This is an optimization exercise on Yosys and OpenROAD, whose aim is small area, a short achievable clock period and few clock cycles, not a production implementation. Only simulation tests tie the RTL to the original design; equivalence was not proved. Some runs may be left out. An edit can pass the tests and still lose a function that they never use.

## flow/design.v in outline (module list and top-level ports)
// module Milestone1: 985 lines
module Milestone1 (
	input  logic        Clock,
	input  logic        Resetn,
	input  logic        Enable,
	output logic [17:0] SRAM_address,
	input  logic [15:0] SRAM_read_data,
	output logic [15:0] SRAM_write_data,
	output logic        SRAM_we_n
);
  // ...
==> flow/run.sh <==
#!/bin/bash
# synth_recipe.tcl (not shown) runs the flow's synth.tcl, then flattens the netlist and writes it again
# the make line also repeats each setting of config.mk as NAME=value (left out here)
make -C /OpenROAD-flow-scripts/flow DESIGN_CONFIG=/design/flow/config.mk WORK_HOME=/design/flow/orfs CLKGATE_MAP_FILE= SYNTH_SCRIPT=/design/flow/synth_recipe.tcl finish
==> flow/config.mk <==
export PLATFORM = sky130hd
export DESIGN_NAME = Milestone1
export DESIGN_NICKNAME = Milestone1
export VERILOG_FILES = /design/flow/design.v
export SDC_FILE = /design/flow/constraint.sdc
export NUM_CORES = 4
export LEC_CHECK = 0
export ABC_AREA = 1
export CAP_MARGIN = 20
export CORE_MARGIN = 2
export CORE_UTILIZATION = 60
export PLACE_DENSITY = 0.75
export SETUP_SLACK_MARGIN = 5
export SLEW_MARGIN = 20
==> flow/constraint.sdc <==
create_clock -name core_clock -period 12.0 [get_ports {Clock}]
set_input_delay 2.4000 -clock core_clock [delete_from_list [all_inputs] [get_ports {Clock}]]
set_output_delay 2.4000 -clock core_clock [all_outputs]
set_load 0.01 [all_outputs]
Figure 1. PDN straps and rails (run 1).
Pins as bars on the die edge. Tap cells in grey.
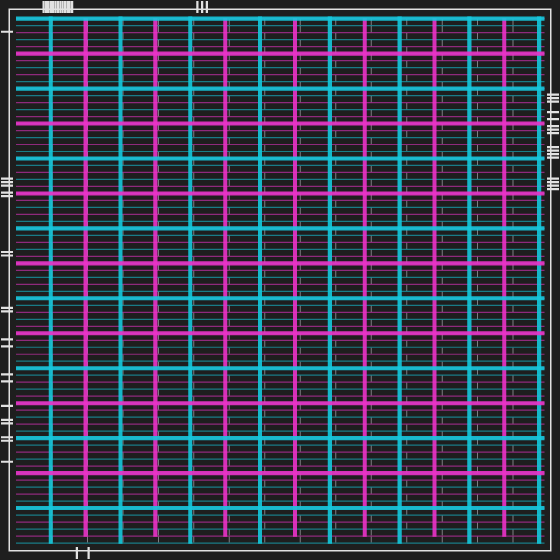
Key: VSS = cyan; VDD = magenta
76 met1 rails follow the rows. The core has 75 rows. 54 signal pins sit on the boundary.
die width: 210 um

Figure 2. Critical path on the layout (run 1).
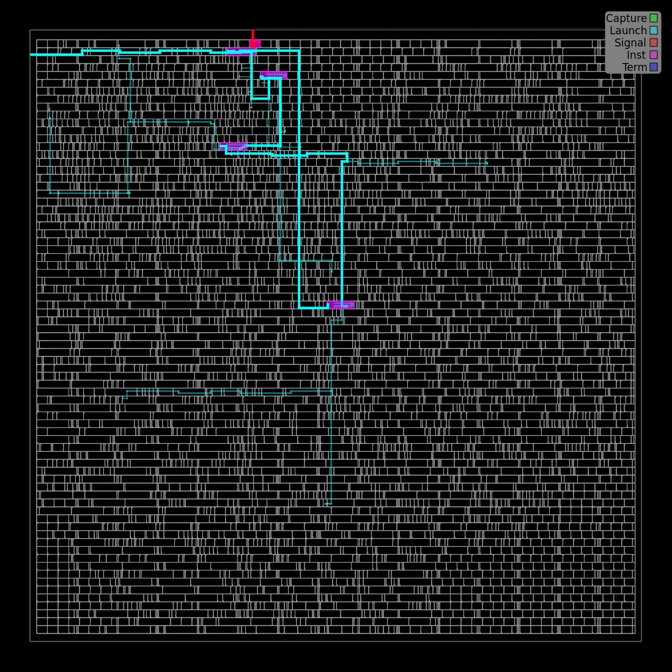
TNS Setup: 0 ps
final worst slack: 8000 ps
Final Non-Filler Cells: 3230
Final min period: 4000 ps
final core occ: 0.670

Figure 3. Routed metal, one colour a layer (run 1).
Only two layers are drawn.
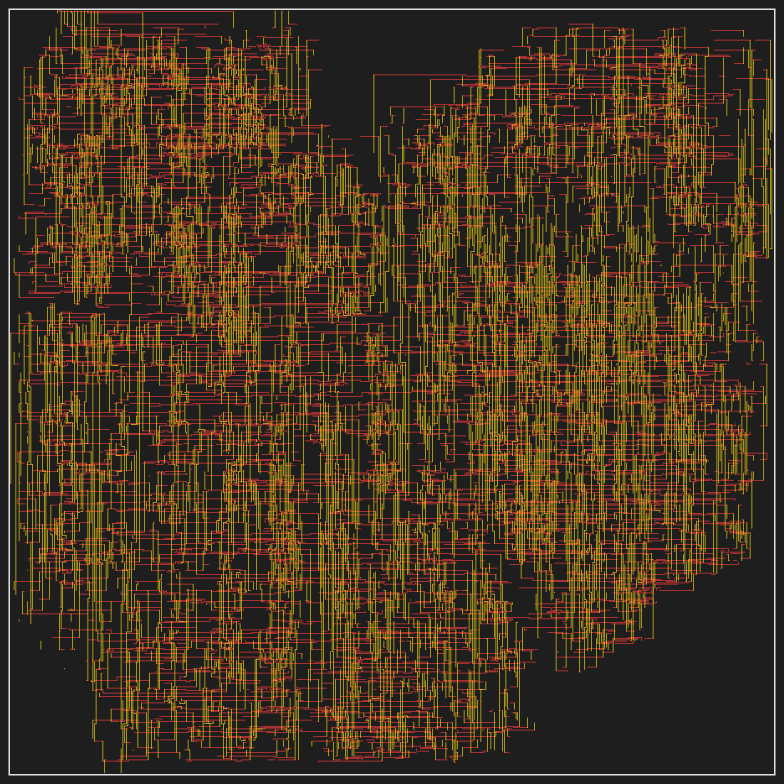
Key: M1 = red [wire length 23.7 mm]; M2 = yellow [wire length 28.2 mm]
DR WL/cell: 17.6 um
vias: 17491
DRT Wirelength: 57000 um
gr usage total: 0.270

==> impl_metrics.env, run 1 <==
export IMPL_dr_wl_met3_um=3010
export IMPL_synthAdderAreaFrac=0.303
export IMPL_h_tree_depth=2
export IMPL_rsz0062_at_grt="false"
export IMPL_tap_cells=539
export IMPL_seq_area_frac_synth=0.396
export IMPL_cp_end_kind="primary output"
export IMPL_crit_path_cell_trace="clkdlybuf4s50_1"
export IMPL_grt_ovfl_total=0
export IMPL_status="complete, no violations"
export IMPL_relSlewSlack=0.328
export IMPL_synth_edf_count=195
export IMPL_startpoint_type="flop"
export IMPL_drtAntennaViolNets=0
export IMPL_drv_slew=0
export IMPL_multi_input_gates=1575
export IMPL_final_common_cell="inv_1"
export IMPL_io_pins=54
export IMPL_r2r_slack_ps=8010
export IMPL_worstSkewPairLatency_ps=590
export IMPL_finClkSkew_ps=18.6
export IMPL_core_um2=41900
export IMPL_synth_top_flop_cell="dfxtp_1"
export IMPL_clkCellAreaFrac=0.0518
export IMPL_dpl_cell_area_um2=26700
export IMPL_diodes=1
export IMPL_cts_tree="yes"
export IMPL_synth_cell_types=57
export IMPL_met1_usage=0.341
export IMPL_synth_top_family_by_area="adder cells"
export IMPL_remaining_drc_errors=0
export IMPL_worst_pin_slew_ps=1010
export IMPL_multi_input_area_share=0.468
export IMPL_dieArea_um2=44100
export IMPL_setup_viol=0
export IMPL_cts_resized=0
export IMPL_slowest_stage="clkdlybuf4s50_1"
export IMPL_grt_util_met3=0.0425
export IMPL_cts_made_buffers=44
export IMPL_dp_cells=3147
export IMPL_fin_crit_sh=0.333
export IMPL_synthMuxAreaShare=0.000786
export IMPL_seq_share=0.359
export IMPL_holdPathStages=0
export IMPL_cts_buffer_depth=3
export IMPL_clock_root_buffer="clkbuf_16"
export IMPL_highest_layer="met4"
export IMPL_inv_count=562
export IMPL_multi_input_area_um2=13200
export IMPL_drv_cap=0
export IMPL_yosysWarnings=3
export IMPL_cp_arrival_ps=1600
export IMPL_buf_share=0.0221
export IMPL_synth_compound_area_share=0.0688
export IMPL_most_common_layout_cells="556 x inv_1, 399 x nand2_1, 248 x fa_1, 220 x ha_1, 208 x dfxtp_1"
export IMPL_viasPerCell=5.42
export IMPL_synth_most_common_cell="inv_1"
export IMPL_yosys_area_top_type="edfxtp_1"
export IMPL_synth_nets=3067
export IMPL_largest_class="multi-input gates"
export IMPL_final_area_um2=28100
export IMPL_port_buffers=53
export IMPL_pre_cts_ws_ps=7980
export IMPL_cts_setup_buffers=0
export IMPL_worst_ep_required_time_ps=9600
export IMPL_clock_sinks=406
export IMPL_slowest_delay_ps=520
export IMPL_path_clk_slew_ps=70
export IMPL_synthCells=2580
export IMPL_drt_iter0_drc=1274
export IMPL_cp_depth=1
export IMPL_synthSimpleGateAreaFrac=0.124
export IMPL_buffers=65
export IMPL_hold_ws_ps=438
export IMPL_syn_avg_cell_area_um2=9.88
export IMPL_hold_path_class="reg2reg"
export IMPL_yosys_register_bits=406
export IMPL_grt_pass1_wl_um=93100
export IMPL_crit_family="buffers and inverters"
export IMPL_routedLengthMet1_um=23700
export IMPL_grt_max_degree=76
export IMPL_async_reset_ff_frac=0.00493
Testbench counts for the RTL of run 1, summed over its fixed seeds: cycles 1,545,712.
## Run 2: what changed since run 1
--- a/flow/config.mk
+++ b/flow/config.mk
@@ -5,7 +5,6 @@
 export SDC_FILE = /design/flow/constraint.sdc
 export NUM_CORES = 4
 export LEC_CHECK = 0
-export ABC_AREA = 1
 export CAP_MARGIN = 20
 export CORE_MARGIN = 2
 export CORE_UTILIZATION = 60
Figure 4. Routed metal, one colour a layer (run 2).
Only two layers are drawn.
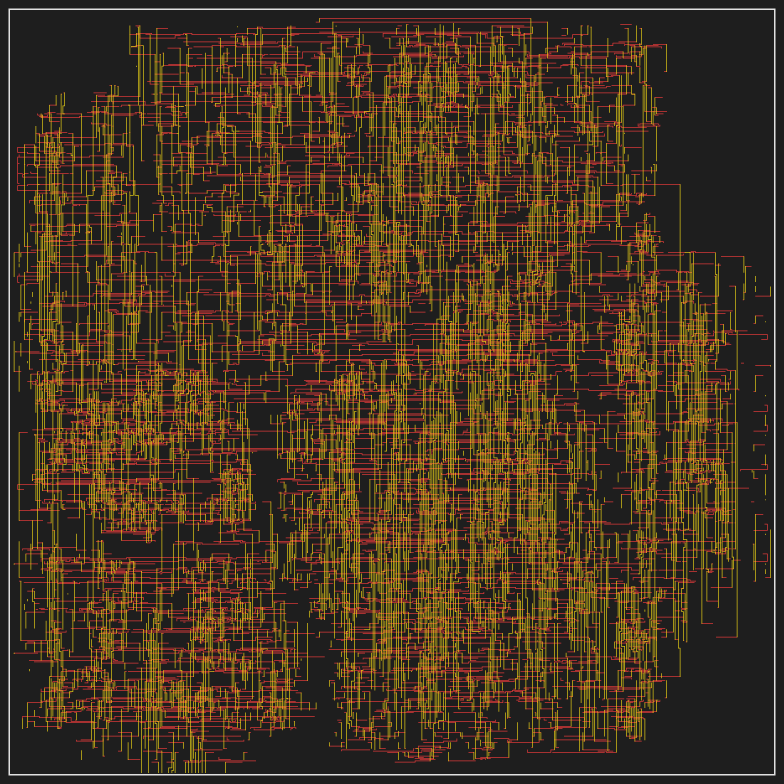
vias: 16048
gr usage total: 0.264

Figure 5. PDN straps and rails (run 2).
Pins as bars on the die edge. Tap cells in grey.
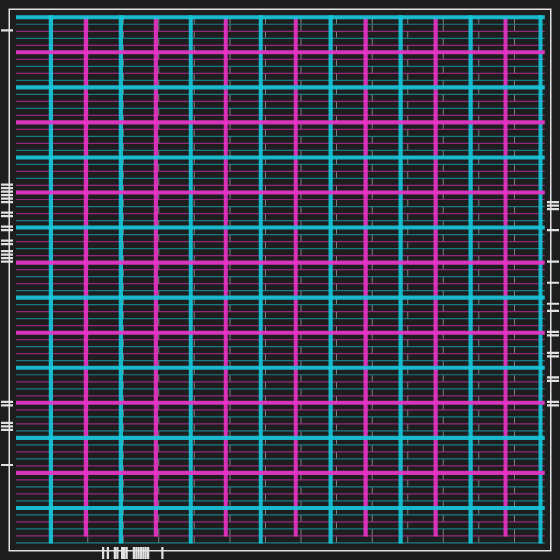
Key: VSS = cyan; VDD = magenta
54 signal pins sit on the boundary. 539 tap cells.
Die Span Y: 210 um
die width: 210 um
placeable core area: 41900 um2

Figure 6. Metal 2 (run 2).
Cells faint in the background.
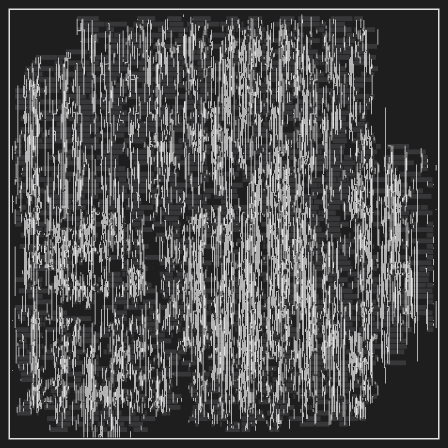
The longest straight run is 94.9 um. 2357 nets have wire on it. The layer carries 26.9 mm of wire. The layer holds 48% of the routed length. The wires run mostly vertical.
DRT Wirelength: 55600 um
GR Layer Usage met2: 0.442

==> impl_metrics.env, run 2 <==
export IMPL_rr_worst_depth=13
export IMPL_crit_family="adder cells"
export IMPL_cts_buffer_depth=3
export IMPL_buf_share=0.0219
export IMPL_h_tree_depth=2
export IMPL_fin_ws_ps=7940
export IMPL_tns_ps=0
export IMPL_dp_hpwl_um=42900
export IMPL_cts_resized=0
export IMPL_gp_congestion=0.957
export IMPL_cts_setup_buffers=0
export IMPL_fin_crit_sh=0.338
export IMPL_dieArea_um2=43900
export IMPL_critical_path_max_fanout=10
export IMPL_top_usage_layer="met2"
export IMPL_cp_num_buf_inv=3
export IMPL_hold_buffers=0
export IMPL_relSlewSlack=0.261
export IMPL_dr_pass1_iters=6
export IMPL_diodes=0
export IMPL_hold_ws_ps=439
export IMPL_multi_input_area_um2=13500
export IMPL_cts_made_buffers=43
export IMPL_final_util=0.667
export IMPL_setup_viol=0
export IMPL_finalNetCount=2783
export IMPL_clock_root_buffer="clkbuf_16"
export IMPL_status="complete, no violations"
export IMPL_most_common_layout_cells="414 x inv_1, 248 x fa_1, 220 x ha_1, 208 x dfxtp_1, 195 x edfxtp_1"
export IMPL_synthSimpleGateAreaFrac=0.0711
export IMPL_rsz0062_at_grt="false"
export IMPL_clkCellAreaFrac=0.0526
export IMPL_dr_wl_met3_um=2720
export IMPL_synthAdderAreaFrac=0.304
export IMPL_design_seq_count=406
export IMPL_yosys_area_top_type="edfxtp_1"
export IMPL_grt_util_met3=0.0356
export IMPL_synth_nets=2723
export IMPL_ff_latch_area_um2=10100
export IMPL_drv_slew=0
export IMPL_drt_iter0_drc=1053
export IMPL_syn_cell_area_um2=25300
export IMPL_synth_top_cell_area_share=0.231
export IMPL_synth_top_flop_cell="dfxtp_1"
export IMPL_path_clk_slew_ps=60
export IMPL_holdPathStages=0
export IMPL_crit_path_cell_trace="inv_1 > fa_1 > inv_1 > fa_1 > inv_1 > fa_1 > ha_1 > o21a_1 > o21ai_0 > a21oi_1 > o211ai_1 > a31oi_1 > a211o_1"
export IMPL_synthXorXnorAreaFrac=0.0297
export IMPL_slowest_delay_ps=740
export IMPL_synth_common_cells="414 x inv_1, 248 x fa_1, 220 x ha_1, 209 x dfxtp_1, 195 x edfxtp_1"
export IMPL_cts_tree="yes"
export IMPL_wl_met2_um=26900
export IMPL_fmax_ghz=0.246
export IMPL_slowest_stage="dfxtp_1"
export IMPL_finalHoldViolations=0
export IMPL_worst_ep_required_time_ps=12460
export IMPL_multi_input_gates=1366
export IMPL_syn2layout_area_growth_pct=10.2
export IMPL_synth_edf_count=195
export IMPL_synthCells=2236
export IMPL_finClkSkew_ps=26.4
export IMPL_hold_path_class="reg2reg"
export IMPL_nFillCells=3116
export IMPL_grt_pass1_wl_um=90000
export IMPL_yosys_register_bits=406
export IMPL_multi_input_area_share=0.484
export IMPL_layout_drive_gt1_share=0.0695
export IMPL_cp_arrival_ps=4520
export IMPL_worst_pin_slew_ps=1110
export IMPL_synth_top_family_by_area="adder cells"
export IMPL_rows=75
export IMPL_cp_depth=13
export IMPL_dp_cells=2790
export IMPL_fin_cells=2870
export IMPL_r2r_slack_ps=7940
export IMPL_synthMuxAreaShare=0.0402
export IMPL_tap_cells=539
export IMPL_met1_usage=0.357
export IMPL_drv_cap=0
export IMPL_final_area_um2=27900
export IMPL_async_reset_ff_frac=0.00493
export IMPL_pre_cts_ws_ps=7920
export IMPL_cp_end_kind="flop"
export IMPL_clkbuf_count=63
export IMPL_largest_class="multi-input gates"
export IMPL_viasPerCell=5.59
export IMPL_startpoint_type="flop"
export IMPL_buffers=64
export IMPL_grt_ovfl_total=0
export IMPL_dpl_cell_area_um2=26500
export IMPL_synth_most_common_cell="inv_1"
export IMPL_start_util=0.606
export IMPL_syn_avg_cell_area_um2=11.3
export IMPL_clock_sinks=406
export IMPL_routedLengthMet1_um=24200
export IMPL_final_common_cell="inv_1"
export IMPL_grt_pass1_vias=16770
export IMPL_grt_max_degree=89
export IMPL_antenna_found_initial=0
export IMPL_crit_type="reg2reg"
export IMPL_synthTopCellsByArea="edfxtp_1 23%, fa_1 20%, dfxtp_1 17%"
export IMPL_io_pins=54
export IMPL_finalCriticalPeriod_ps=4060
export IMPL_inv_count=415
export IMPL_synth_cell_types=76
export IMPL_drtAntennaViolNets=0
export IMPL_synth_compound_area_share=0.0872
export IMPL_remaining_drc_errors=0
export IMPL_yosysWarnings=3
export IMPL_port_buffers=53
export IMPL_seq_share=0.361
export IMPL_highest_layer="met4"
export IMPL_worstSkewPairLatency_ps=590
export IMPL_wl_per_cell_um=19.4
export IMPL_seq_area_frac_synth=0.398
## Run 3: what changed since run 2
--- a/flow/config.mk
+++ b/flow/config.mk
@@ -8,6 +8,7 @@
 export CAP_MARGIN = 20
 export CORE_MARGIN = 2
 export CORE_UTILIZATION = 60
+export CTS_BUF_LIST = sky130_fd_sc_hd__clkbuf_4 sky130_fd_sc_hd__clkbuf_8
 export PLACE_DENSITY = 0.75
 export SETUP_SLACK_MARGIN = 5
 export SLEW_MARGIN = 20
Figure 7. Metal 2 (run 3).
Cells faint in the background.
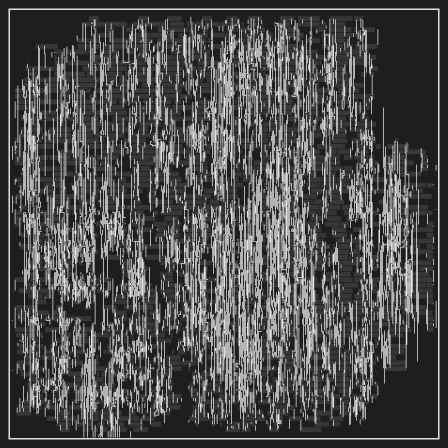
2372 nets have wire on it. The layer holds 48% of the routed length.
DRT Wirelength: 55600 um
GR Layer Usage met2: 0.430

Figure 8. Routed metal, one colour a layer (run 3).
Only two layers are drawn.
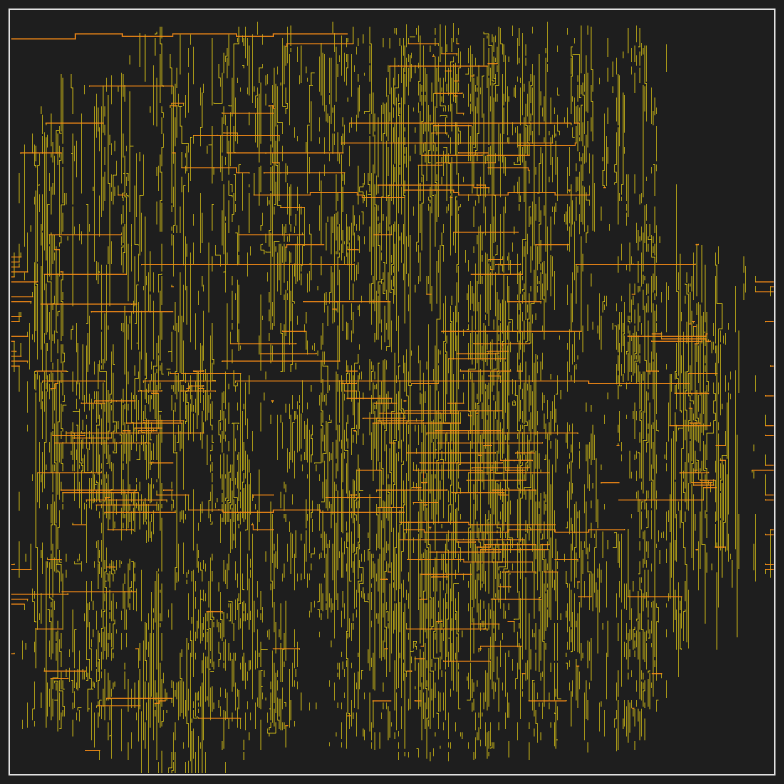
Key: M3 = orange [wire length 3010 um]; M2 = yellow [wire length 26.5 mm]
DR WL/cell: 19.1 um
gr usage total: 0.263
vias: 16195

Figure 9. Clock distribution (run 3).
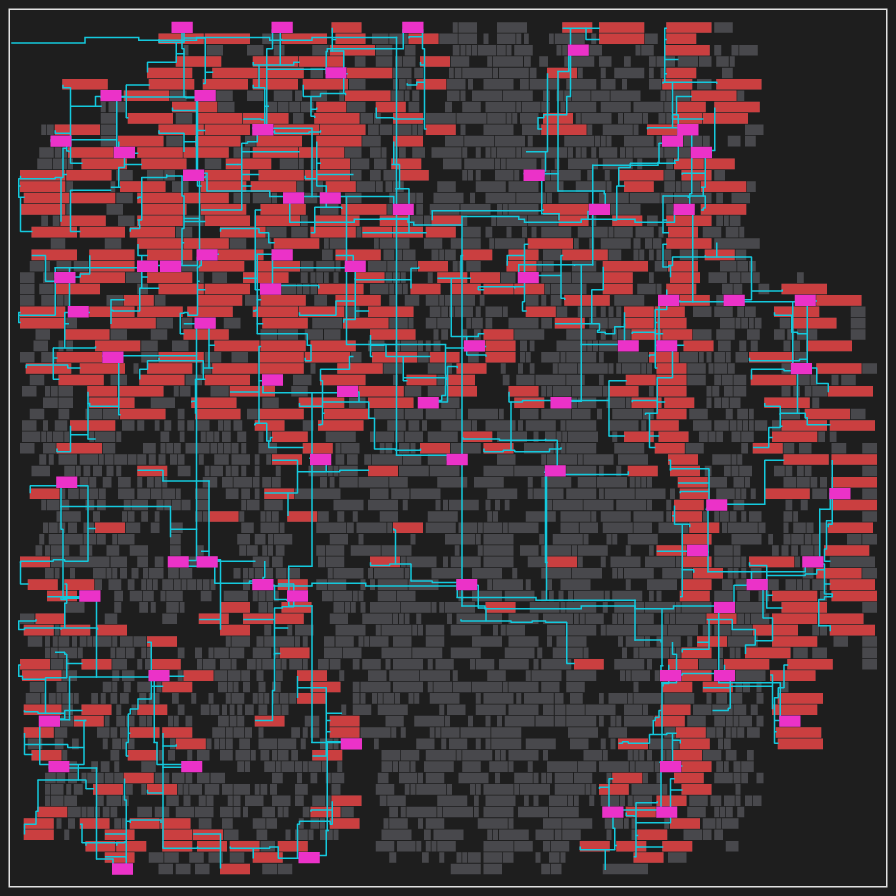
Key: flip-flops = red [count 406]; clock-net drivers = magenta [count 71]; clock wires = cyan [length 5410 um]
There are 72 routed clock nets. Position of the flops: spread over the die.
worst-skew pair later-pin latency: 660 ps
Final Skew: 51.6 ps

==> impl_metrics.env, run 3 <==
export IMPL_startpoint_type="flop"
export IMPL_yosysWarnings=3
export IMPL_setup_viol=0
export IMPL_dp_hpwl_um=42900
export IMPL_cts_buffer_depth=3
export IMPL_inv_count=415
export IMPL_synth_top_cell_area_share=0.231
export IMPL_drt_iter0_drc=1014
export IMPL_synthSimpleGateAreaFrac=0.0711
export IMPL_routedLengthMet1_um=24100
export IMPL_fin_cells=2918
export IMPL_crit_family="adder cells"
export IMPL_nFillCells=3109
export IMPL_r2r_slack_ps=7870
export IMPL_worst_pin_slew_ps=1090
export IMPL_fin_ws_ps=7870
export IMPL_fmax_ghz=0.242
export IMPL_rr_worst_depth=13
export IMPL_rsz0062_at_grt="false"
export IMPL_dpl_cell_area_um2=26500
export IMPL_synth_edf_count=195
export IMPL_gp_congestion=0.957
export IMPL_die_h_um=210
export IMPL_synth_common_cells="414 x inv_1, 248 x fa_1, 220 x ha_1, 209 x dfxtp_1, 195 x edfxtp_1"
export IMPL_async_reset_ff_frac=0.00493
export IMPL_core_um2=41900
export IMPL_status="complete, no violations"
export IMPL_h_tree_depth=3
export IMPL_cp_num_buf_inv=3
export IMPL_io_pins=54
export IMPL_drv_slew=0
export IMPL_buf_share=0.0218
export IMPL_multi_input_area_share=0.482
export IMPL_crit_type="reg2reg"
export IMPL_crit_path_cell_trace="inv_1 > fa_1 > inv_1 > fa_1 > inv_1 > fa_1 > ha_1 > o21a_1 > o21ai_0 > a21oi_1 > o211ai_1 > a31oi_1 > a211o_1"
export IMPL_met1_usage=0.350
export IMPL_clkCellAreaFrac=0.0574
export IMPL_dp_cells=2790
export IMPL_grt_util_met3=0.0516
export IMPL_multi_input_gates=1366
export IMPL_critical_path_max_fanout=10
export IMPL_seq_area_frac_synth=0.398
export IMPL_yosys_area_top_type="edfxtp_1"
export IMPL_start_util=0.606
export IMPL_multi_input_area_um2=13500
export IMPL_highest_layer="met5"
export IMPL_design_seq_count=406
export IMPL_wl_met2_um=26500
export IMPL_synthTopCellsByArea="edfxtp_1 23%, fa_1 20%, dfxtp_1 17%"
export IMPL_seq_share=0.360
export IMPL_clock_sinks=406
export IMPL_final_common_cell="inv_1"
export IMPL_hold_buffers=0
export IMPL_slowest_delay_ps=770
export IMPL_rows=75
export IMPL_synth_nets=2723
export IMPL_synthXorXnorAreaFrac=0.0297
export IMPL_buffers=64
export IMPL_die_w_um=210
export IMPL_remaining_drc_errors=0
export IMPL_pre_cts_ws_ps=7920
export IMPL_yosys_register_bits=406
export IMPL_cp_end_kind="flop"
export IMPL_fin_crit_sh=0.344
export IMPL_syn_avg_cell_area_um2=11.3
export IMPL_finalNetCount=2811
export IMPL_tns_ps=0
export IMPL_tap_cells=539
export IMPL_synthCells=2236
export IMPL_clock_root_buffer="clkbuf_8"
export IMPL_largest_class="multi-input gates"
export IMPL_antenna_found_initial=1
export IMPL_port_buffers=53
export IMPL_top_usage_layer="met2"
export IMPL_drv_cap=0
export IMPL_dieArea_um2=43900
export IMPL_relSlewSlack=0.277
export IMPL_finalHoldViolations=0
export IMPL_synth_top_flop_cell="dfxtp_1"
export IMPL_synth_most_common_cell="inv_1"
export IMPL_synth_compound_area_share=0.0872
export IMPL_layout_drive_gt1_share=0.0891
export IMPL_diodes=0
export IMPL_grt_max_degree=89
export IMPL_synthAdderAreaFrac=0.304
export IMPL_most_common_layout_cells="414 x inv_1, 248 x fa_1, 220 x ha_1, 208 x dfxtp_1, 195 x edfxtp_1"
export IMPL_cts_made_buffers=71
export IMPL_ff_latch_area_um2=10100
export IMPL_syn2layout_area_growth_pct=10.8
export IMPL_final_util=0.671
export IMPL_cts_tree="yes"
export IMPL_synthMuxAreaShare=0.0402
export IMPL_path_clk_slew_ps=70
export IMPL_cp_arrival_ps=4660
export IMPL_synth_top_family_by_area="adder cells"
export IMPL_holdPathStages=0
export IMPL_synth_cell_types=76
export IMPL_final_area_um2=28100
export IMPL_dr_wl_met3_um=3010
export IMPL_viasPerCell=5.55
export IMPL_finalCriticalPeriod_ps=4130
export IMPL_dr_pass1_iters=7
export IMPL_hold_ws_ps=395
export IMPL_cp_depth=13
export IMPL_syn_cell_area_um2=25300
export IMPL_grt_ovfl_total=0
export IMPL_slowest_stage="dfxtp_1"
export IMPL_clkbuf_count=99
export IMPL_worst_ep_required_time_ps=12530
export IMPL_cts_setup_buffers=0
export IMPL_hold_path_class="reg2reg"
export IMPL_cts_resized=0
export IMPL_grt_pass1_vias=16889
export IMPL_drtAntennaViolNets=0
export IMPL_grt_pass1_wl_um=89600
## Run 4: what changed since run 3
==> flow/flow/run.sh (new file) <==
#!/bin/bash
set -euo pipefail
sed 's/SETUP_SLACK_MARGIN=5 /SETUP_SLACK_MARGIN=8 /' standard.sh > standard_margin.sh
grep -q 'SETUP_SLACK_MARGIN=8 ' standard_margin.sh
bash standard_margin.sh > standard_margin.log 2>&1
==> flow/standard.sh (new file) <==
#!/bin/bash
# synth_recipe.tcl (not shown) runs the flow's synth.tcl, then flattens the netlist and writes it again
# the make line also repeats each setting of config.mk as NAME=value (left out here)
make -C /OpenROAD-flow-scripts/flow DESIGN_CONFIG=/design/flow/config.mk WORK_HOME=/design/flow/orfs CLKGATE_MAP_FILE= SYNTH_SCRIPT=/design/flow/synth_recipe.tcl "${@:-finish}"
--- a/flow/config.mk
+++ b/flow/config.mk
@@ -8,7 +8,6 @@
 export CAP_MARGIN = 20
 export CORE_MARGIN = 2
 export CORE_UTILIZATION = 60
-export CTS_BUF_LIST = sky130_fd_sc_hd__clkbuf_4 sky130_fd_sc_hd__clkbuf_8
 export PLACE_DENSITY = 0.75
 export SETUP_SLACK_MARGIN = 5
 export SLEW_MARGIN = 20
removed: flow/run.sh
Figure 10. Routed metal, one colour a layer (run 4).
Only two layers are drawn.
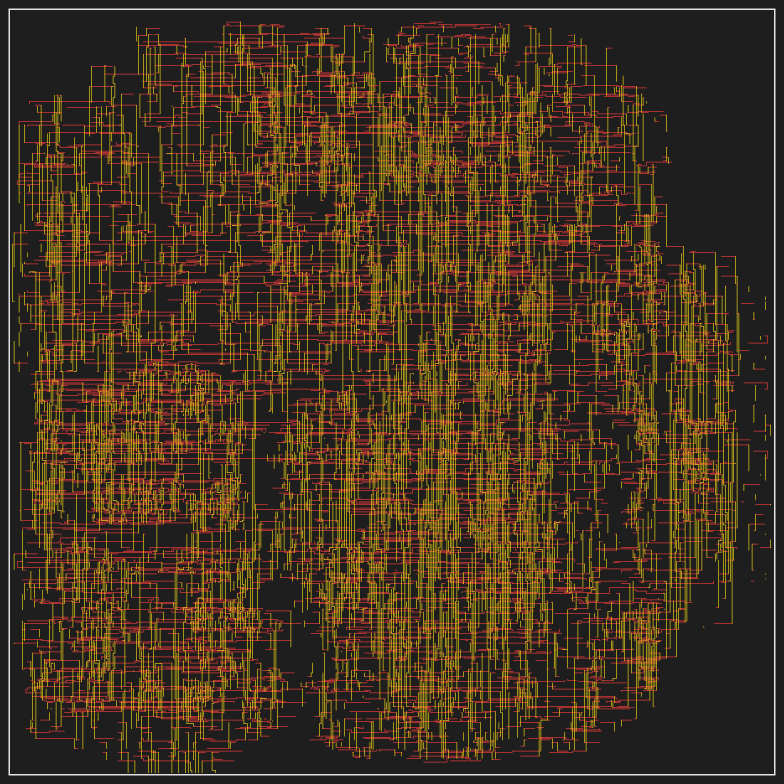
Key: M2 = yellow [wire length 25.9 mm]; M1 = red [wire length 23.8 mm]
DRT Wirelength: 55200 um
vias: 16067
DR WL/cell: 19.2 um
gr usage total: 0.260

Figure 11. Critical path on the layout (run 4).
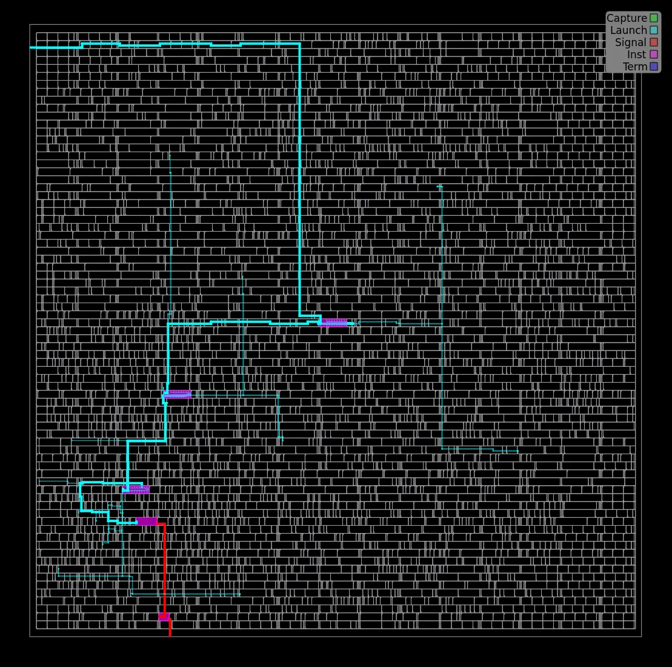
final worst slack: 8140 ps
Final min period: 3860 ps
Final Non-Filler Cells: 2870
final core occ: 0.669

Figure 12. Metal 2 (run 4).
Cells faint in the background.
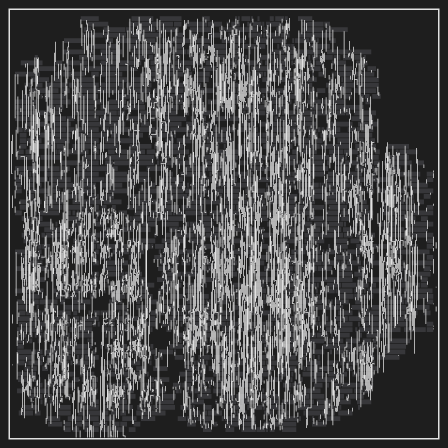
GR Layer Usage met2: 0.426

==> impl_metrics.env, run 4 <==
export IMPL_status="complete, no violations"
export IMPL_most_common_layout_cells="414 x inv_1, 248 x fa_1, 220 x ha_1, 198 x dfxtp_1, 195 x edfxtp_1"
export IMPL_die_h_um=210
export IMPL_worstSkewPairLatency_ps=580
export IMPL_crit_path_cell_trace="clkdlybuf4s50_1"
export IMPL_io_pins=54
export IMPL_syn2layout_area_growth_pct=10.5
export IMPL_yosysWarnings=3
export IMPL_finClkSkew_ps=26.8
export IMPL_grt_ovfl_total=0
export IMPL_synth_top_flop_cell="dfxtp_1"
export IMPL_remaining_drc_errors=0
export IMPL_largest_class="multi-input gates"
export IMPL_cts_buffer_depth=3
export IMPL_seq_share=0.361
export IMPL_buf_share=0.0218
export IMPL_final_common_cell="inv_1"
export IMPL_drtAntennaViolNets=0
export IMPL_buffers=64
export IMPL_inv_count=415
export IMPL_cp_depth=1
export IMPL_synth_top_family_by_area="adder cells"
export IMPL_dpl_cell_area_um2=26500
export IMPL_finalHoldViolations=0
export IMPL_ff_latch_area_um2=10100
export IMPL_synth_nets=2723
export IMPL_tns_ps=0
export IMPL_gp_congestion=0.967
export IMPL_synthXorXnorAreaFrac=0.0297
export IMPL_dr_pass1_iters=5
export IMPL_critical_path_max_fanout=1
export IMPL_routedLengthMet1_um=23800
export IMPL_cts_resized=4
export IMPL_clkCellAreaFrac=0.0537
export IMPL_synthCells=2236
export IMPL_multi_input_area_um2=13500
export IMPL_hold_path_class="reg2reg"
export IMPL_dp_cells=2790
export IMPL_syn_cell_area_um2=25300
export IMPL_grt_pass1_wl_um=89000
export IMPL_slowest_delay_ps=540
export IMPL_async_reset_ff_frac=0.00493
export IMPL_core_um2=41900
export IMPL_synth_edf_count=195
export IMPL_viasPerCell=5.60
export IMPL_synth_cell_types=76
export IMPL_crit_type="reg2out"
export IMPL_cp_num_buf_inv=1
export IMPL_clkbuf_count=64
export IMPL_clock_root_buffer="clkbuf_16"
export IMPL_startpoint_type="flop"
export IMPL_drv_cap=0
export IMPL_dp_hpwl_um=42200
export IMPL_synth_common_cells="414 x inv_1, 248 x fa_1, 220 x ha_1, 209 x dfxtp_1, 195 x edfxtp_1"
export IMPL_grt_util_met3=0.0491
export IMPL_grt_pass1_vias=16826
export IMPL_seq_area_frac_synth=0.398
export IMPL_h_tree_depth=2
export IMPL_cts_setup_buffers=0
export IMPL_dr_wl_met3_um=3370
export IMPL_synthSimpleGateAreaFrac=0.0711
export IMPL_tap_cells=539
export IMPL_multi_input_area_share=0.484
export IMPL_final_area_um2=28000
export IMPL_clock_sinks=406
export IMPL_rows=75
export IMPL_drv_slew=0
export IMPL_grt_max_degree=67
export IMPL_synth_most_common_cell="inv_1"
export IMPL_port_buffers=53
export IMPL_cts_made_buffers=43
export IMPL_worst_ep_required_time_ps=9600
export IMPL_synth_top_cell_area_share=0.231
export IMPL_drt_iter0_drc=1136
export IMPL_yosys_register_bits=406
export IMPL_synthMuxAreaShare=0.0402
export IMPL_crit_family="buffers and inverters"
export IMPL_highest_layer="met4"
export IMPL_holdPathStages=0
export IMPL_pre_cts_ws_ps=7900
export IMPL_hold_buffers=0
export IMPL_fmax_ghz=0.259
export IMPL_rsz0062_at_grt="false"
export IMPL_cts_tree="yes"
export IMPL_synth_compound_area_share=0.0872
export IMPL_hold_ws_ps=445
export IMPL_setup_viol=0
export IMPL_die_w_um=210
export IMPL_syn_avg_cell_area_um2=11.3
export IMPL_design_seq_count=406
export IMPL_top_usage_layer="met2"
## Run 5: what changed since run 4
==> flow/flow/run.sh (replaced) <==
#!/bin/bash
set -euo pipefail
sed 's/SETUP_SLACK_MARGIN=5 /SETUP_SLACK_MARGIN=9.0 /' standard.sh > standard_margin.sh
grep -q 'SETUP_SLACK_MARGIN=9.0 ' standard_margin.sh
bash standard_margin.sh > standard_margin.log 2>&1
Figure 13. Critical path on the layout (run 5).
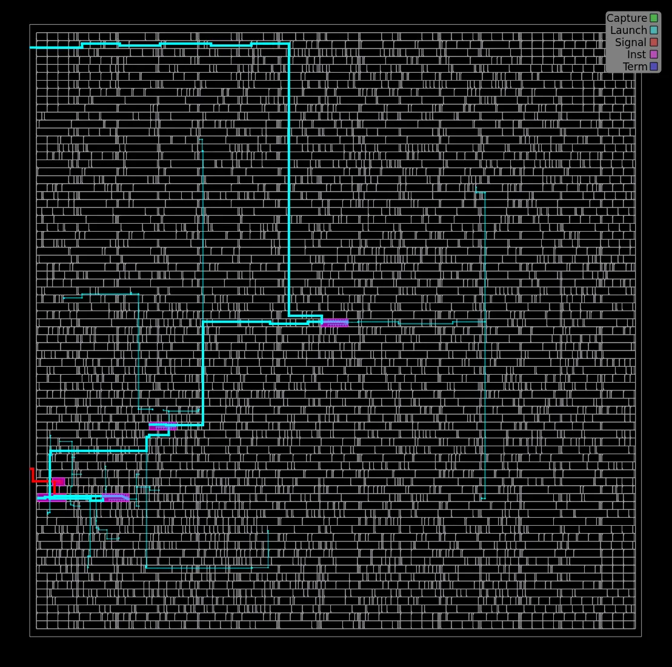
Final min period: 3620 ps
final worst slack: 8380 ps
final core occ: 0.721
Final Non-Filler Cells: 3010

Figure 14. Wires after detailed routing (run 5).
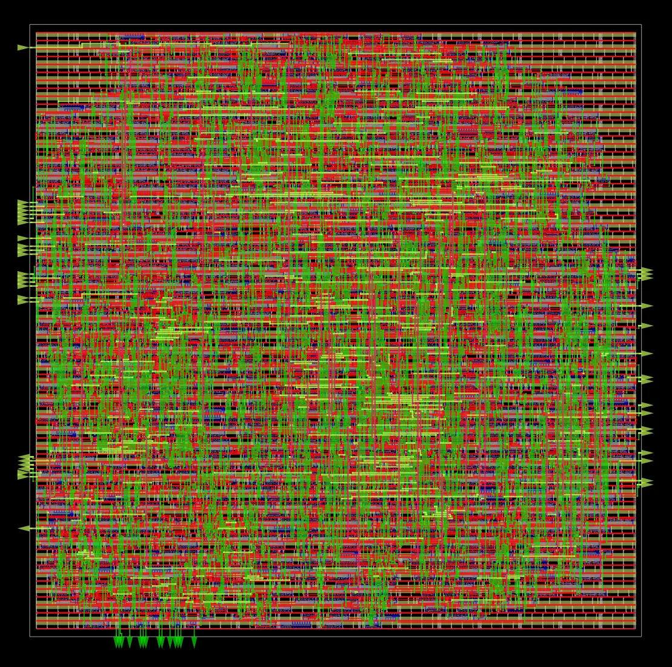
DRT Wirelength: 60900 um
DR WL/cell: 20.2 um
top sig layer: met4
M1 WL: 25600 um
gr usage total: 0.280

Figure 15. Clock distribution (run 5).
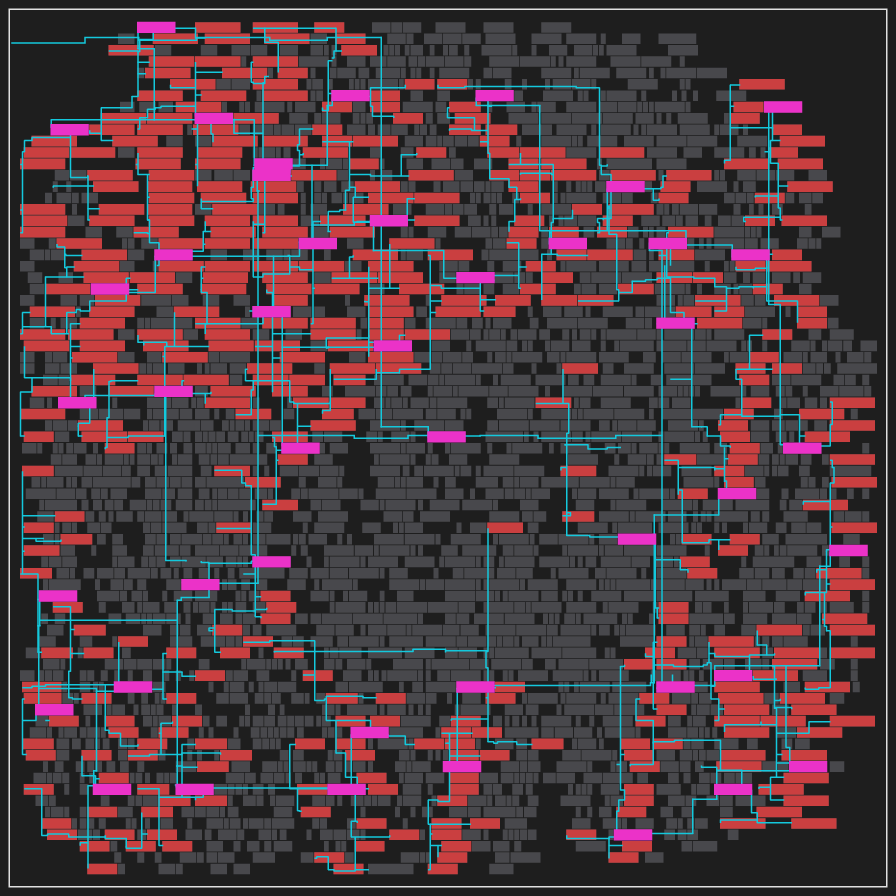
Final Skew: 35.0 ps

==> impl_metrics.env, run 5 <==
export IMPL_setup_viol=0
export IMPL_buf_share=0.0588
export IMPL_r2r_slack_ps=8590
export IMPL_synthXorXnorAreaFrac=0.0297
export IMPL_yosys_register_bits=406
export IMPL_nFillCells=2781
export IMPL_drv_cap=0
export IMPL_cp_end_kind="primary output"
export IMPL_viasPerCell=5.66
export IMPL_final_area_um2=30200
export IMPL_synthTopCellsByArea="edfxtp_1 23%, fa_1 20%, dfxtp_1 17%"
export IMPL_dr_pass1_iters=5
export IMPL_seq_area_frac_synth=0.398
export IMPL_finalNetCount=2922
export IMPL_remaining_drc_errors=0
export IMPL_syn_avg_cell_area_um2=11.3
export IMPL_crit_path_cell_trace="buf_6"
export IMPL_synthSimpleGateAreaFrac=0.0711
export IMPL_startpoint_type="flop"
export IMPL_slowest_delay_ps=530
export IMPL_multi_input_area_share=0.477
export IMPL_hold_ws_ps=441
export IMPL_cts_tree="yes"
export IMPL_largest_class="multi-input gates"
export IMPL_critical_path_max_fanout=1
export IMPL_core_um2=41900
export IMPL_die_h_um=210
export IMPL_path_clk_slew_ps=60
export IMPL_syn2layout_area_growth_pct=19.0
export IMPL_synth_most_common_cell="inv_1"
export IMPL_clock_root_buffer="clkbuf_16"
export IMPL_design_seq_count=406
export IMPL_grt_ovfl_total=0
export IMPL_rsz0062_at_grt="true"
export IMPL_rows=75
export IMPL_antenna_found_initial=0
export IMPL_globalRouteMet2Util=0.455
export IMPL_clkbuf_count=60
export IMPL_ff_latch_area_um2=10200
export IMPL_crit_family="flip-flops"
export IMPL_worst_ep_required_time_ps=9600
export IMPL_cts_resized=338
export IMPL_tns_ps=0
export IMPL_dpl_cell_area_um2=26500
export IMPL_yosysWarnings=3
export IMPL_multi_input_gates=1367
export IMPL_grt_max_degree=42
export IMPL_layout_drive_gt1_share=0.225
export IMPL_synthCells=2236
export IMPL_synthMuxAreaShare=0.0402
export IMPL_cts_buffer_depth=3
export IMPL_synth_top_cell_area_share=0.231
export IMPL_drtAntennaViolNets=0
export IMPL_synth_cell_types=76
export IMPL_crit_type="reg2out"
export IMPL_synth_nets=2723
export IMPL_grt_util_met3=0.0462
export IMPL_worstSkewPairLatency_ps=600
export IMPL_hold_buffers=0
export IMPL_status="complete, no violations"
export IMPL_cp_num_buf_inv=1
export IMPL_dr_wl_met3_um=3850
export IMPL_worst_pin_slew_ps=973
export IMPL_drv_slew=0
export IMPL_wl_met2_um=29300
export IMPL_multi_input_area_um2=14400
export IMPL_gp_congestion=0.951
export IMPL_synth_top_family_by_area="adder cells"
export IMPL_cp_depth=1
export IMPL_buffers=201
export IMPL_hold_path_class="reg2reg"
export IMPL_synth_compound_area_share=0.0872
export IMPL_top_usage_layer="met2"
export IMPL_clkCellAreaFrac=0.0488
export IMPL_holdPathStages=0
export IMPL_dp_cells=2787
export IMPL_diodes=0
export IMPL_dp_hpwl_um=42700
export IMPL_h_tree_depth=2
export IMPL_io_pins=54
export IMPL_cts_made_buffers=44
export IMPL_pre_cts_ws_ps=8250
export IMPL_synthAdderAreaFrac=0.304
export IMPL_synth_top_flop_cell="dfxtp_1"
export IMPL_synth_common_cells="414 x inv_1, 248 x fa_1, 220 x ha_1, 209 x dfxtp_1, 195 x edfxtp_1"
export IMPL_rr_worst_depth=11
export IMPL_inv_count=415
export IMPL_syn_cell_area_um2=25300
export IMPL_cts_setup_buffers=86
export IMPL_yosys_area_top_type="edfxtp_1"
export IMPL_clock_sinks=406
export IMPL_grt_pass1_wl_um=94600
export IMPL_fin_crit_sh=0.301
export IMPL_grt_pass1_vias=17472
export IMPL_synth_edf_count=195
export IMPL_drt_iter0_drc=1327
export IMPL_async_reset_ff_frac=0.00493
export IMPL_dieArea_um2=43900
export IMPL_port_buffers=53
export IMPL_finalHoldViolations=0
export IMPL_tap_cells=539
export IMPL_num_vias=17032
export IMPL_fmax_ghz=0.277
export IMPL_relSlewSlack=0.350
export IMPL_start_util=0.606
export IMPL_slowest_stage="dfstp_2"
export IMPL_cp_arrival_ps=1220
export IMPL_final_common_cell="inv_1"
export IMPL_met1_usage=0.379
export IMPL_die_w_um=210
export IMPL_most_common_layout_cells="382 x inv_1, 227 x fa_1, 208 x ha_1, 195 x edfxtp_1, 154 x dfxtp_1"
export IMPL_seq_share=0.339
## Run 6: what changed since run 5
==> flow/flow/run.sh (replaced) <==
#!/bin/bash
set -euo pipefail
sed 's/SETUP_SLACK_MARGIN=5 /SETUP_SLACK_MARGIN=8.6 /' standard.sh > standard_margin.sh
grep -q 'SETUP_SLACK_MARGIN=8.6 ' standard_margin.sh
bash standard_margin.sh > standard_margin.log 2>&1
--- a/flow/config.mk
+++ b/flow/config.mk
@@ -8,6 +8,8 @@
 export CAP_MARGIN = 20
 export CORE_MARGIN = 2
 export CORE_UTILIZATION = 60
+export CTS_CLUSTER_DIAMETER = 60
+export CTS_CLUSTER_SIZE = 30
 export PLACE_DENSITY = 0.75
 export SETUP_SLACK_MARGIN = 5
 export SLEW_MARGIN = 20
Figure 16. Metal 2 (run 6).
Cells faint in the background.
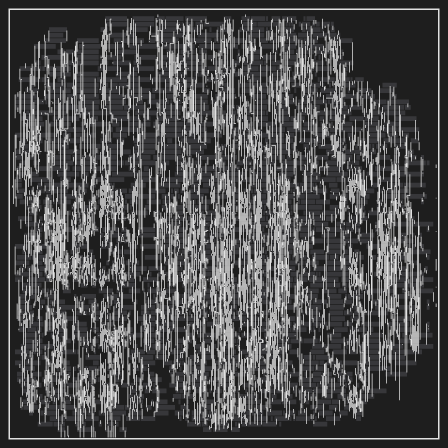
The longest straight run is 83.0 um. The wires run mostly vertical. The layer carries 26.8 mm of wire. The layer holds 48% of the routed length. 2418 nets have wire on it.
vias: 16269
GR Layer Usage met2: 0.429
DRT Wirelength: 56100 um

Figure 17. PDN straps and rails (run 6).
Pins as bars on the die edge. Tap cells in grey.
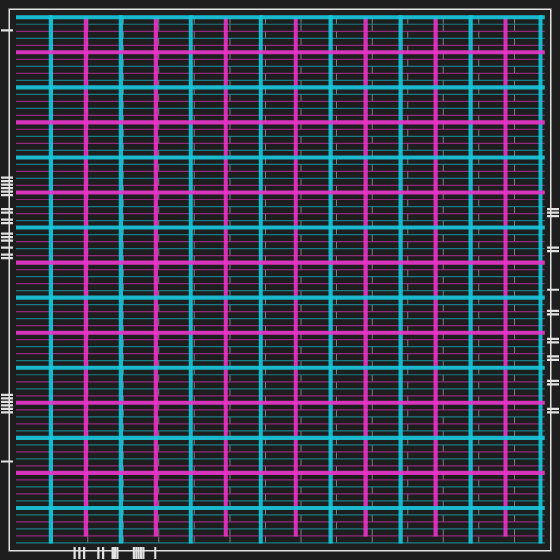

Figure 18. Clock distribution (run 6).
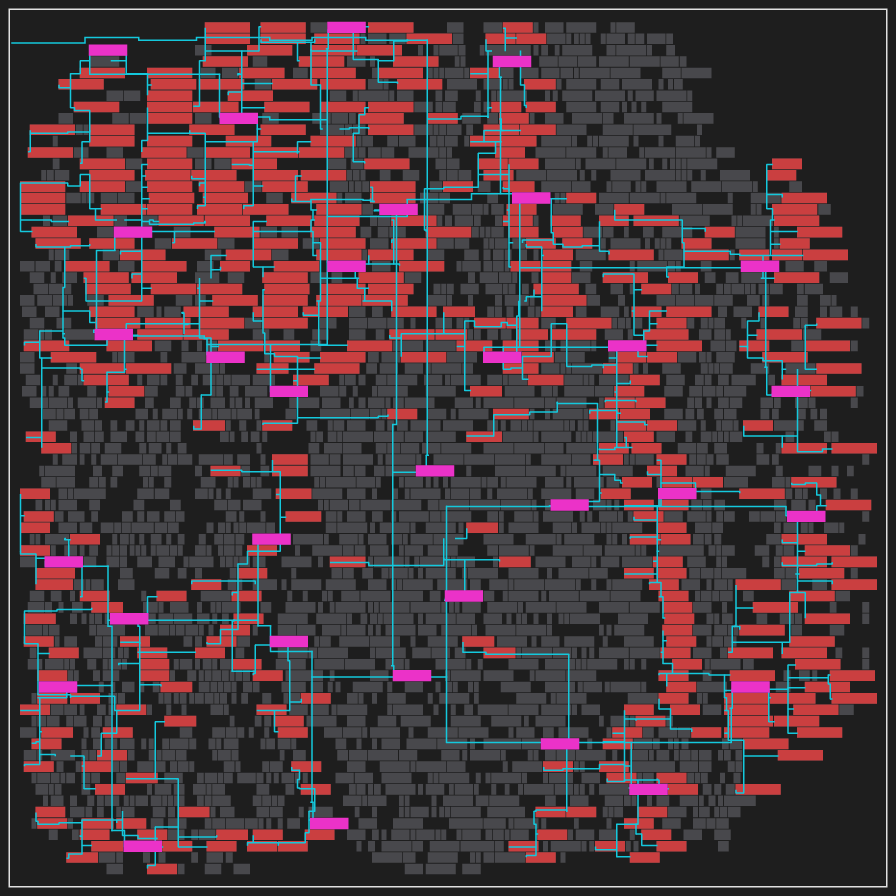
Key: clock wires = cyan [length 4480 um]; clock-net drivers = magenta [count 31]; flip-flops = red [count 406]
There are 32 routed clock nets.
worst-skew pair later-pin latency: 610 ps
Final Skew: 24.1 ps

==> impl_metrics.env, run 6 <==
export IMPL_status="complete, no violations"
export IMPL_synthMuxAreaShare=0.0402
export IMPL_highest_layer="met4"
export IMPL_layout_drive_gt1_share=0.138
export IMPL_fmax_ghz=0.276
export IMPL_multi_input_gates=1366
export IMPL_wl_per_cell_um=19.4
export IMPL_synth_top_cell_area_share=0.231
export IMPL_drv_cap=0
export IMPL_multi_input_area_share=0.487
export IMPL_dr_pass1_iters=6
export IMPL_crit_type="reg2out"
export IMPL_syn_cell_area_um2=25300
export IMPL_gp_congestion=0.920
export IMPL_inv_count=415
export IMPL_synth_most_common_cell="inv_1"
export IMPL_worst_pin_slew_ps=1020
export IMPL_pre_cts_ws_ps=8190
export IMPL_final_common_cell="inv_1"
export IMPL_slowest_delay_ps=540
export IMPL_clkCellAreaFrac=0.0426
export IMPL_crit_path_cell_trace="buf_6"
export IMPL_diodes=0
export IMPL_synth_top_family_by_area="adder cells"
export IMPL_critical_path_max_fanout=1
export IMPL_crit_family="flip-flops"
export IMPL_top_usage_layer="met2"
export IMPL_start_util=0.606
export IMPL_clock_root_buffer="clkbuf_16"
export IMPL_met1_usage=0.360
export IMPL_routedLengthMet1_um=24500
export IMPL_dr_wl_met3_um=2960
export IMPL_die_h_um=210
export IMPL_drt_iter0_drc=1406
export IMPL_cts_setup_buffers=14
export IMPL_holdPathStages=0
export IMPL_synth_compound_area_share=0.0872
export IMPL_finalNetCount=2817
export IMPL_grt_pass1_wl_um=88700
export IMPL_worst_ep_required_time_ps=9600
export IMPL_hold_buffers=0
export IMPL_dpl_cell_area_um2=26500
export IMPL_multi_input_area_um2=13800
export IMPL_seq_area_frac_synth=0.398
export IMPL_hold_ws_ps=440
export IMPL_remaining_drc_errors=0
export IMPL_yosys_register_bits=406
export IMPL_synth_cell_types=76
export IMPL_cp_arrival_ps=1220
export IMPL_clock_sinks=406
export IMPL_grt_util_met3=0.0329
export IMPL_startpoint_type="flop"
export IMPL_cts_buffer_depth=3
export IMPL_port_buffers=53
export IMPL_rows=75
export IMPL_r2r_slack_ps=8490
export IMPL_buffers=110
export IMPL_dp_cells=2789
export IMPL_clkbuf_count=31
export IMPL_synth_edf_count=195
export IMPL_io_pins=54
export IMPL_synth_common_cells="414 x inv_1, 248 x fa_1, 220 x ha_1, 209 x dfxtp_1, 195 x edfxtp_1"
export IMPL_async_reset_ff_frac=0.00493
export IMPL_syn_avg_cell_area_um2=11.3
export IMPL_fin_cells=2893
export IMPL_dieArea_um2=43900
export IMPL_antenna_found_initial=0
export IMPL_dp_hpwl_um=42500
export IMPL_final_util=0.677
export IMPL_synthSimpleGateAreaFrac=0.0711
## Run 7: what changed since run 6
--- a/flow/config.mk
+++ b/flow/config.mk
@@ -8,8 +8,6 @@
 export CAP_MARGIN = 20
 export CORE_MARGIN = 2
 export CORE_UTILIZATION = 60
-export CTS_CLUSTER_DIAMETER = 60
-export CTS_CLUSTER_SIZE = 30
 export PLACE_DENSITY = 0.75
 export SETUP_SLACK_MARGIN = 5
 export SLEW_MARGIN = 20
Figure 19. Clock distribution (run 7).
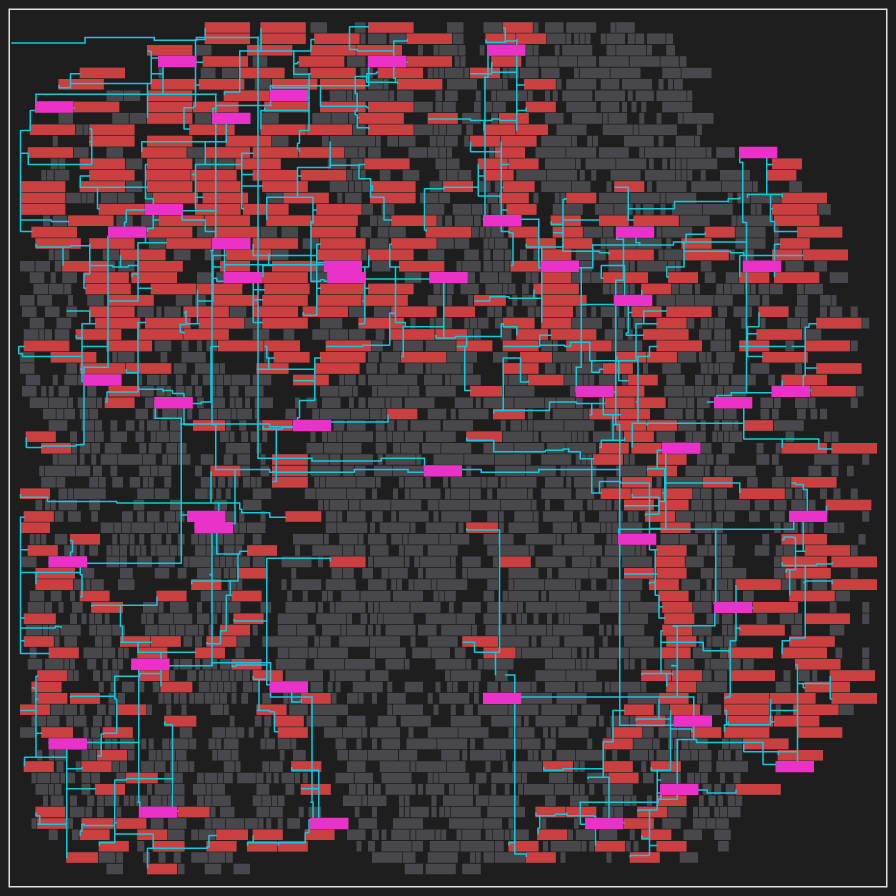

Figure 20. Routed metal, one colour a layer (run 7).
Only two layers are drawn.
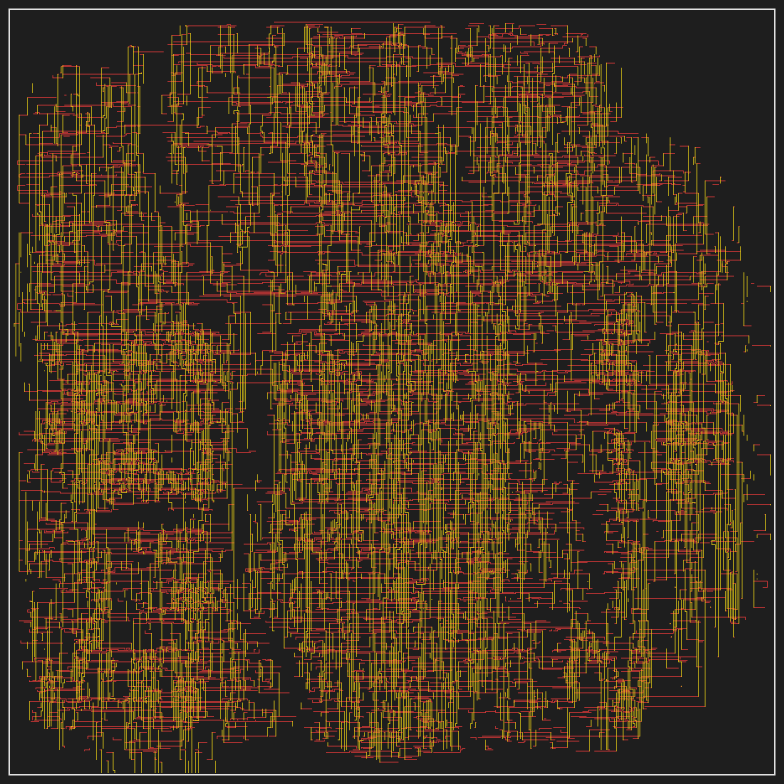
DRT Wirelength: 56800 um
DR WL/cell: 19.5 um

Figure 21. Wires after detailed routing (run 7).
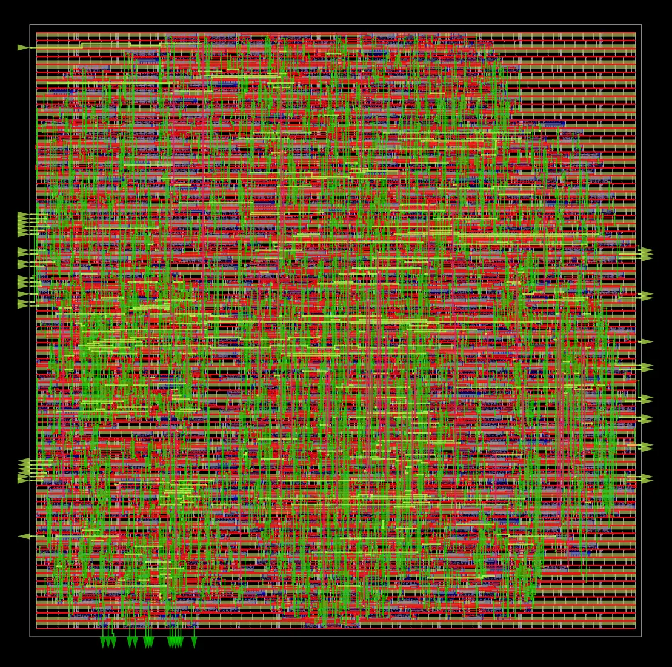
met2 wire length: 26900 um
DR WL met3: 3220 um
vias: 16476
gr usage total: 0.264

==> impl_metrics.env, run 7 <==
export IMPL_cts_buffer_depth=3
export IMPL_rows=75
export IMPL_routedLengthMet1_um=24600
export IMPL_final_util=0.682
export IMPL_hold_path_class="reg2reg"
export IMPL_multi_input_area_share=0.484
export IMPL_synth_nets=2723
export IMPL_rr_worst_depth=12
export IMPL_synthTopCellsByArea="edfxtp_1 23%, fa_1 20%, dfxtp_1 17%"
export IMPL_yosysWarnings=3
export IMPL_synth_compound_area_share=0.0872
export IMPL_critical_path_max_fanout=1
export IMPL_cp_end_kind="primary output"
export IMPL_syn_cell_area_um2=25300
export IMPL_seq_area_frac_synth=0.398
export IMPL_diodes=1
export IMPL_finalCriticalPeriod_ps=3600
export IMPL_setup_viol=0
export IMPL_slowest_delay_ps=530
export IMPL_largest_class="multi-input gates"
export IMPL_worst_pin_slew_ps=1020
export IMPL_clkbuf_count=56
export IMPL_grt_util_met3=0.0426
export IMPL_crit_path_cell_trace="buf_6"
export IMPL_tap_cells=539
export IMPL_holdPathStages=0
export IMPL_gp_congestion=0.920
export IMPL_yosys_area_top_type="edfxtp_1"
export IMPL_finalHoldViolations=0
export IMPL_fin_crit_sh=0.300
export IMPL_dp_cells=2789
export IMPL_dieArea_um2=43900
export IMPL_synthCells=2236
export IMPL_layout_drive_gt1_share=0.141
export IMPL_drt_iter0_drc=1235
export IMPL_clock_sinks=406
export IMPL_synthXorXnorAreaFrac=0.0297
export IMPL_cp_num_buf_inv=1
export IMPL_cts_setup_buffers=15
export IMPL_clkCellAreaFrac=0.0494
export IMPL_start_util=0.606
export IMPL_status="complete, no violations"
export IMPL_drv_cap=0
export IMPL_rsz0062_at_grt="true"
export IMPL_grt_pass1_wl_um=89800
export IMPL_drv_slew=0
export IMPL_path_clk_slew_ps=70
export IMPL_multi_input_gates=1366
export IMPL_cts_made_buffers=43
export IMPL_final_area_um2=28500
export IMPL_synth_edf_count=195
export IMPL_worstSkewPairLatency_ps=580
export IMPL_r2r_slack_ps=8520
export IMPL_io_pins=54
export IMPL_final_common_cell="inv_1"
export IMPL_synth_top_family_by_area="adder cells"
## Run 8: what changed since run 7
--- a/flow/config.mk
+++ b/flow/config.mk
@@ -5,9 +5,12 @@
 export SDC_FILE = /design/flow/constraint.sdc
 export NUM_CORES = 4
 export LEC_CHECK = 0
+export ABC_AREA = 1
 export CAP_MARGIN = 20
 export CORE_MARGIN = 2
 export CORE_UTILIZATION = 60
+export CTS_CLUSTER_DIAMETER = 100
+export CTS_CLUSTER_SIZE = 24
 export PLACE_DENSITY = 0.75
 export SETUP_SLACK_MARGIN = 5
 export SLEW_MARGIN = 20
Figure 22. Metal 2 (run 8).
Cells faint in the background.
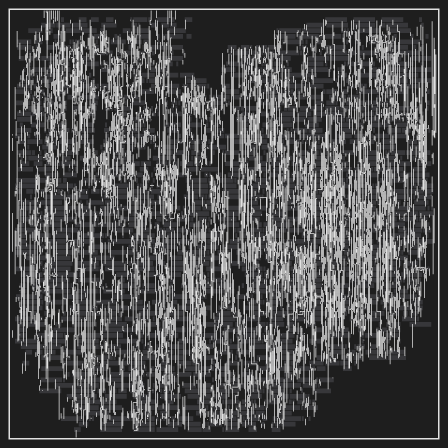
2679 nets have wire on it. The wires run mostly vertical. The longest straight run is 87.0 um.
GR Layer Usage met2: 0.464
DRT Wirelength: 57600 um

Figure 23. Clock distribution (run 8).
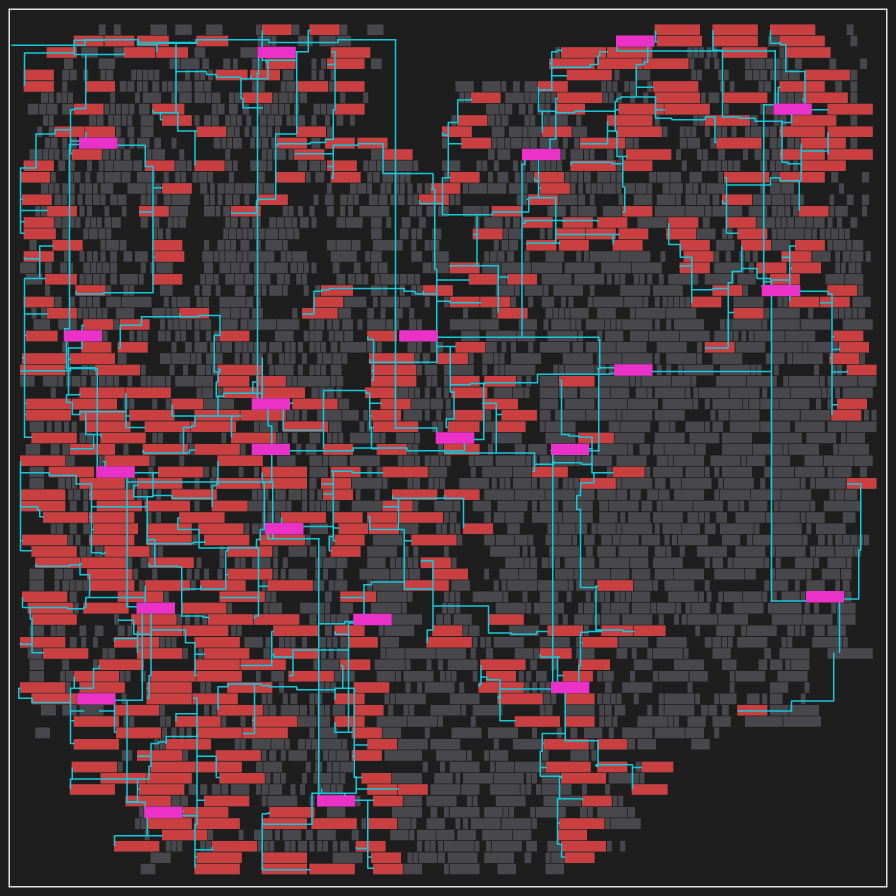
Key: clock-net drivers = magenta [count 22]; flip-flops = red [count 406]; clock wires = cyan [length 4480 um]
Position of the flops: spread over the die.
worst-skew pair later-pin latency: 580 ps
Final Skew: 30.6 ps

Figure 24. Routed metal, one colour a layer (run 8).
Only two layers are drawn.
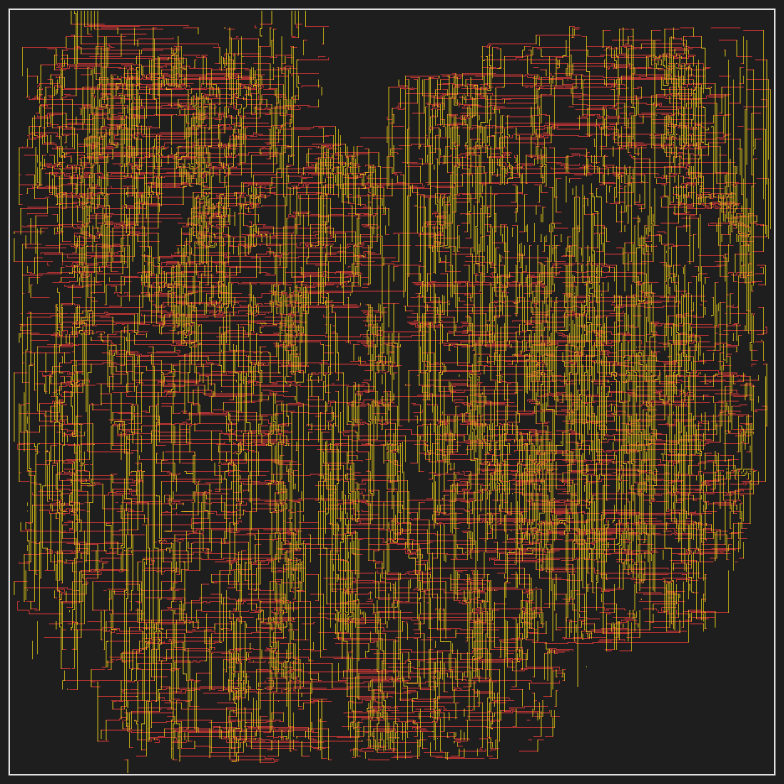
Key: M2 = yellow [wire length 28.5 mm]; M1 = red [wire length 23.6 mm]
gr usage total: 0.269
DR WL/cell: 17.8 um
vias: 17581

==> impl_metrics.env, run 8 <==
export IMPL_final_area_um2=28000
export IMPL_synthCells=2580
export IMPL_fmax_ghz=0.277
export IMPL_yosys_area_top_type="edfxtp_1"
export IMPL_grt_pass1_wl_um=92800
export IMPL_synth_common_cells="556 x inv_1, 399 x nand2_1, 248 x fa_1, 220 x ha_1, 209 x dfxtp_1"
export IMPL_cts_tree="yes"
export IMPL_diodes=0
export IMPL_rows=75
export IMPL_pre_cts_ws_ps=8240
export IMPL_crit_type="reg2out"
export IMPL_tns_ps=0
export IMPL_dr_wl_met3_um=3270
export IMPL_synthAdderAreaFrac=0.303
export IMPL_finalCriticalPeriod_ps=3610
export IMPL_synth_edf_count=195
export IMPL_critical_path_max_fanout=1
export IMPL_synth_nets=3067
export IMPL_seq_area_frac_synth=0.396
export IMPL_grt_max_degree=76
export IMPL_cts_setup_buffers=14
export IMPL_dpl_cell_area_um2=26700
export IMPL_crit_path_cell_trace="buf_6"
export IMPL_drv_cap=0
export IMPL_grt_ovfl_total=0
export IMPL_multi_input_gates=1575
export IMPL_cts_resized=193
export IMPL_async_reset_ff_frac=0.00493
export IMPL_yosysWarnings=3
export IMPL_finalNetCount=3169
export IMPL_nFillCells=3179
export IMPL_grt_pass1_vias=18014
export IMPL_h_tree_depth=1
export IMPL_worst_ep_required_time_ps=9600
export IMPL_yosys_register_bits=406
export IMPL_io_pins=54
export IMPL_remaining_drc_errors=0
export IMPL_finalHoldViolations=0
export IMPL_crit_family="flip-flops"
export IMPL_relSlewSlack=0.333
export IMPL_clkCellAreaFrac=0.0244
export IMPL_synth_top_family_by_area="adder cells"
export IMPL_synth_top_cell_area_share=0.230
export IMPL_multi_input_area_um2=13300
export IMPL_start_util=0.608
export IMPL_port_buffers=53
export IMPL_wl_met2_um=28500
export IMPL_slowest_delay_ps=540
export IMPL_rr_worst_depth=10
export IMPL_synth_cell_types=57
export IMPL_syn2layout_area_growth_pct=9.69
export IMPL_slowest_stage="dfstp_2"
export IMPL_clock_root_buffer="clkbuf_16"
export IMPL_syn_avg_cell_area_um2=9.88
export IMPL_drtAntennaViolNets=0
export IMPL_grt_util_met3=0.0375
export IMPL_tap_cells=539
export IMPL_cp_depth=1
export IMPL_cp_num_buf_inv=1
export IMPL_synthTopCellsByArea="edfxtp_1 23%, fa_1 19%, dfxtp_1 16%"
export IMPL_synth_top_flop_cell="dfxtp_1"
export IMPL_r2r_slack_ps=8650
export IMPL_fin_ws_ps=8390
export IMPL_path_clk_slew_ps=100
export IMPL_fin_cells=3237
export IMPL_rsz0062_at_grt="true"
export IMPL_design_seq_count=406
export IMPL_multi_input_area_share=0.477
export IMPL_status="complete, no violations"
export IMPL_final_util=0.666
export IMPL_holdPathStages=0
export IMPL_ff_latch_area_um2=10200
export IMPL_inv_count=562
export IMPL_hold_path_class="reg2reg"
export IMPL_cts_buffer_depth=3
export IMPL_hold_buffers=0
export IMPL_routedLengthMet1_um=23600
export IMPL_met1_usage=0.348
export IMPL_top_usage_layer="met2"
export IMPL_gp_congestion=0.943
export IMPL_cts_made_buffers=22
export IMPL_synthMuxAreaShare=0.000786
export IMPL_dr_pass1_iters=7
export IMPL_clock_sinks=406
export IMPL_layout_drive_gt1_share=0.0967
export IMPL_syn_cell_area_um2=25500
export IMPL_synth_most_common_cell="inv_1"
export IMPL_final_common_cell="inv_1"
export IMPL_dp_hpwl_um=44600
export IMPL_largest_class="multi-input gates"
export IMPL_drt_iter0_drc=1259
export IMPL_most_common_layout_cells="543 x inv_1, 395 x nand2_1, 245 x fa_1, 212 x ha_1, 195 x edfxtp_1"
export IMPL_hold_ws_ps=439
export IMPL_drv_slew=0
export IMPL_die_h_um=210
export IMPL_setup_viol=0
export IMPL_buf_share=0.0330
export IMPL_synth_compound_area_share=0.0688
export IMPL_seq_share=0.365
export IMPL_cp_end_kind="primary output"
export IMPL_synthXorXnorAreaFrac=0.0186
export IMPL_clkbuf_count=36
export IMPL_cp_arrival_ps=1210
export IMPL_fin_crit_sh=0.301
export IMPL_startpoint_type="flop"
export IMPL_highest_layer="met4"
export IMPL_die_w_um=210
export IMPL_viasPerCell=5.43
export IMPL_worst_pin_slew_ps=999
export IMPL_core_um2=41900
## Run 9: what changed since run 8
--- a/flow/config.mk
+++ b/flow/config.mk
@@ -5,7 +5,6 @@
 export SDC_FILE = /design/flow/constraint.sdc
 export NUM_CORES = 4
 export LEC_CHECK = 0
-export ABC_AREA = 1
 export CAP_MARGIN = 20
 export CORE_MARGIN = 2
 export CORE_UTILIZATION = 60
Figure 25. Wires after detailed routing (run 9).
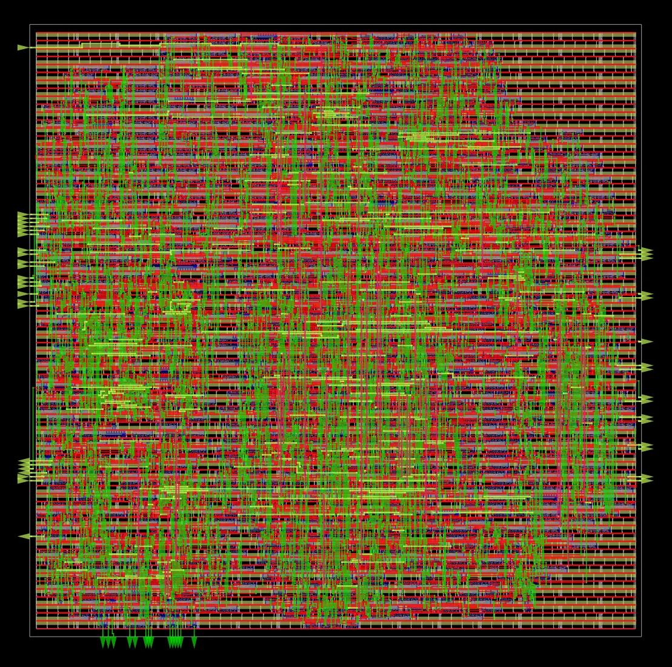
DR WL met3: 3110 um
M1 WL: 24500 um
gr usage total: 0.258

Figure 26. Routed metal, one colour a layer (run 9).
Only two layers are drawn.
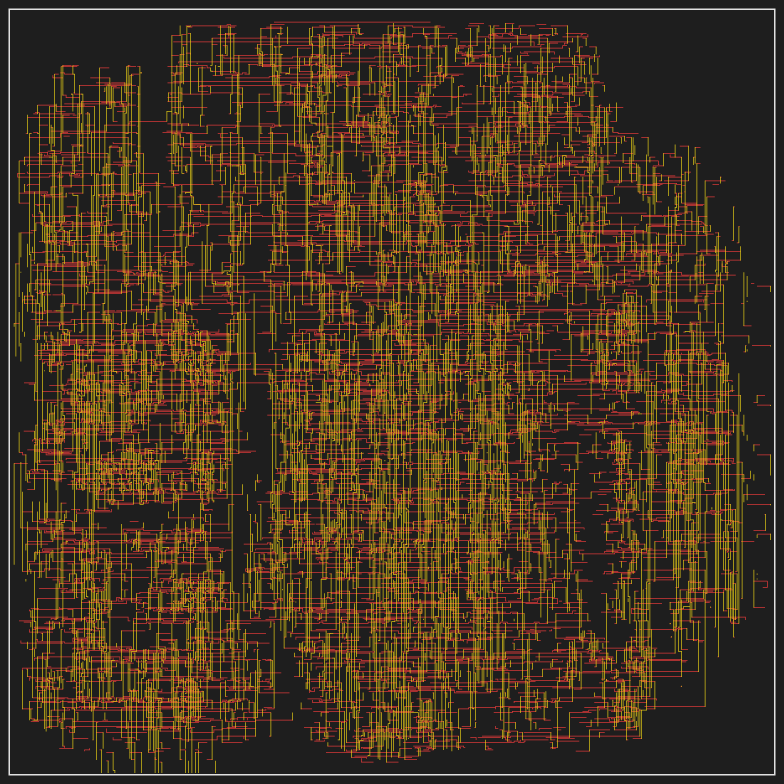
Key: M2 = yellow [wire length 26.5 mm]; M1 = red [wire length 24.5 mm]
DR WL/cell: 19.4 um
DRT Wirelength: 55700 um
vias: 16104

Figure 27. Metal 2 (run 9).
Cells faint in the background.
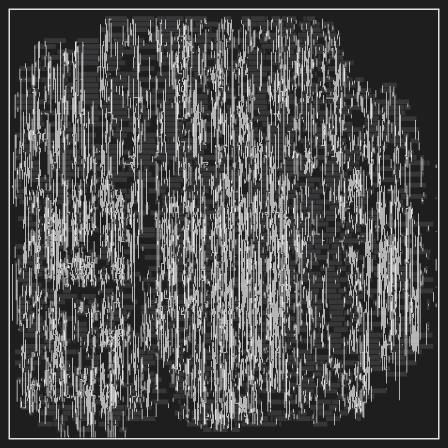
The layer carries 26.5 mm of wire. 2393 nets have wire on it. The layer holds 48% of the routed length. The wires run mostly vertical.
GR Layer Usage met2: 0.427

==> impl_metrics.env, run 9 <==
export IMPL_seq_area_frac_synth=0.398
export IMPL_cp_depth=1
export IMPL_syn_cell_area_um2=25300
export IMPL_synth_most_common_cell="inv_1"
export IMPL_slowest_stage="dfstp_2"
export IMPL_status="complete, no violations"
export IMPL_cp_end_kind="primary output"
export IMPL_finClkSkew_ps=12.5
export IMPL_drtAntennaViolNets=0
export IMPL_synthXorXnorAreaFrac=0.0297
export IMPL_multi_input_gates=1366
export IMPL_viasPerCell=5.61
export IMPL_synthMuxAreaShare=0.0402
export IMPL_diodes=0
export IMPL_cp_num_buf_inv=1
export IMPL_synthAdderAreaFrac=0.304
export IMPL_crit_family="flip-flops"
export IMPL_fin_ws_ps=8410
export IMPL_inv_count=415
export IMPL_grt_pass1_wl_um=88300
export IMPL_cp_arrival_ps=1190
export IMPL_rows=75
export IMPL_h_tree_depth=1
export IMPL_start_util=0.606
export IMPL_grt_ovfl_total=0
export IMPL_critical_path_max_fanout=1
export IMPL_clkbuf_count=35
export IMPL_seq_share=0.367
export IMPL_pre_cts_ws_ps=8190
export IMPL_multi_input_area_um2=13800
export IMPL_finalCriticalPeriod_ps=3590
export IMPL_remaining_drc_errors=0
export IMPL_synth_compound_area_share=0.0872
export IMPL_synth_edf_count=195
export IMPL_tns_ps=0
export IMPL_syn_avg_cell_area_um2=11.3
export IMPL_dp_cells=2789
export IMPL_grt_pass1_vias=16476
export IMPL_cts_buffer_depth=3
export IMPL_clock_sinks=406
export IMPL_buf_share=0.0316
export IMPL_cts_made_buffers=21
export IMPL_synth_top_family_by_area="adder cells"
export IMPL_rr_worst_depth=11
export IMPL_syn2layout_area_growth_pct=9.43
export IMPL_crit_type="reg2out"
export IMPL_fmax_ghz=0.278
export IMPL_fin_cells=2872
export IMPL_grt_util_met3=0.0304
export IMPL_layout_drive_gt1_share=0.126
export IMPL_dieArea_um2=43900
export IMPL_synth_top_cell_area_share=0.231
export IMPL_buffers=108
export IMPL_top_usage_layer="met2"
export IMPL_relSlewSlack=0.302
export IMPL_synth_top_flop_cell="dfxtp_1"
export IMPL_die_h_um=210
export IMPL_cts_resized=198
export IMPL_slowest_delay_ps=540
export IMPL_worst_ep_required_time_ps=9600
export IMPL_final_common_cell="inv_1"
export IMPL_io_pins=54
export IMPL_synth_common_cells="414 x inv_1, 248 x fa_1, 220 x ha_1, 209 x dfxtp_1, 195 x edfxtp_1"
export IMPL_hold_ws_ps=448
export IMPL_path_clk_slew_ps=90
export IMPL_hold_path_class="reg2reg"
export IMPL_final_util=0.663
export IMPL_synthTopCellsByArea="edfxtp_1 23%, fa_1 20%, dfxtp_1 17%"
export IMPL_multi_input_area_share=0.497
export IMPL_hold_buffers=0
export IMPL_rsz0062_at_grt="true"
export IMPL_nFillCells=3124
export IMPL_final_area_um2=27700
export IMPL_met1_usage=0.363
export IMPL_tap_cells=539
export IMPL_cts_setup_buffers=15
export IMPL_ff_latch_area_um2=10200
export IMPL_highest_layer="met4"
export IMPL_yosysWarnings=3
export IMPL_drv_cap=0
export IMPL_yosys_register_bits=406
export IMPL_worstSkewPairLatency_ps=560
export IMPL_worst_pin_slew_ps=1040
export IMPL_most_common_layout_cells="405 x inv_1, 246 x fa_1, 213 x ha_1, 195 x edfxtp_1, 163 x dfxtp_1"
export IMPL_synthSimpleGateAreaFrac=0.0711
export IMPL_synthCells=2236
export IMPL_dr_pass1_iters=5
export IMPL_design_seq_count=406
export IMPL_fin_crit_sh=0.299
export IMPL_synth_cell_types=76
export IMPL_die_w_um=210
export IMPL_largest_class="multi-input gates"
export IMPL_holdPathStages=0
export IMPL_dpl_cell_area_um2=26500
export IMPL_yosys_area_top_type="edfxtp_1"
export IMPL_finalNetCount=2805
## Run 10: what changed since run 9
--- a/flow/design.v
+++ b/flow/design.v
@@ -20,11 +20,12 @@
 logic [7:0] wU [0:5];
 logic [7:0] wV [0:5];
 logic [7:0] hU, vh1, vh2;
-logic [15:0] Yh;
+logic [7:0] Y1h;    
 logic [7:0] B0h, G1h, B1h;
 wire [7:0] rd_hi = SRAM_read_data[15:8];
 wire [7:0] rd_lo = SRAM_read_data[7:0];
 logic selV;   
+logic selE;   
 wire [7:0] fa = selV ? wV[0] : wU[0];
 wire [7:0] fb = selV ? wV[1] : wU[1];
 wire [7:0] fc = selV ? wV[2] : wU[2];
@@ -216,12 +217,12 @@
 logic [7:0] py;
 logic signed [8:0] pu, pv;
 always_ff @(posedge Clock) begin
-	if (selV) begin
-		py <= Yh[15:8];
+	if (selE) begin
+		py <= rd_hi;       
 		pu <= {~wU[2][7], ~wU[2][7], wU[2][6:0]};
 		pv <= {~wV[2][7], ~wV[2][7], wV[2][6:0]};
 	end else begin
-		py <= Yh[7:0];
+		py <= Y1h;
 		pu <= FU;
 		pv <= FV;
 	end
@@ -922,12 +923,14 @@
 		wa <= RGB_BASE - 18'd5;
 		first <= 1'b1;
 		selV <= 1'b0;
+		selE <= 1'b0;
 		oddB <= 1'b0;
 		SRAM_address <= U_BASE;
 	end else begin
 		col <= ncol;
 		ph <= nph;
 		selV <= (nph == 4'd1);
+		selE <= (nph == 4'd0);
 		oddB <= (ph == 4'd4);
 		if (ph == 4'd1 & c0) first <= 1'b0;
 		if (nwrite) begin
@@ -972,8 +975,8 @@
 	end
 end
 always_ff @(posedge Clock) begin
-	if (ph == 4'd0) Yh <= SRAM_read_data;
-	if (ph == 4'd3) begin
+	if (ph == 4'd0) Y1h <= rd_lo;
+	if (ph == 4'd2) begin
 		SRAM_write_data <= {Ro, Go};
 		B0h <= Bo;
 	end else if (oddB) begin
Figure 28. Routed metal, one colour a layer (run 10).
Only two layers are drawn.
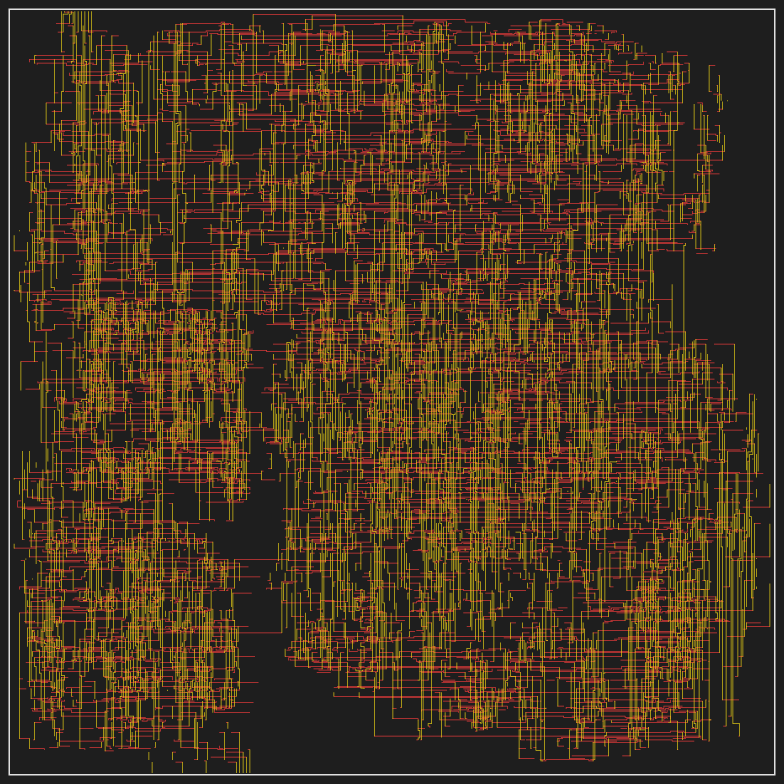
Key: M2 = yellow [wire length 26.7 mm]; M1 = red [wire length 25.1 mm]
DRT Wirelength: 56600 um
vias: 16098
gr usage total: 0.263

Figure 29. Metal 2 (run 10).
Cells faint in the background.
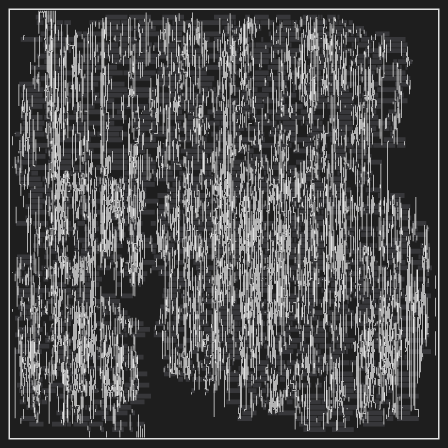
The layer carries 26.7 mm of wire. 2411 nets have wire on it. The longest straight run is 77.2 um. The wires run mostly vertical. The layer holds 47% of the routed length.
GR Layer Usage met2: 0.428

Figure 30. Critical path on the layout (run 10).
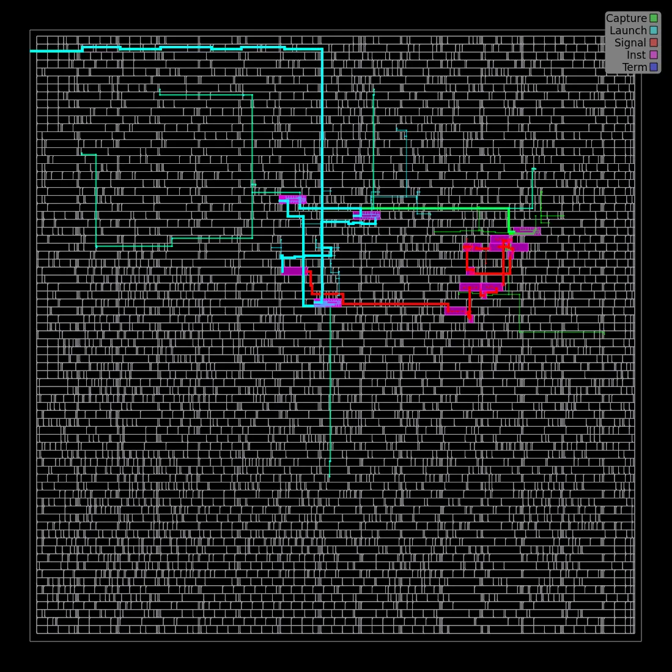
final core occ: 0.660
Final Non-Filler Cells: 2861

==> impl_metrics.env, run 10 <==
export IMPL_met1_usage=0.384
export IMPL_buffers=111
export IMPL_startpoint_type="flop"
export IMPL_cts_buffer_depth=3
export IMPL_synth_top_flop_cell="dfxtp_1"
export IMPL_cts_resized=197
export IMPL_synth_most_common_cell="inv_1"
export IMPL_clkbuf_count=35
export IMPL_cp_end_kind="flop"
export IMPL_rsz0062_at_grt="true"
export IMPL_rows=75
export IMPL_clock_root_buffer="clkbuf_16"
export IMPL_multi_input_area_share=0.501
export IMPL_buf_share=0.0317
export IMPL_seq_area_frac_synth=0.392
export IMPL_wl_met2_um=26700
export IMPL_core_um2=41700
export IMPL_crit_top_cell="fa_1"
export IMPL_tns_ps=0
export IMPL_hold_buffers=0
export IMPL_cts_tree="yes"
export IMPL_port_buffers=53
export IMPL_dp_hpwl_um=43600
export IMPL_dp_cells=2774
export IMPL_slowest_stage="fa_1"
export IMPL_syn2layout_area_growth_pct=9.27
export IMPL_crit_family="adder cells"
export IMPL_drv_slew=0
export IMPL_clkCellAreaFrac=0.0230
export IMPL_drt_iter0_drc=1107
export IMPL_io_pins=54
export IMPL_grt_pass1_vias=16527
export IMPL_slowest_delay_ps=550
export IMPL_nFillCells=3138
export IMPL_dr_wl_met3_um=3710
export IMPL_worstSkewPairLatency_ps=560
export IMPL_status="complete, no violations"
export IMPL_finClkSkew_ps=21.9
export IMPL_syn_cell_area_um2=25200
export IMPL_tap_cells=539
export IMPL_largest_class="multi-input gates"
export IMPL_dieArea_um2=43600
export IMPL_inv_count=409
export IMPL_finalHoldViolations=0
export IMPL_routedLengthMet1_um=25100
export IMPL_design_seq_count=399
export IMPL_final_area_um2=27500
export IMPL_synth_common_cells="408 x inv_1, 248 x fa_1, 221 x ha_1, 210 x dfxtp_1, 187 x edfxtp_1"
export IMPL_dpl_cell_area_um2=26300
export IMPL_holdPathStages=0
export IMPL_layout_drive_gt1_share=0.127
export IMPL_fin_ws_ps=8290
export IMPL_cts_setup_buffers=26
export IMPL_synthSimpleGateAreaFrac=0.0755
export IMPL_yosys_area_top_type="edfxtp_1"
export IMPL_diodes=0
export IMPL_r2r_slack_ps=8290
export IMPL_synth_top_family_by_area="adder cells"
export IMPL_die_h_um=209
export IMPL_relSlewSlack=0.327
export IMPL_synth_cell_types=78
export IMPL_synthCells=2223
export IMPL_wl_per_cell_um=19.8
export IMPL_critical_path_max_fanout=2
export IMPL_antenna_found_initial=2
export IMPL_cp_depth=11
export IMPL_ff_latch_area_um2=9970
export IMPL_finalCriticalPeriod_ps=3710
export IMPL_viasPerCell=5.63
export IMPL_yosysWarnings=3
export IMPL_synthMuxAreaShare=0.0447
export IMPL_die_w_um=209
export IMPL_gp_congestion=0.940
export IMPL_highest_layer="met4"
export IMPL_synth_nets=2711
export IMPL_grt_ovfl_total=0
export IMPL_synthTopCellsByArea="edfxtp_1 22%, fa_1 20%, dfxtp_1 17%"
export IMPL_worst_ep_required_time_ps=12450
export IMPL_pre_cts_ws_ps=8030
export IMPL_drv_cap=0
export IMPL_multi_input_area_um2=13800
export IMPL_grt_max_degree=50
export IMPL_drtAntennaViolNets=0
export IMPL_multi_input_gates=1365
export IMPL_hold_ws_ps=451
export IMPL_synth_compound_area_share=0.0813
export IMPL_synth_edf_count=187
export IMPL_dr_pass1_iters=5
export IMPL_async_reset_ff_frac=0.00501
export IMPL_fmax_ghz=0.269
export IMPL_cp_num_buf_inv=2
export IMPL_clock_sinks=399
export IMPL_h_tree_depth=1
export IMPL_fin_crit_sh=0.309
export IMPL_crit_path_cell_trace="fa_1 > inv_2 > fa_1 > inv_1 > fa_1 > fa_1 > ha_1 > a211o_1 > or3_1 > o21bai_1 > o21ai_1"
export IMPL_crit_type="reg2reg"
export IMPL_syn_avg_cell_area_um2=11.3
export IMPL_start_util=0.604
export IMPL_cp_arrival_ps=4160
export IMPL_synthXorXnorAreaFrac=0.0303
export IMPL_final_common_cell="inv_1"
export IMPL_grt_util_met3=0.0373
export IMPL_grt_pass1_wl_um=89700
export IMPL_finalNetCount=2795
export IMPL_synth_top_cell_area_share=0.223
export IMPL_yosys_register_bits=399
export IMPL_setup_viol=0
export IMPL_hold_path_class="reg2reg"
export IMPL_rr_worst_depth=11
export IMPL_synthAdderAreaFrac=0.307
export IMPL_most_common_layout_cells="396 x inv_1, 247 x fa_1, 215 x ha_1, 187 x edfxtp_1, 165 x dfxtp_1"
export IMPL_top_usage_layer="met2"
export IMPL_path_clk_slew_ps=90
export IMPL_seq_share=0.362
export IMPL_remaining_drc_errors=0
export IMPL_cts_made_buffers=21
export IMPL_worst_pin_slew_ps=1010
Testbench counts for the RTL of run 10, summed over its fixed seeds: cycles 1,545,712.
## Run 11: what changed since run 10
--- a/flow/design.v
+++ b/flow/design.v
@@ -851,19 +851,21 @@
 wire [26:0] txb_a = {1'b1, txb_157, txb_155, txb_153, txb_151, txb_149, txb_147, txb_145, txb_142, txb_140, txb_137, txb_134, txb_131, txb_128, txb_126, txb_124, txb_121, txb_118, txb_116, ~txb_113, ~txb_110, ~txb_107, ~txb_104, ~txb_101, txb_100, ~pu[1], ~pu[0]};
 wire [26:0] txb_b = {1'b0, ~pu[8], txb_156, txb_154, txb_152, txb_150, txb_148, txb_146, txb_144, txb_141, txb_139, txb_136, txb_133, txb_130, txb_127, txb_125, txb_123, txb_120, txb_117, txb_115, ~txb_112, ~txb_109, ~txb_106, ~txb_103, ~pu[0], 1'b0, 1'b1};
 wire [16:0] lr = {1'b0, txr_a[15:0]} + {1'b0, txr_b[15:0]};
-wire [16:0] lg = {1'b0, txg_a[15:0]} + {1'b0, txg_b[15:0]};
+wire [12:0] lg = {1'b0, txg_a[11:0]} + {1'b0, txg_b[11:0]};    
 wire [16:0] lb = {1'b0, txb_a[15:0]} + {1'b0, txb_b[15:0]};
-logic [10:0] hra, hrb, hga, hgb, hba, hbb;
+logic [10:0] hra, hrb, hba, hbb;
+logic [14:0] hga, hgb;
 logic cr, cg, cb, Nu, Nv;
 always_ff @(posedge Clock) begin
 	hra <= txr_a[26:16]; hrb <= txr_b[26:16]; cr <= lr[16];
-	hga <= txg_a[26:16]; hgb <= txg_b[26:16]; cg <= lg[16];
+	hga <= txg_a[26:12]; hgb <= txg_b[26:12]; cg <= lg[12];
 	hba <= txb_a[26:16]; hbb <= txb_b[26:16]; cb <= lb[16];
 	Nu <= pu[8] & ~pu[7];
 	Nv <= pv[8] & ~pv[7];
 end
 wire [10:0] XR = hra + hrb + {10'd0, cr};
-wire [10:0] XG = hga + hgb + {10'd0, cg};
+wire [14:0] XGw = hga + hgb + {14'd0, cg};
+wire [10:0] XG = XGw[14:4];
 wire [10:0] XB = hba + hbb + {10'd0, cb};
 function automatic [7:0] clampc(input [10:0] x);
 	clampc = x[10] ? 8'd0 : (|x[9:8]) ? 8'd255 : x[7:0];
Figure 31. Clock distribution (run 11).
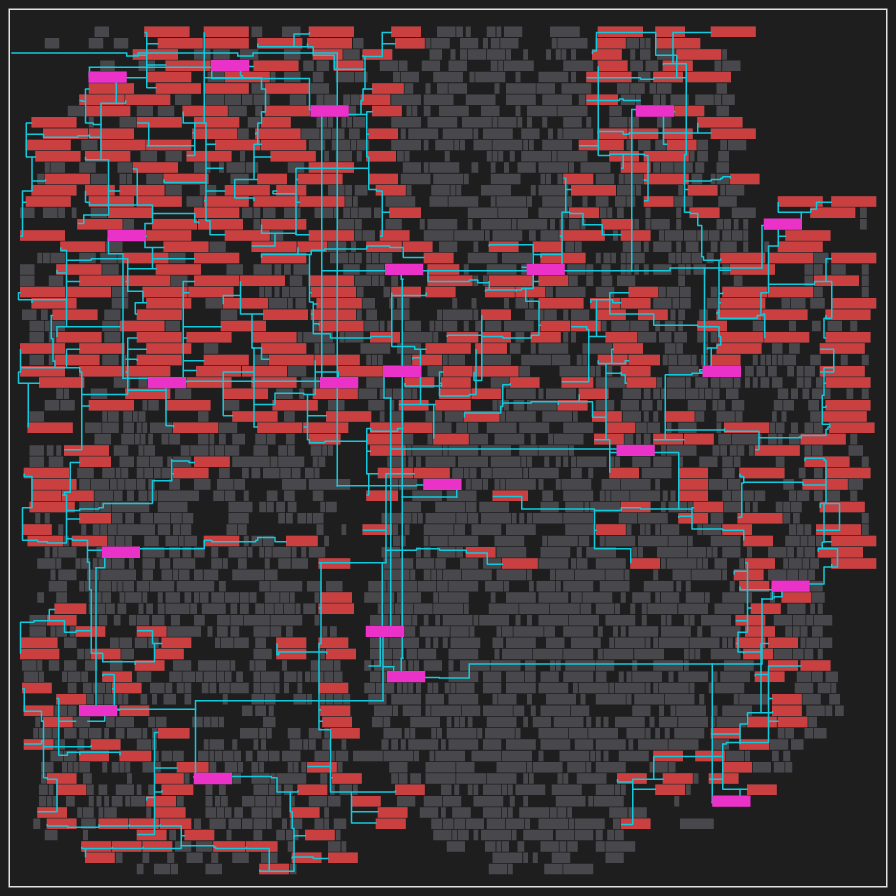
Final Skew: 22.1 ps
worst-skew pair later-pin latency: 570 ps

Figure 32. Wires after detailed routing (run 11).
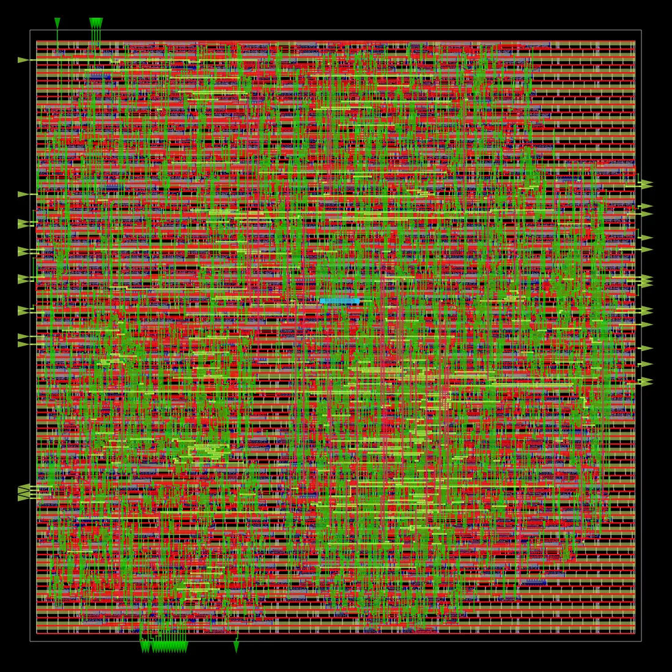
gr usage total: 0.264
vias: 16295
DR WL/cell: 19.9 um
top sig layer: met5
DR WL met3: 2990 um

Figure 33. Routed metal, one colour a layer (run 11).
Only two layers are drawn.
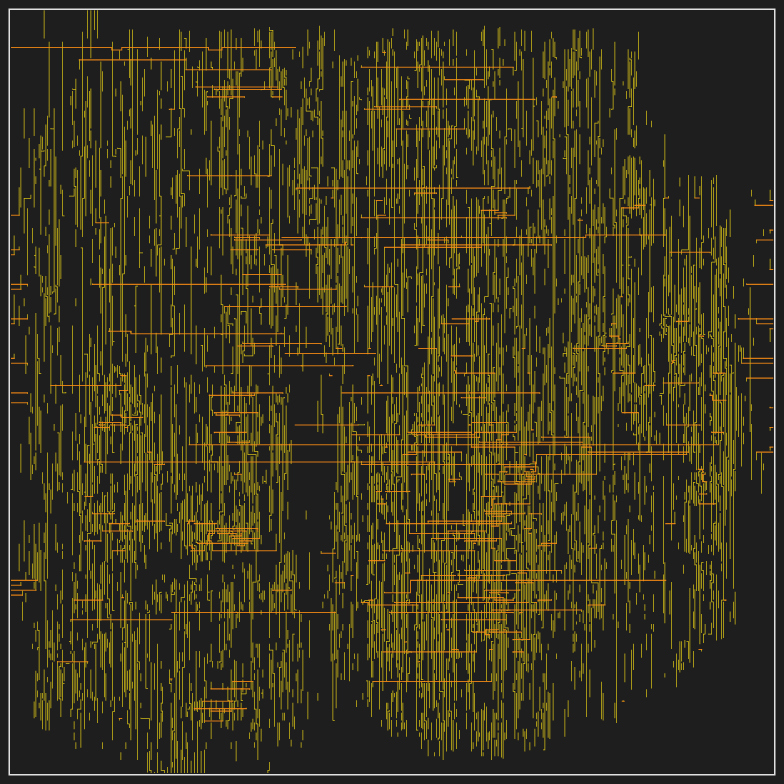
Key: M3 = orange [wire length 2990 um]; M2 = yellow [wire length 27.8 mm]
DRT Wirelength: 57300 um

==> impl_metrics.env, run 11 <==
export IMPL_finalNetCount=2815
export IMPL_buf_share=0.0334
export IMPL_dpl_cell_area_um2=26700
export IMPL_final_area_um2=27900
export IMPL_ff_latch_area_um2=10100
export IMPL_async_reset_ff_frac=0.00491
export IMPL_syn_cell_area_um2=25600
export IMPL_crit_type="reg2out"
export IMPL_cts_buffer_depth=3
export IMPL_finalHoldViolations=0
export IMPL_slowest_stage="dfstp_2"
export IMPL_cp_end_kind="primary output"
export IMPL_cts_setup_buffers=15
export IMPL_grt_pass1_vias=16988
export IMPL_drv_slew=0
export IMPL_synth_most_common_cell="inv_1"
export IMPL_synthXorXnorAreaFrac=0.0325
export IMPL_nFillCells=3228
export IMPL_seq_area_frac_synth=0.392
export IMPL_fin_ws_ps=8390
export IMPL_cts_resized=214
export IMPL_crit_family="flip-flops"
export IMPL_synthSimpleGateAreaFrac=0.0707
export IMPL_yosys_register_bits=407
export IMPL_design_seq_count=407
export IMPL_dp_cells=2789
export IMPL_routedLengthMet1_um=24700
export IMPL_largest_class="multi-input gates"
export IMPL_tns_ps=0
export IMPL_hold_buffers=0
export IMPL_finalCriticalPeriod_ps=3610
export IMPL_syn_avg_cell_area_um2=11.5
export IMPL_dieArea_um2=44400
export IMPL_path_clk_slew_ps=100
export IMPL_synth_top_flop_cell="dfxtp_1"
export IMPL_die_h_um=211
export IMPL_synthCells=2236
export IMPL_multi_input_area_share=0.504
export IMPL_clkCellAreaFrac=0.0217
export IMPL_grt_max_degree=50
export IMPL_rows=75
export IMPL_cp_depth=1
export IMPL_dp_hpwl_um=43900
export IMPL_drtAntennaViolNets=0
export IMPL_top_usage_layer="met2"
export IMPL_inv_count=397
export IMPL_cp_arrival_ps=1210
export IMPL_synth_cell_types=96
export IMPL_diodes=0
export IMPL_clock_root_buffer="clkbuf_16"
export IMPL_clkbuf_count=32
export IMPL_fin_crit_sh=0.301
export IMPL_globalRouteMet2Util=0.450
export IMPL_final_common_cell="inv_1"
export IMPL_synthTopCellsByArea="edfxtp_1 22%, fa_1 19%, dfxtp_1 17%"
export IMPL_status="complete, no violations"
export IMPL_yosys_area_top_type="edfxtp_1"
export IMPL_multi_input_gates=1381
export IMPL_wl_met2_um=27800
export IMPL_startpoint_type="flop"
export IMPL_antenna_found_initial=2
export IMPL_tap_cells=539
export IMPL_seq_share=0.362
export IMPL_synthAdderAreaFrac=0.301
export IMPL_fin_cells=2881
export IMPL_viasPerCell=5.66
export IMPL_critical_path_max_fanout=1
export IMPL_worst_ep_required_time_ps=9600
export IMPL_final_util=0.665
export IMPL_grt_pass1_wl_um=90700
Testbench counts for the RTL of run 11, summed over its fixed seeds: cycles 1,545,712.
## Run 12: what changed since run 11
==> flow/flow/run.sh (replaced) <==
#!/bin/bash
set -euo pipefail
sed 's/SETUP_SLACK_MARGIN=5 /SETUP_SLACK_MARGIN=8.4 /' standard.sh > standard_margin.sh
grep -q 'SETUP_SLACK_MARGIN=8.4 ' standard_margin.sh
bash standard_margin.sh > standard_margin.log 2>&1
Figure 34. PDN straps and rails (run 12).
Pins as bars on the die edge. Tap cells in grey.
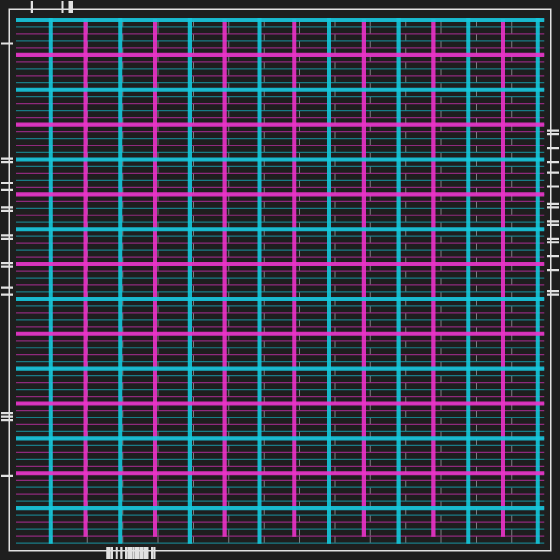
Key: VDD = magenta; VSS = cyan
The core has 75 rows. 539 tap cells. 15 straps on met4. 15 straps on met5.
die width: 211 um
placeable core area: 42000 um2
Die Span Y: 211 um

Figure 35. Wires after detailed routing (run 12).
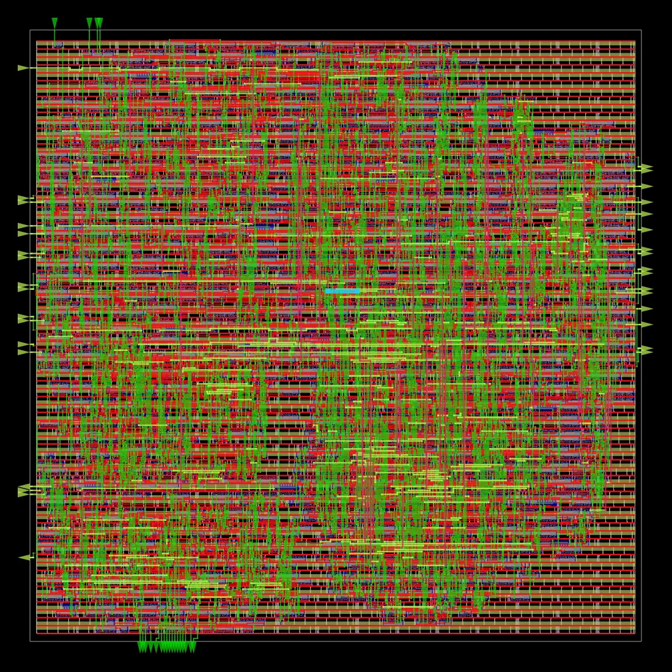
DR WL/cell: 19.1 um
DR WL met3: 3110 um

Figure 36. Metal 2 (run 12).
Cells faint in the background.
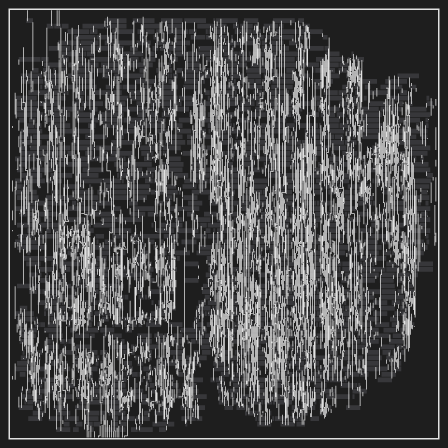
2366 nets have wire on it. The wires run mostly vertical. The longest straight run is 80.9 um.
vias: 16089
DRT Wirelength: 54700 um
GR Layer Usage met2: 0.431

==> impl_metrics.env, run 12 <==
export IMPL_finalNetCount=2788
export IMPL_synthSimpleGateAreaFrac=0.0707
export IMPL_diodes=0
export IMPL_buffers=94
export IMPL_synth_compound_area_share=0.0907
export IMPL_most_common_layout_cells="392 x inv_1, 246 x fa_1, 218 x ha_1, 194 x dfxtp_1, 187 x edfxtp_1"
export IMPL_worstSkewPairLatency_ps=560
export IMPL_tns_ps=0
export IMPL_cp_depth=1
export IMPL_fin_cells=2855
export IMPL_rr_worst_depth=18
export IMPL_final_area_um2=27600
export IMPL_dp_hpwl_um=42800
export IMPL_async_reset_ff_frac=0.00491
export IMPL_slowest_stage="dfstp_2"
export IMPL_dieArea_um2=44400
export IMPL_largest_class="multi-input gates"
export IMPL_synthMuxAreaShare=0.0458
export IMPL_cp_arrival_ps=1200
export IMPL_synth_edf_count=187
export IMPL_cp_num_buf_inv=1
export IMPL_status="complete, no violations"
export IMPL_multi_input_gates=1381
export IMPL_pre_cts_ws_ps=7870
export IMPL_routedLengthMet1_um=23200
export IMPL_cts_setup_buffers=5
export IMPL_slowest_delay_ps=540
export IMPL_dp_cells=2795
export IMPL_start_util=0.609
export IMPL_clock_root_buffer="clkbuf_16"
export IMPL_relSlewSlack=0.324
export IMPL_synthTopCellsByArea="edfxtp_1 22%, fa_1 19%, dfxtp_1 17%"
export IMPL_dr_pass1_iters=5
export IMPL_clkCellAreaFrac=0.0231
export IMPL_io_pins=54
export IMPL_hold_path_class="reg2reg"
export IMPL_synth_cell_types=96
export IMPL_nFillCells=3178
export IMPL_fmax_ghz=0.278
export IMPL_buf_share=0.0281
export IMPL_synth_top_flop_cell="dfxtp_1"
export IMPL_worst_pin_slew_ps=1010
export IMPL_rows=75
export IMPL_startpoint_type="flop"
export IMPL_fin_ws_ps=8400
export IMPL_grt_pass1_vias=16644
export IMPL_crit_path_cell_trace="buf_6"
export IMPL_holdPathStages=0
export IMPL_wl_met2_um=26400
export IMPL_hold_ws_ps=447
export IMPL_finalCriticalPeriod_ps=3600
export IMPL_grt_max_degree=50
export IMPL_crit_type="reg2out"
export IMPL_synth_top_family_by_area="adder cells"
export IMPL_rsz0062_at_grt="true"
## Run 13: what changed since run 12
==> flow/flow/run.sh (replaced) <==
#!/bin/bash
set -euo pipefail
sed 's/SETUP_SLACK_MARGIN=5 /SETUP_SLACK_MARGIN=8.2 /' standard.sh > standard_margin.sh
grep -q 'SETUP_SLACK_MARGIN=8.2 ' standard_margin.sh
bash standard_margin.sh > standard_margin.log 2>&1
Figure 37. Routed metal, one colour a layer (run 13).
Only two layers are drawn.
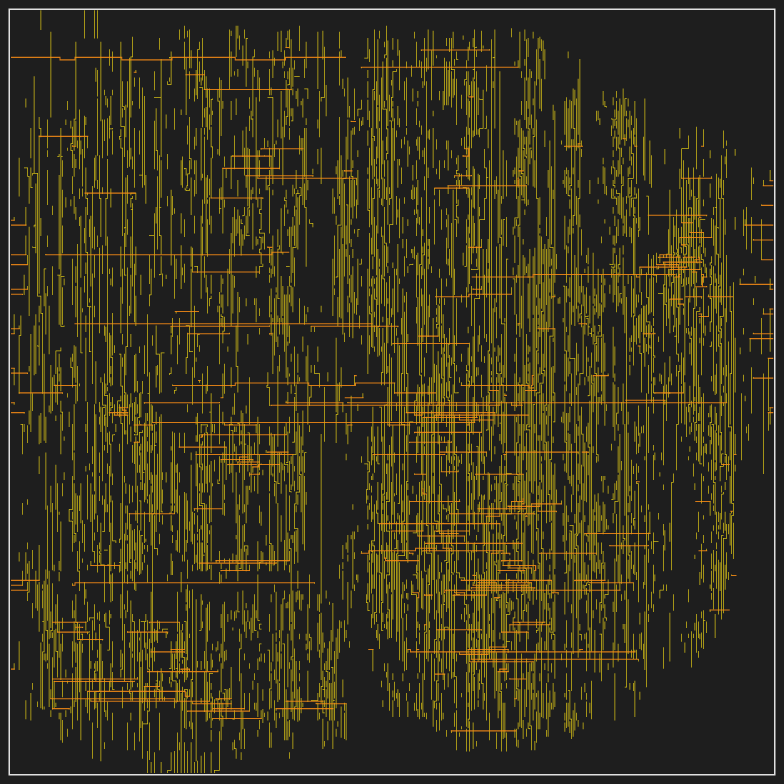
Key: M2 = yellow [wire length 26.4 mm]; M3 = orange [wire length 2890 um]
DRT Wirelength: 54500 um
DR WL/cell: 19.2 um

Figure 38. Metal 2 (run 13).
Cells faint in the background.
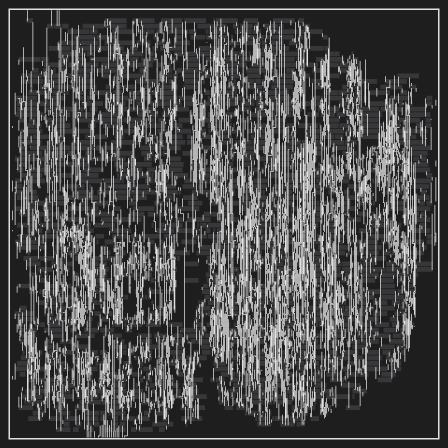
The layer holds 48% of the routed length. The wires run mostly vertical. 2359 nets have wire on it. The layer carries 26.4 mm of wire.
vias: 16096
GR Layer Usage met2: 0.432

Figure 39. Critical path on the layout (run 13).
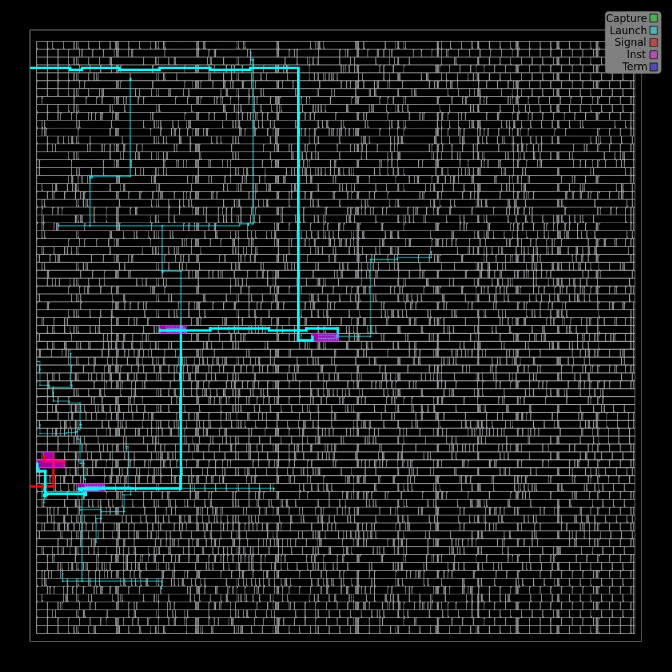
Final Non-Filler Cells: 2844
Final min period: 3720 ps
final core occ: 0.654
final worst slack: 8280 ps

==> impl_metrics.env, run 13 <==
export IMPL_pre_cts_ws_ps=7870
export IMPL_yosys_area_top_type="edfxtp_1"
export IMPL_crit_type="reg2out"
export IMPL_synthCells=2236
export IMPL_design_seq_count=407
export IMPL_syn_cell_area_um2=25600
export IMPL_buf_share=0.0260
export IMPL_cts_made_buffers=21
export IMPL_dr_pass1_iters=5
export IMPL_synth_most_common_cell="inv_1"
export IMPL_crit_path_cell_trace="clkdlybuf4s15_1"
export IMPL_die_w_um=211
export IMPL_finalNetCount=2777
export IMPL_worstSkewPairLatency_ps=560
export IMPL_yosys_register_bits=407
export IMPL_core_um2=42000
export IMPL_finalHoldViolations=0
export IMPL_crit_family="flip-flops"
export IMPL_gp_congestion=0.911
export IMPL_dr_wl_met3_um=2890
export IMPL_synth_top_flop_cell="dfxtp_1"
export IMPL_drv_cap=0
export IMPL_cts_setup_buffers=2
export IMPL_grt_pass1_vias=16634
export IMPL_synthAdderAreaFrac=0.301
export IMPL_hold_ws_ps=446
export IMPL_cts_resized=43
export IMPL_multi_input_area_share=0.506
export IMPL_final_common_cell="inv_1"
export IMPL_seq_area_frac_synth=0.392
export IMPL_slowest_stage="dfstp_2"
export IMPL_dp_cells=2795
export IMPL_synth_compound_area_share=0.0907
export IMPL_cts_tree="yes"
export IMPL_io_pins=54
export IMPL_async_reset_ff_frac=0.00491
export IMPL_synthSimpleGateAreaFrac=0.0707
export IMPL_synthTopCellsByArea="edfxtp_1 22%, fa_1 19%, dfxtp_1 17%"
export IMPL_inv_count=396
export IMPL_most_common_layout_cells="396 x inv_1, 246 x fa_1, 219 x ha_1, 204 x dfxtp_1, 187 x edfxtp_1"
export IMPL_r2r_slack_ps=8390
export IMPL_dieArea_um2=44400
export IMPL_largest_class="multi-input gates"
export IMPL_multi_input_area_um2=13900
export IMPL_rsz0062_at_grt="true"
export IMPL_syn2layout_area_growth_pct=7.29
export IMPL_cp_arrival_ps=1320
export IMPL_cp_end_kind="primary output"
export IMPL_clkCellAreaFrac=0.0232
export IMPL_dpl_cell_area_um2=26700
export IMPL_met1_usage=0.331
export IMPL_fmax_ghz=0.269
export IMPL_top_usage_layer="met2"
export IMPL_fin_crit_sh=0.310
export IMPL_start_util=0.609
export IMPL_hold_buffers=0
export IMPL_worst_ep_required_time_ps=9600
export IMPL_worst_pin_slew_ps=1010
export IMPL_tns_ps=0
export IMPL_tap_cells=539
export IMPL_routedLengthMet1_um=23300
export IMPL_viasPerCell=5.66
export IMPL_grt_max_degree=50
export IMPL_h_tree_depth=1
export IMPL_drt_iter0_drc=1006
export IMPL_synth_edf_count=187
export IMPL_finClkSkew_ps=18.9
export IMPL_antenna_found_initial=3
export IMPL_critical_path_max_fanout=1
export IMPL_grt_util_met3=0.0385
export IMPL_layout_drive_gt1_share=0.0768
export IMPL_synthMuxAreaShare=0.0458
export IMPL_cp_num_buf_inv=1
export IMPL_yosysWarnings=3
export IMPL_port_buffers=53
export IMPL_seq_share=0.366
export IMPL_relSlewSlack=0.327
export IMPL_hold_path_class="reg2reg"
export IMPL_dp_hpwl_um=42800
export IMPL_rr_worst_depth=10
export IMPL_startpoint_type="flop"
export IMPL_multi_input_gates=1381
export IMPL_rows=75
export IMPL_buffers=83
export IMPL_setup_viol=0
export IMPL_synth_common_cells="396 x inv_1, 246 x fa_1, 222 x ha_1, 218 x dfxtp_1, 187 x edfxtp_1"
export IMPL_highest_layer="met5"
export IMPL_cp_depth=1
export IMPL_synth_cell_types=96
export IMPL_grt_pass1_wl_um=87200
export IMPL_die_h_um=211
export IMPL_status="complete, no violations"
export IMPL_cts_buffer_depth=3
export IMPL_clock_root_buffer="clkbuf_16"
export IMPL_synth_top_family_by_area="adder cells"
export IMPL_final_area_um2=27500
export IMPL_drv_slew=0
export IMPL_slowest_delay_ps=530
export IMPL_synth_nets=2723
export IMPL_synthXorXnorAreaFrac=0.0325
export IMPL_diodes=0
export IMPL_drtAntennaViolNets=0
export IMPL_nFillCells=3205
export IMPL_wl_met2_um=26400
export IMPL_grt_ovfl_total=0
export IMPL_ff_latch_area_um2=10100
export IMPL_synth_top_cell_area_share=0.219

==> gallery <==
Metal 2.
Cells faint in the background.
panel A
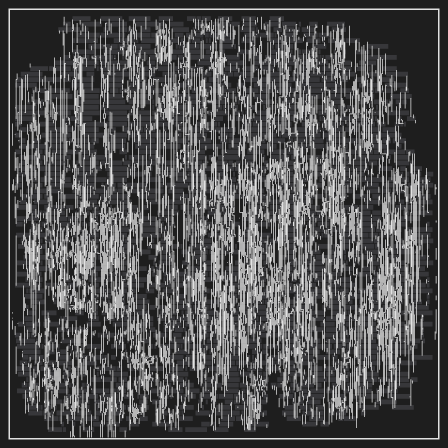
panel B
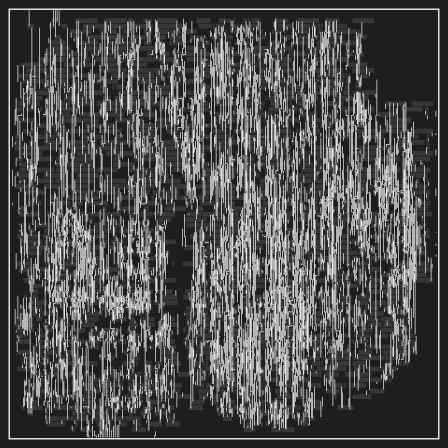
panel C
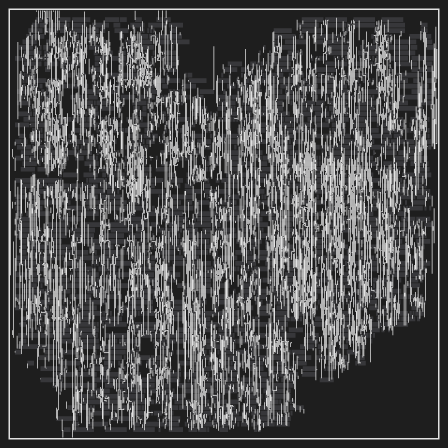
Panel A is run 5.
Panel C is run 1.
Panel B is run 11.

-- what the ideal ports hide --
The flow's constraints put no driver on any port. The routed layouts listed below were extracted and timed again, unchanged, in two steps. Step 1: set_driving_cell puts a clkbuf_16 on Clock and a buf_2 on each other input, an assumption about the parent block. Step 2 moves the port delays by t, midway between the first and last clock arrival at a register: inputs arrive t later, outputs are due t later. That takes back most of the time a late clock gives input paths. Slacks: ideal ports / drivers / drivers and shift; pairs: ideal ports / drivers.
run | t, ns | setup WS [ns] | worst setup path after step 2 | latest minus earliest clock arrival (ns) | pins driven straight from the clock port
run 1 | 0.629 | 7.998 / 7.945 / 8.009 | register to register | 0.023 / 0.023 | 1
run 2 | 0.637 | 7.941 / 7.923 / 7.941 | register to register | 0.026 / 0.026 | 1
run 3 | 0.691 | 7.867 / 7.842 / 7.867 | register to register | 0.063 / 0.063 | 1
run 4 | 0.627 | 8.142 / 8.086 / 8.181 | register to register | 0.031 / 0.031 | 1
run 5 | 0.642 | 8.384 / 8.328 / 8.503 | input to register | 0.035 / 0.036 | 1
run 6 | 0.654 | 8.382 / 8.324 / 8.458 | input to register | 0.028 / 0.028 | 1
run 7 | 0.630 | 8.401 / 8.345 / 8.457 | input to register | 0.016 / 0.016 | 1
run 8 | 0.619 | 8.390 / 8.337 / 8.541 | input to register | 0.031 / 0.031 | 1
run 9 | 0.607 | 8.407 / 8.350 / 8.452 | input to register | 0.014 / 0.013 | 1
run 10 | 0.607 | 8.289 / 8.289 / 8.289 | register to register | 0.022 / 0.022 | 1
run 11 | 0.611 | 8.391 / 8.337 / 8.552 | input to register | 0.024 / 0.025 | 1
run 12 | 0.611 | 8.405 / 8.345 / 8.479 | register to register | 0.021 / 0.021 | 1
run 13 | 0.609 | 8.278 / 8.222 / 8.388 | register to register | 0.020 / 0.020 | 1
After both steps every run listed still meets setup and hold.
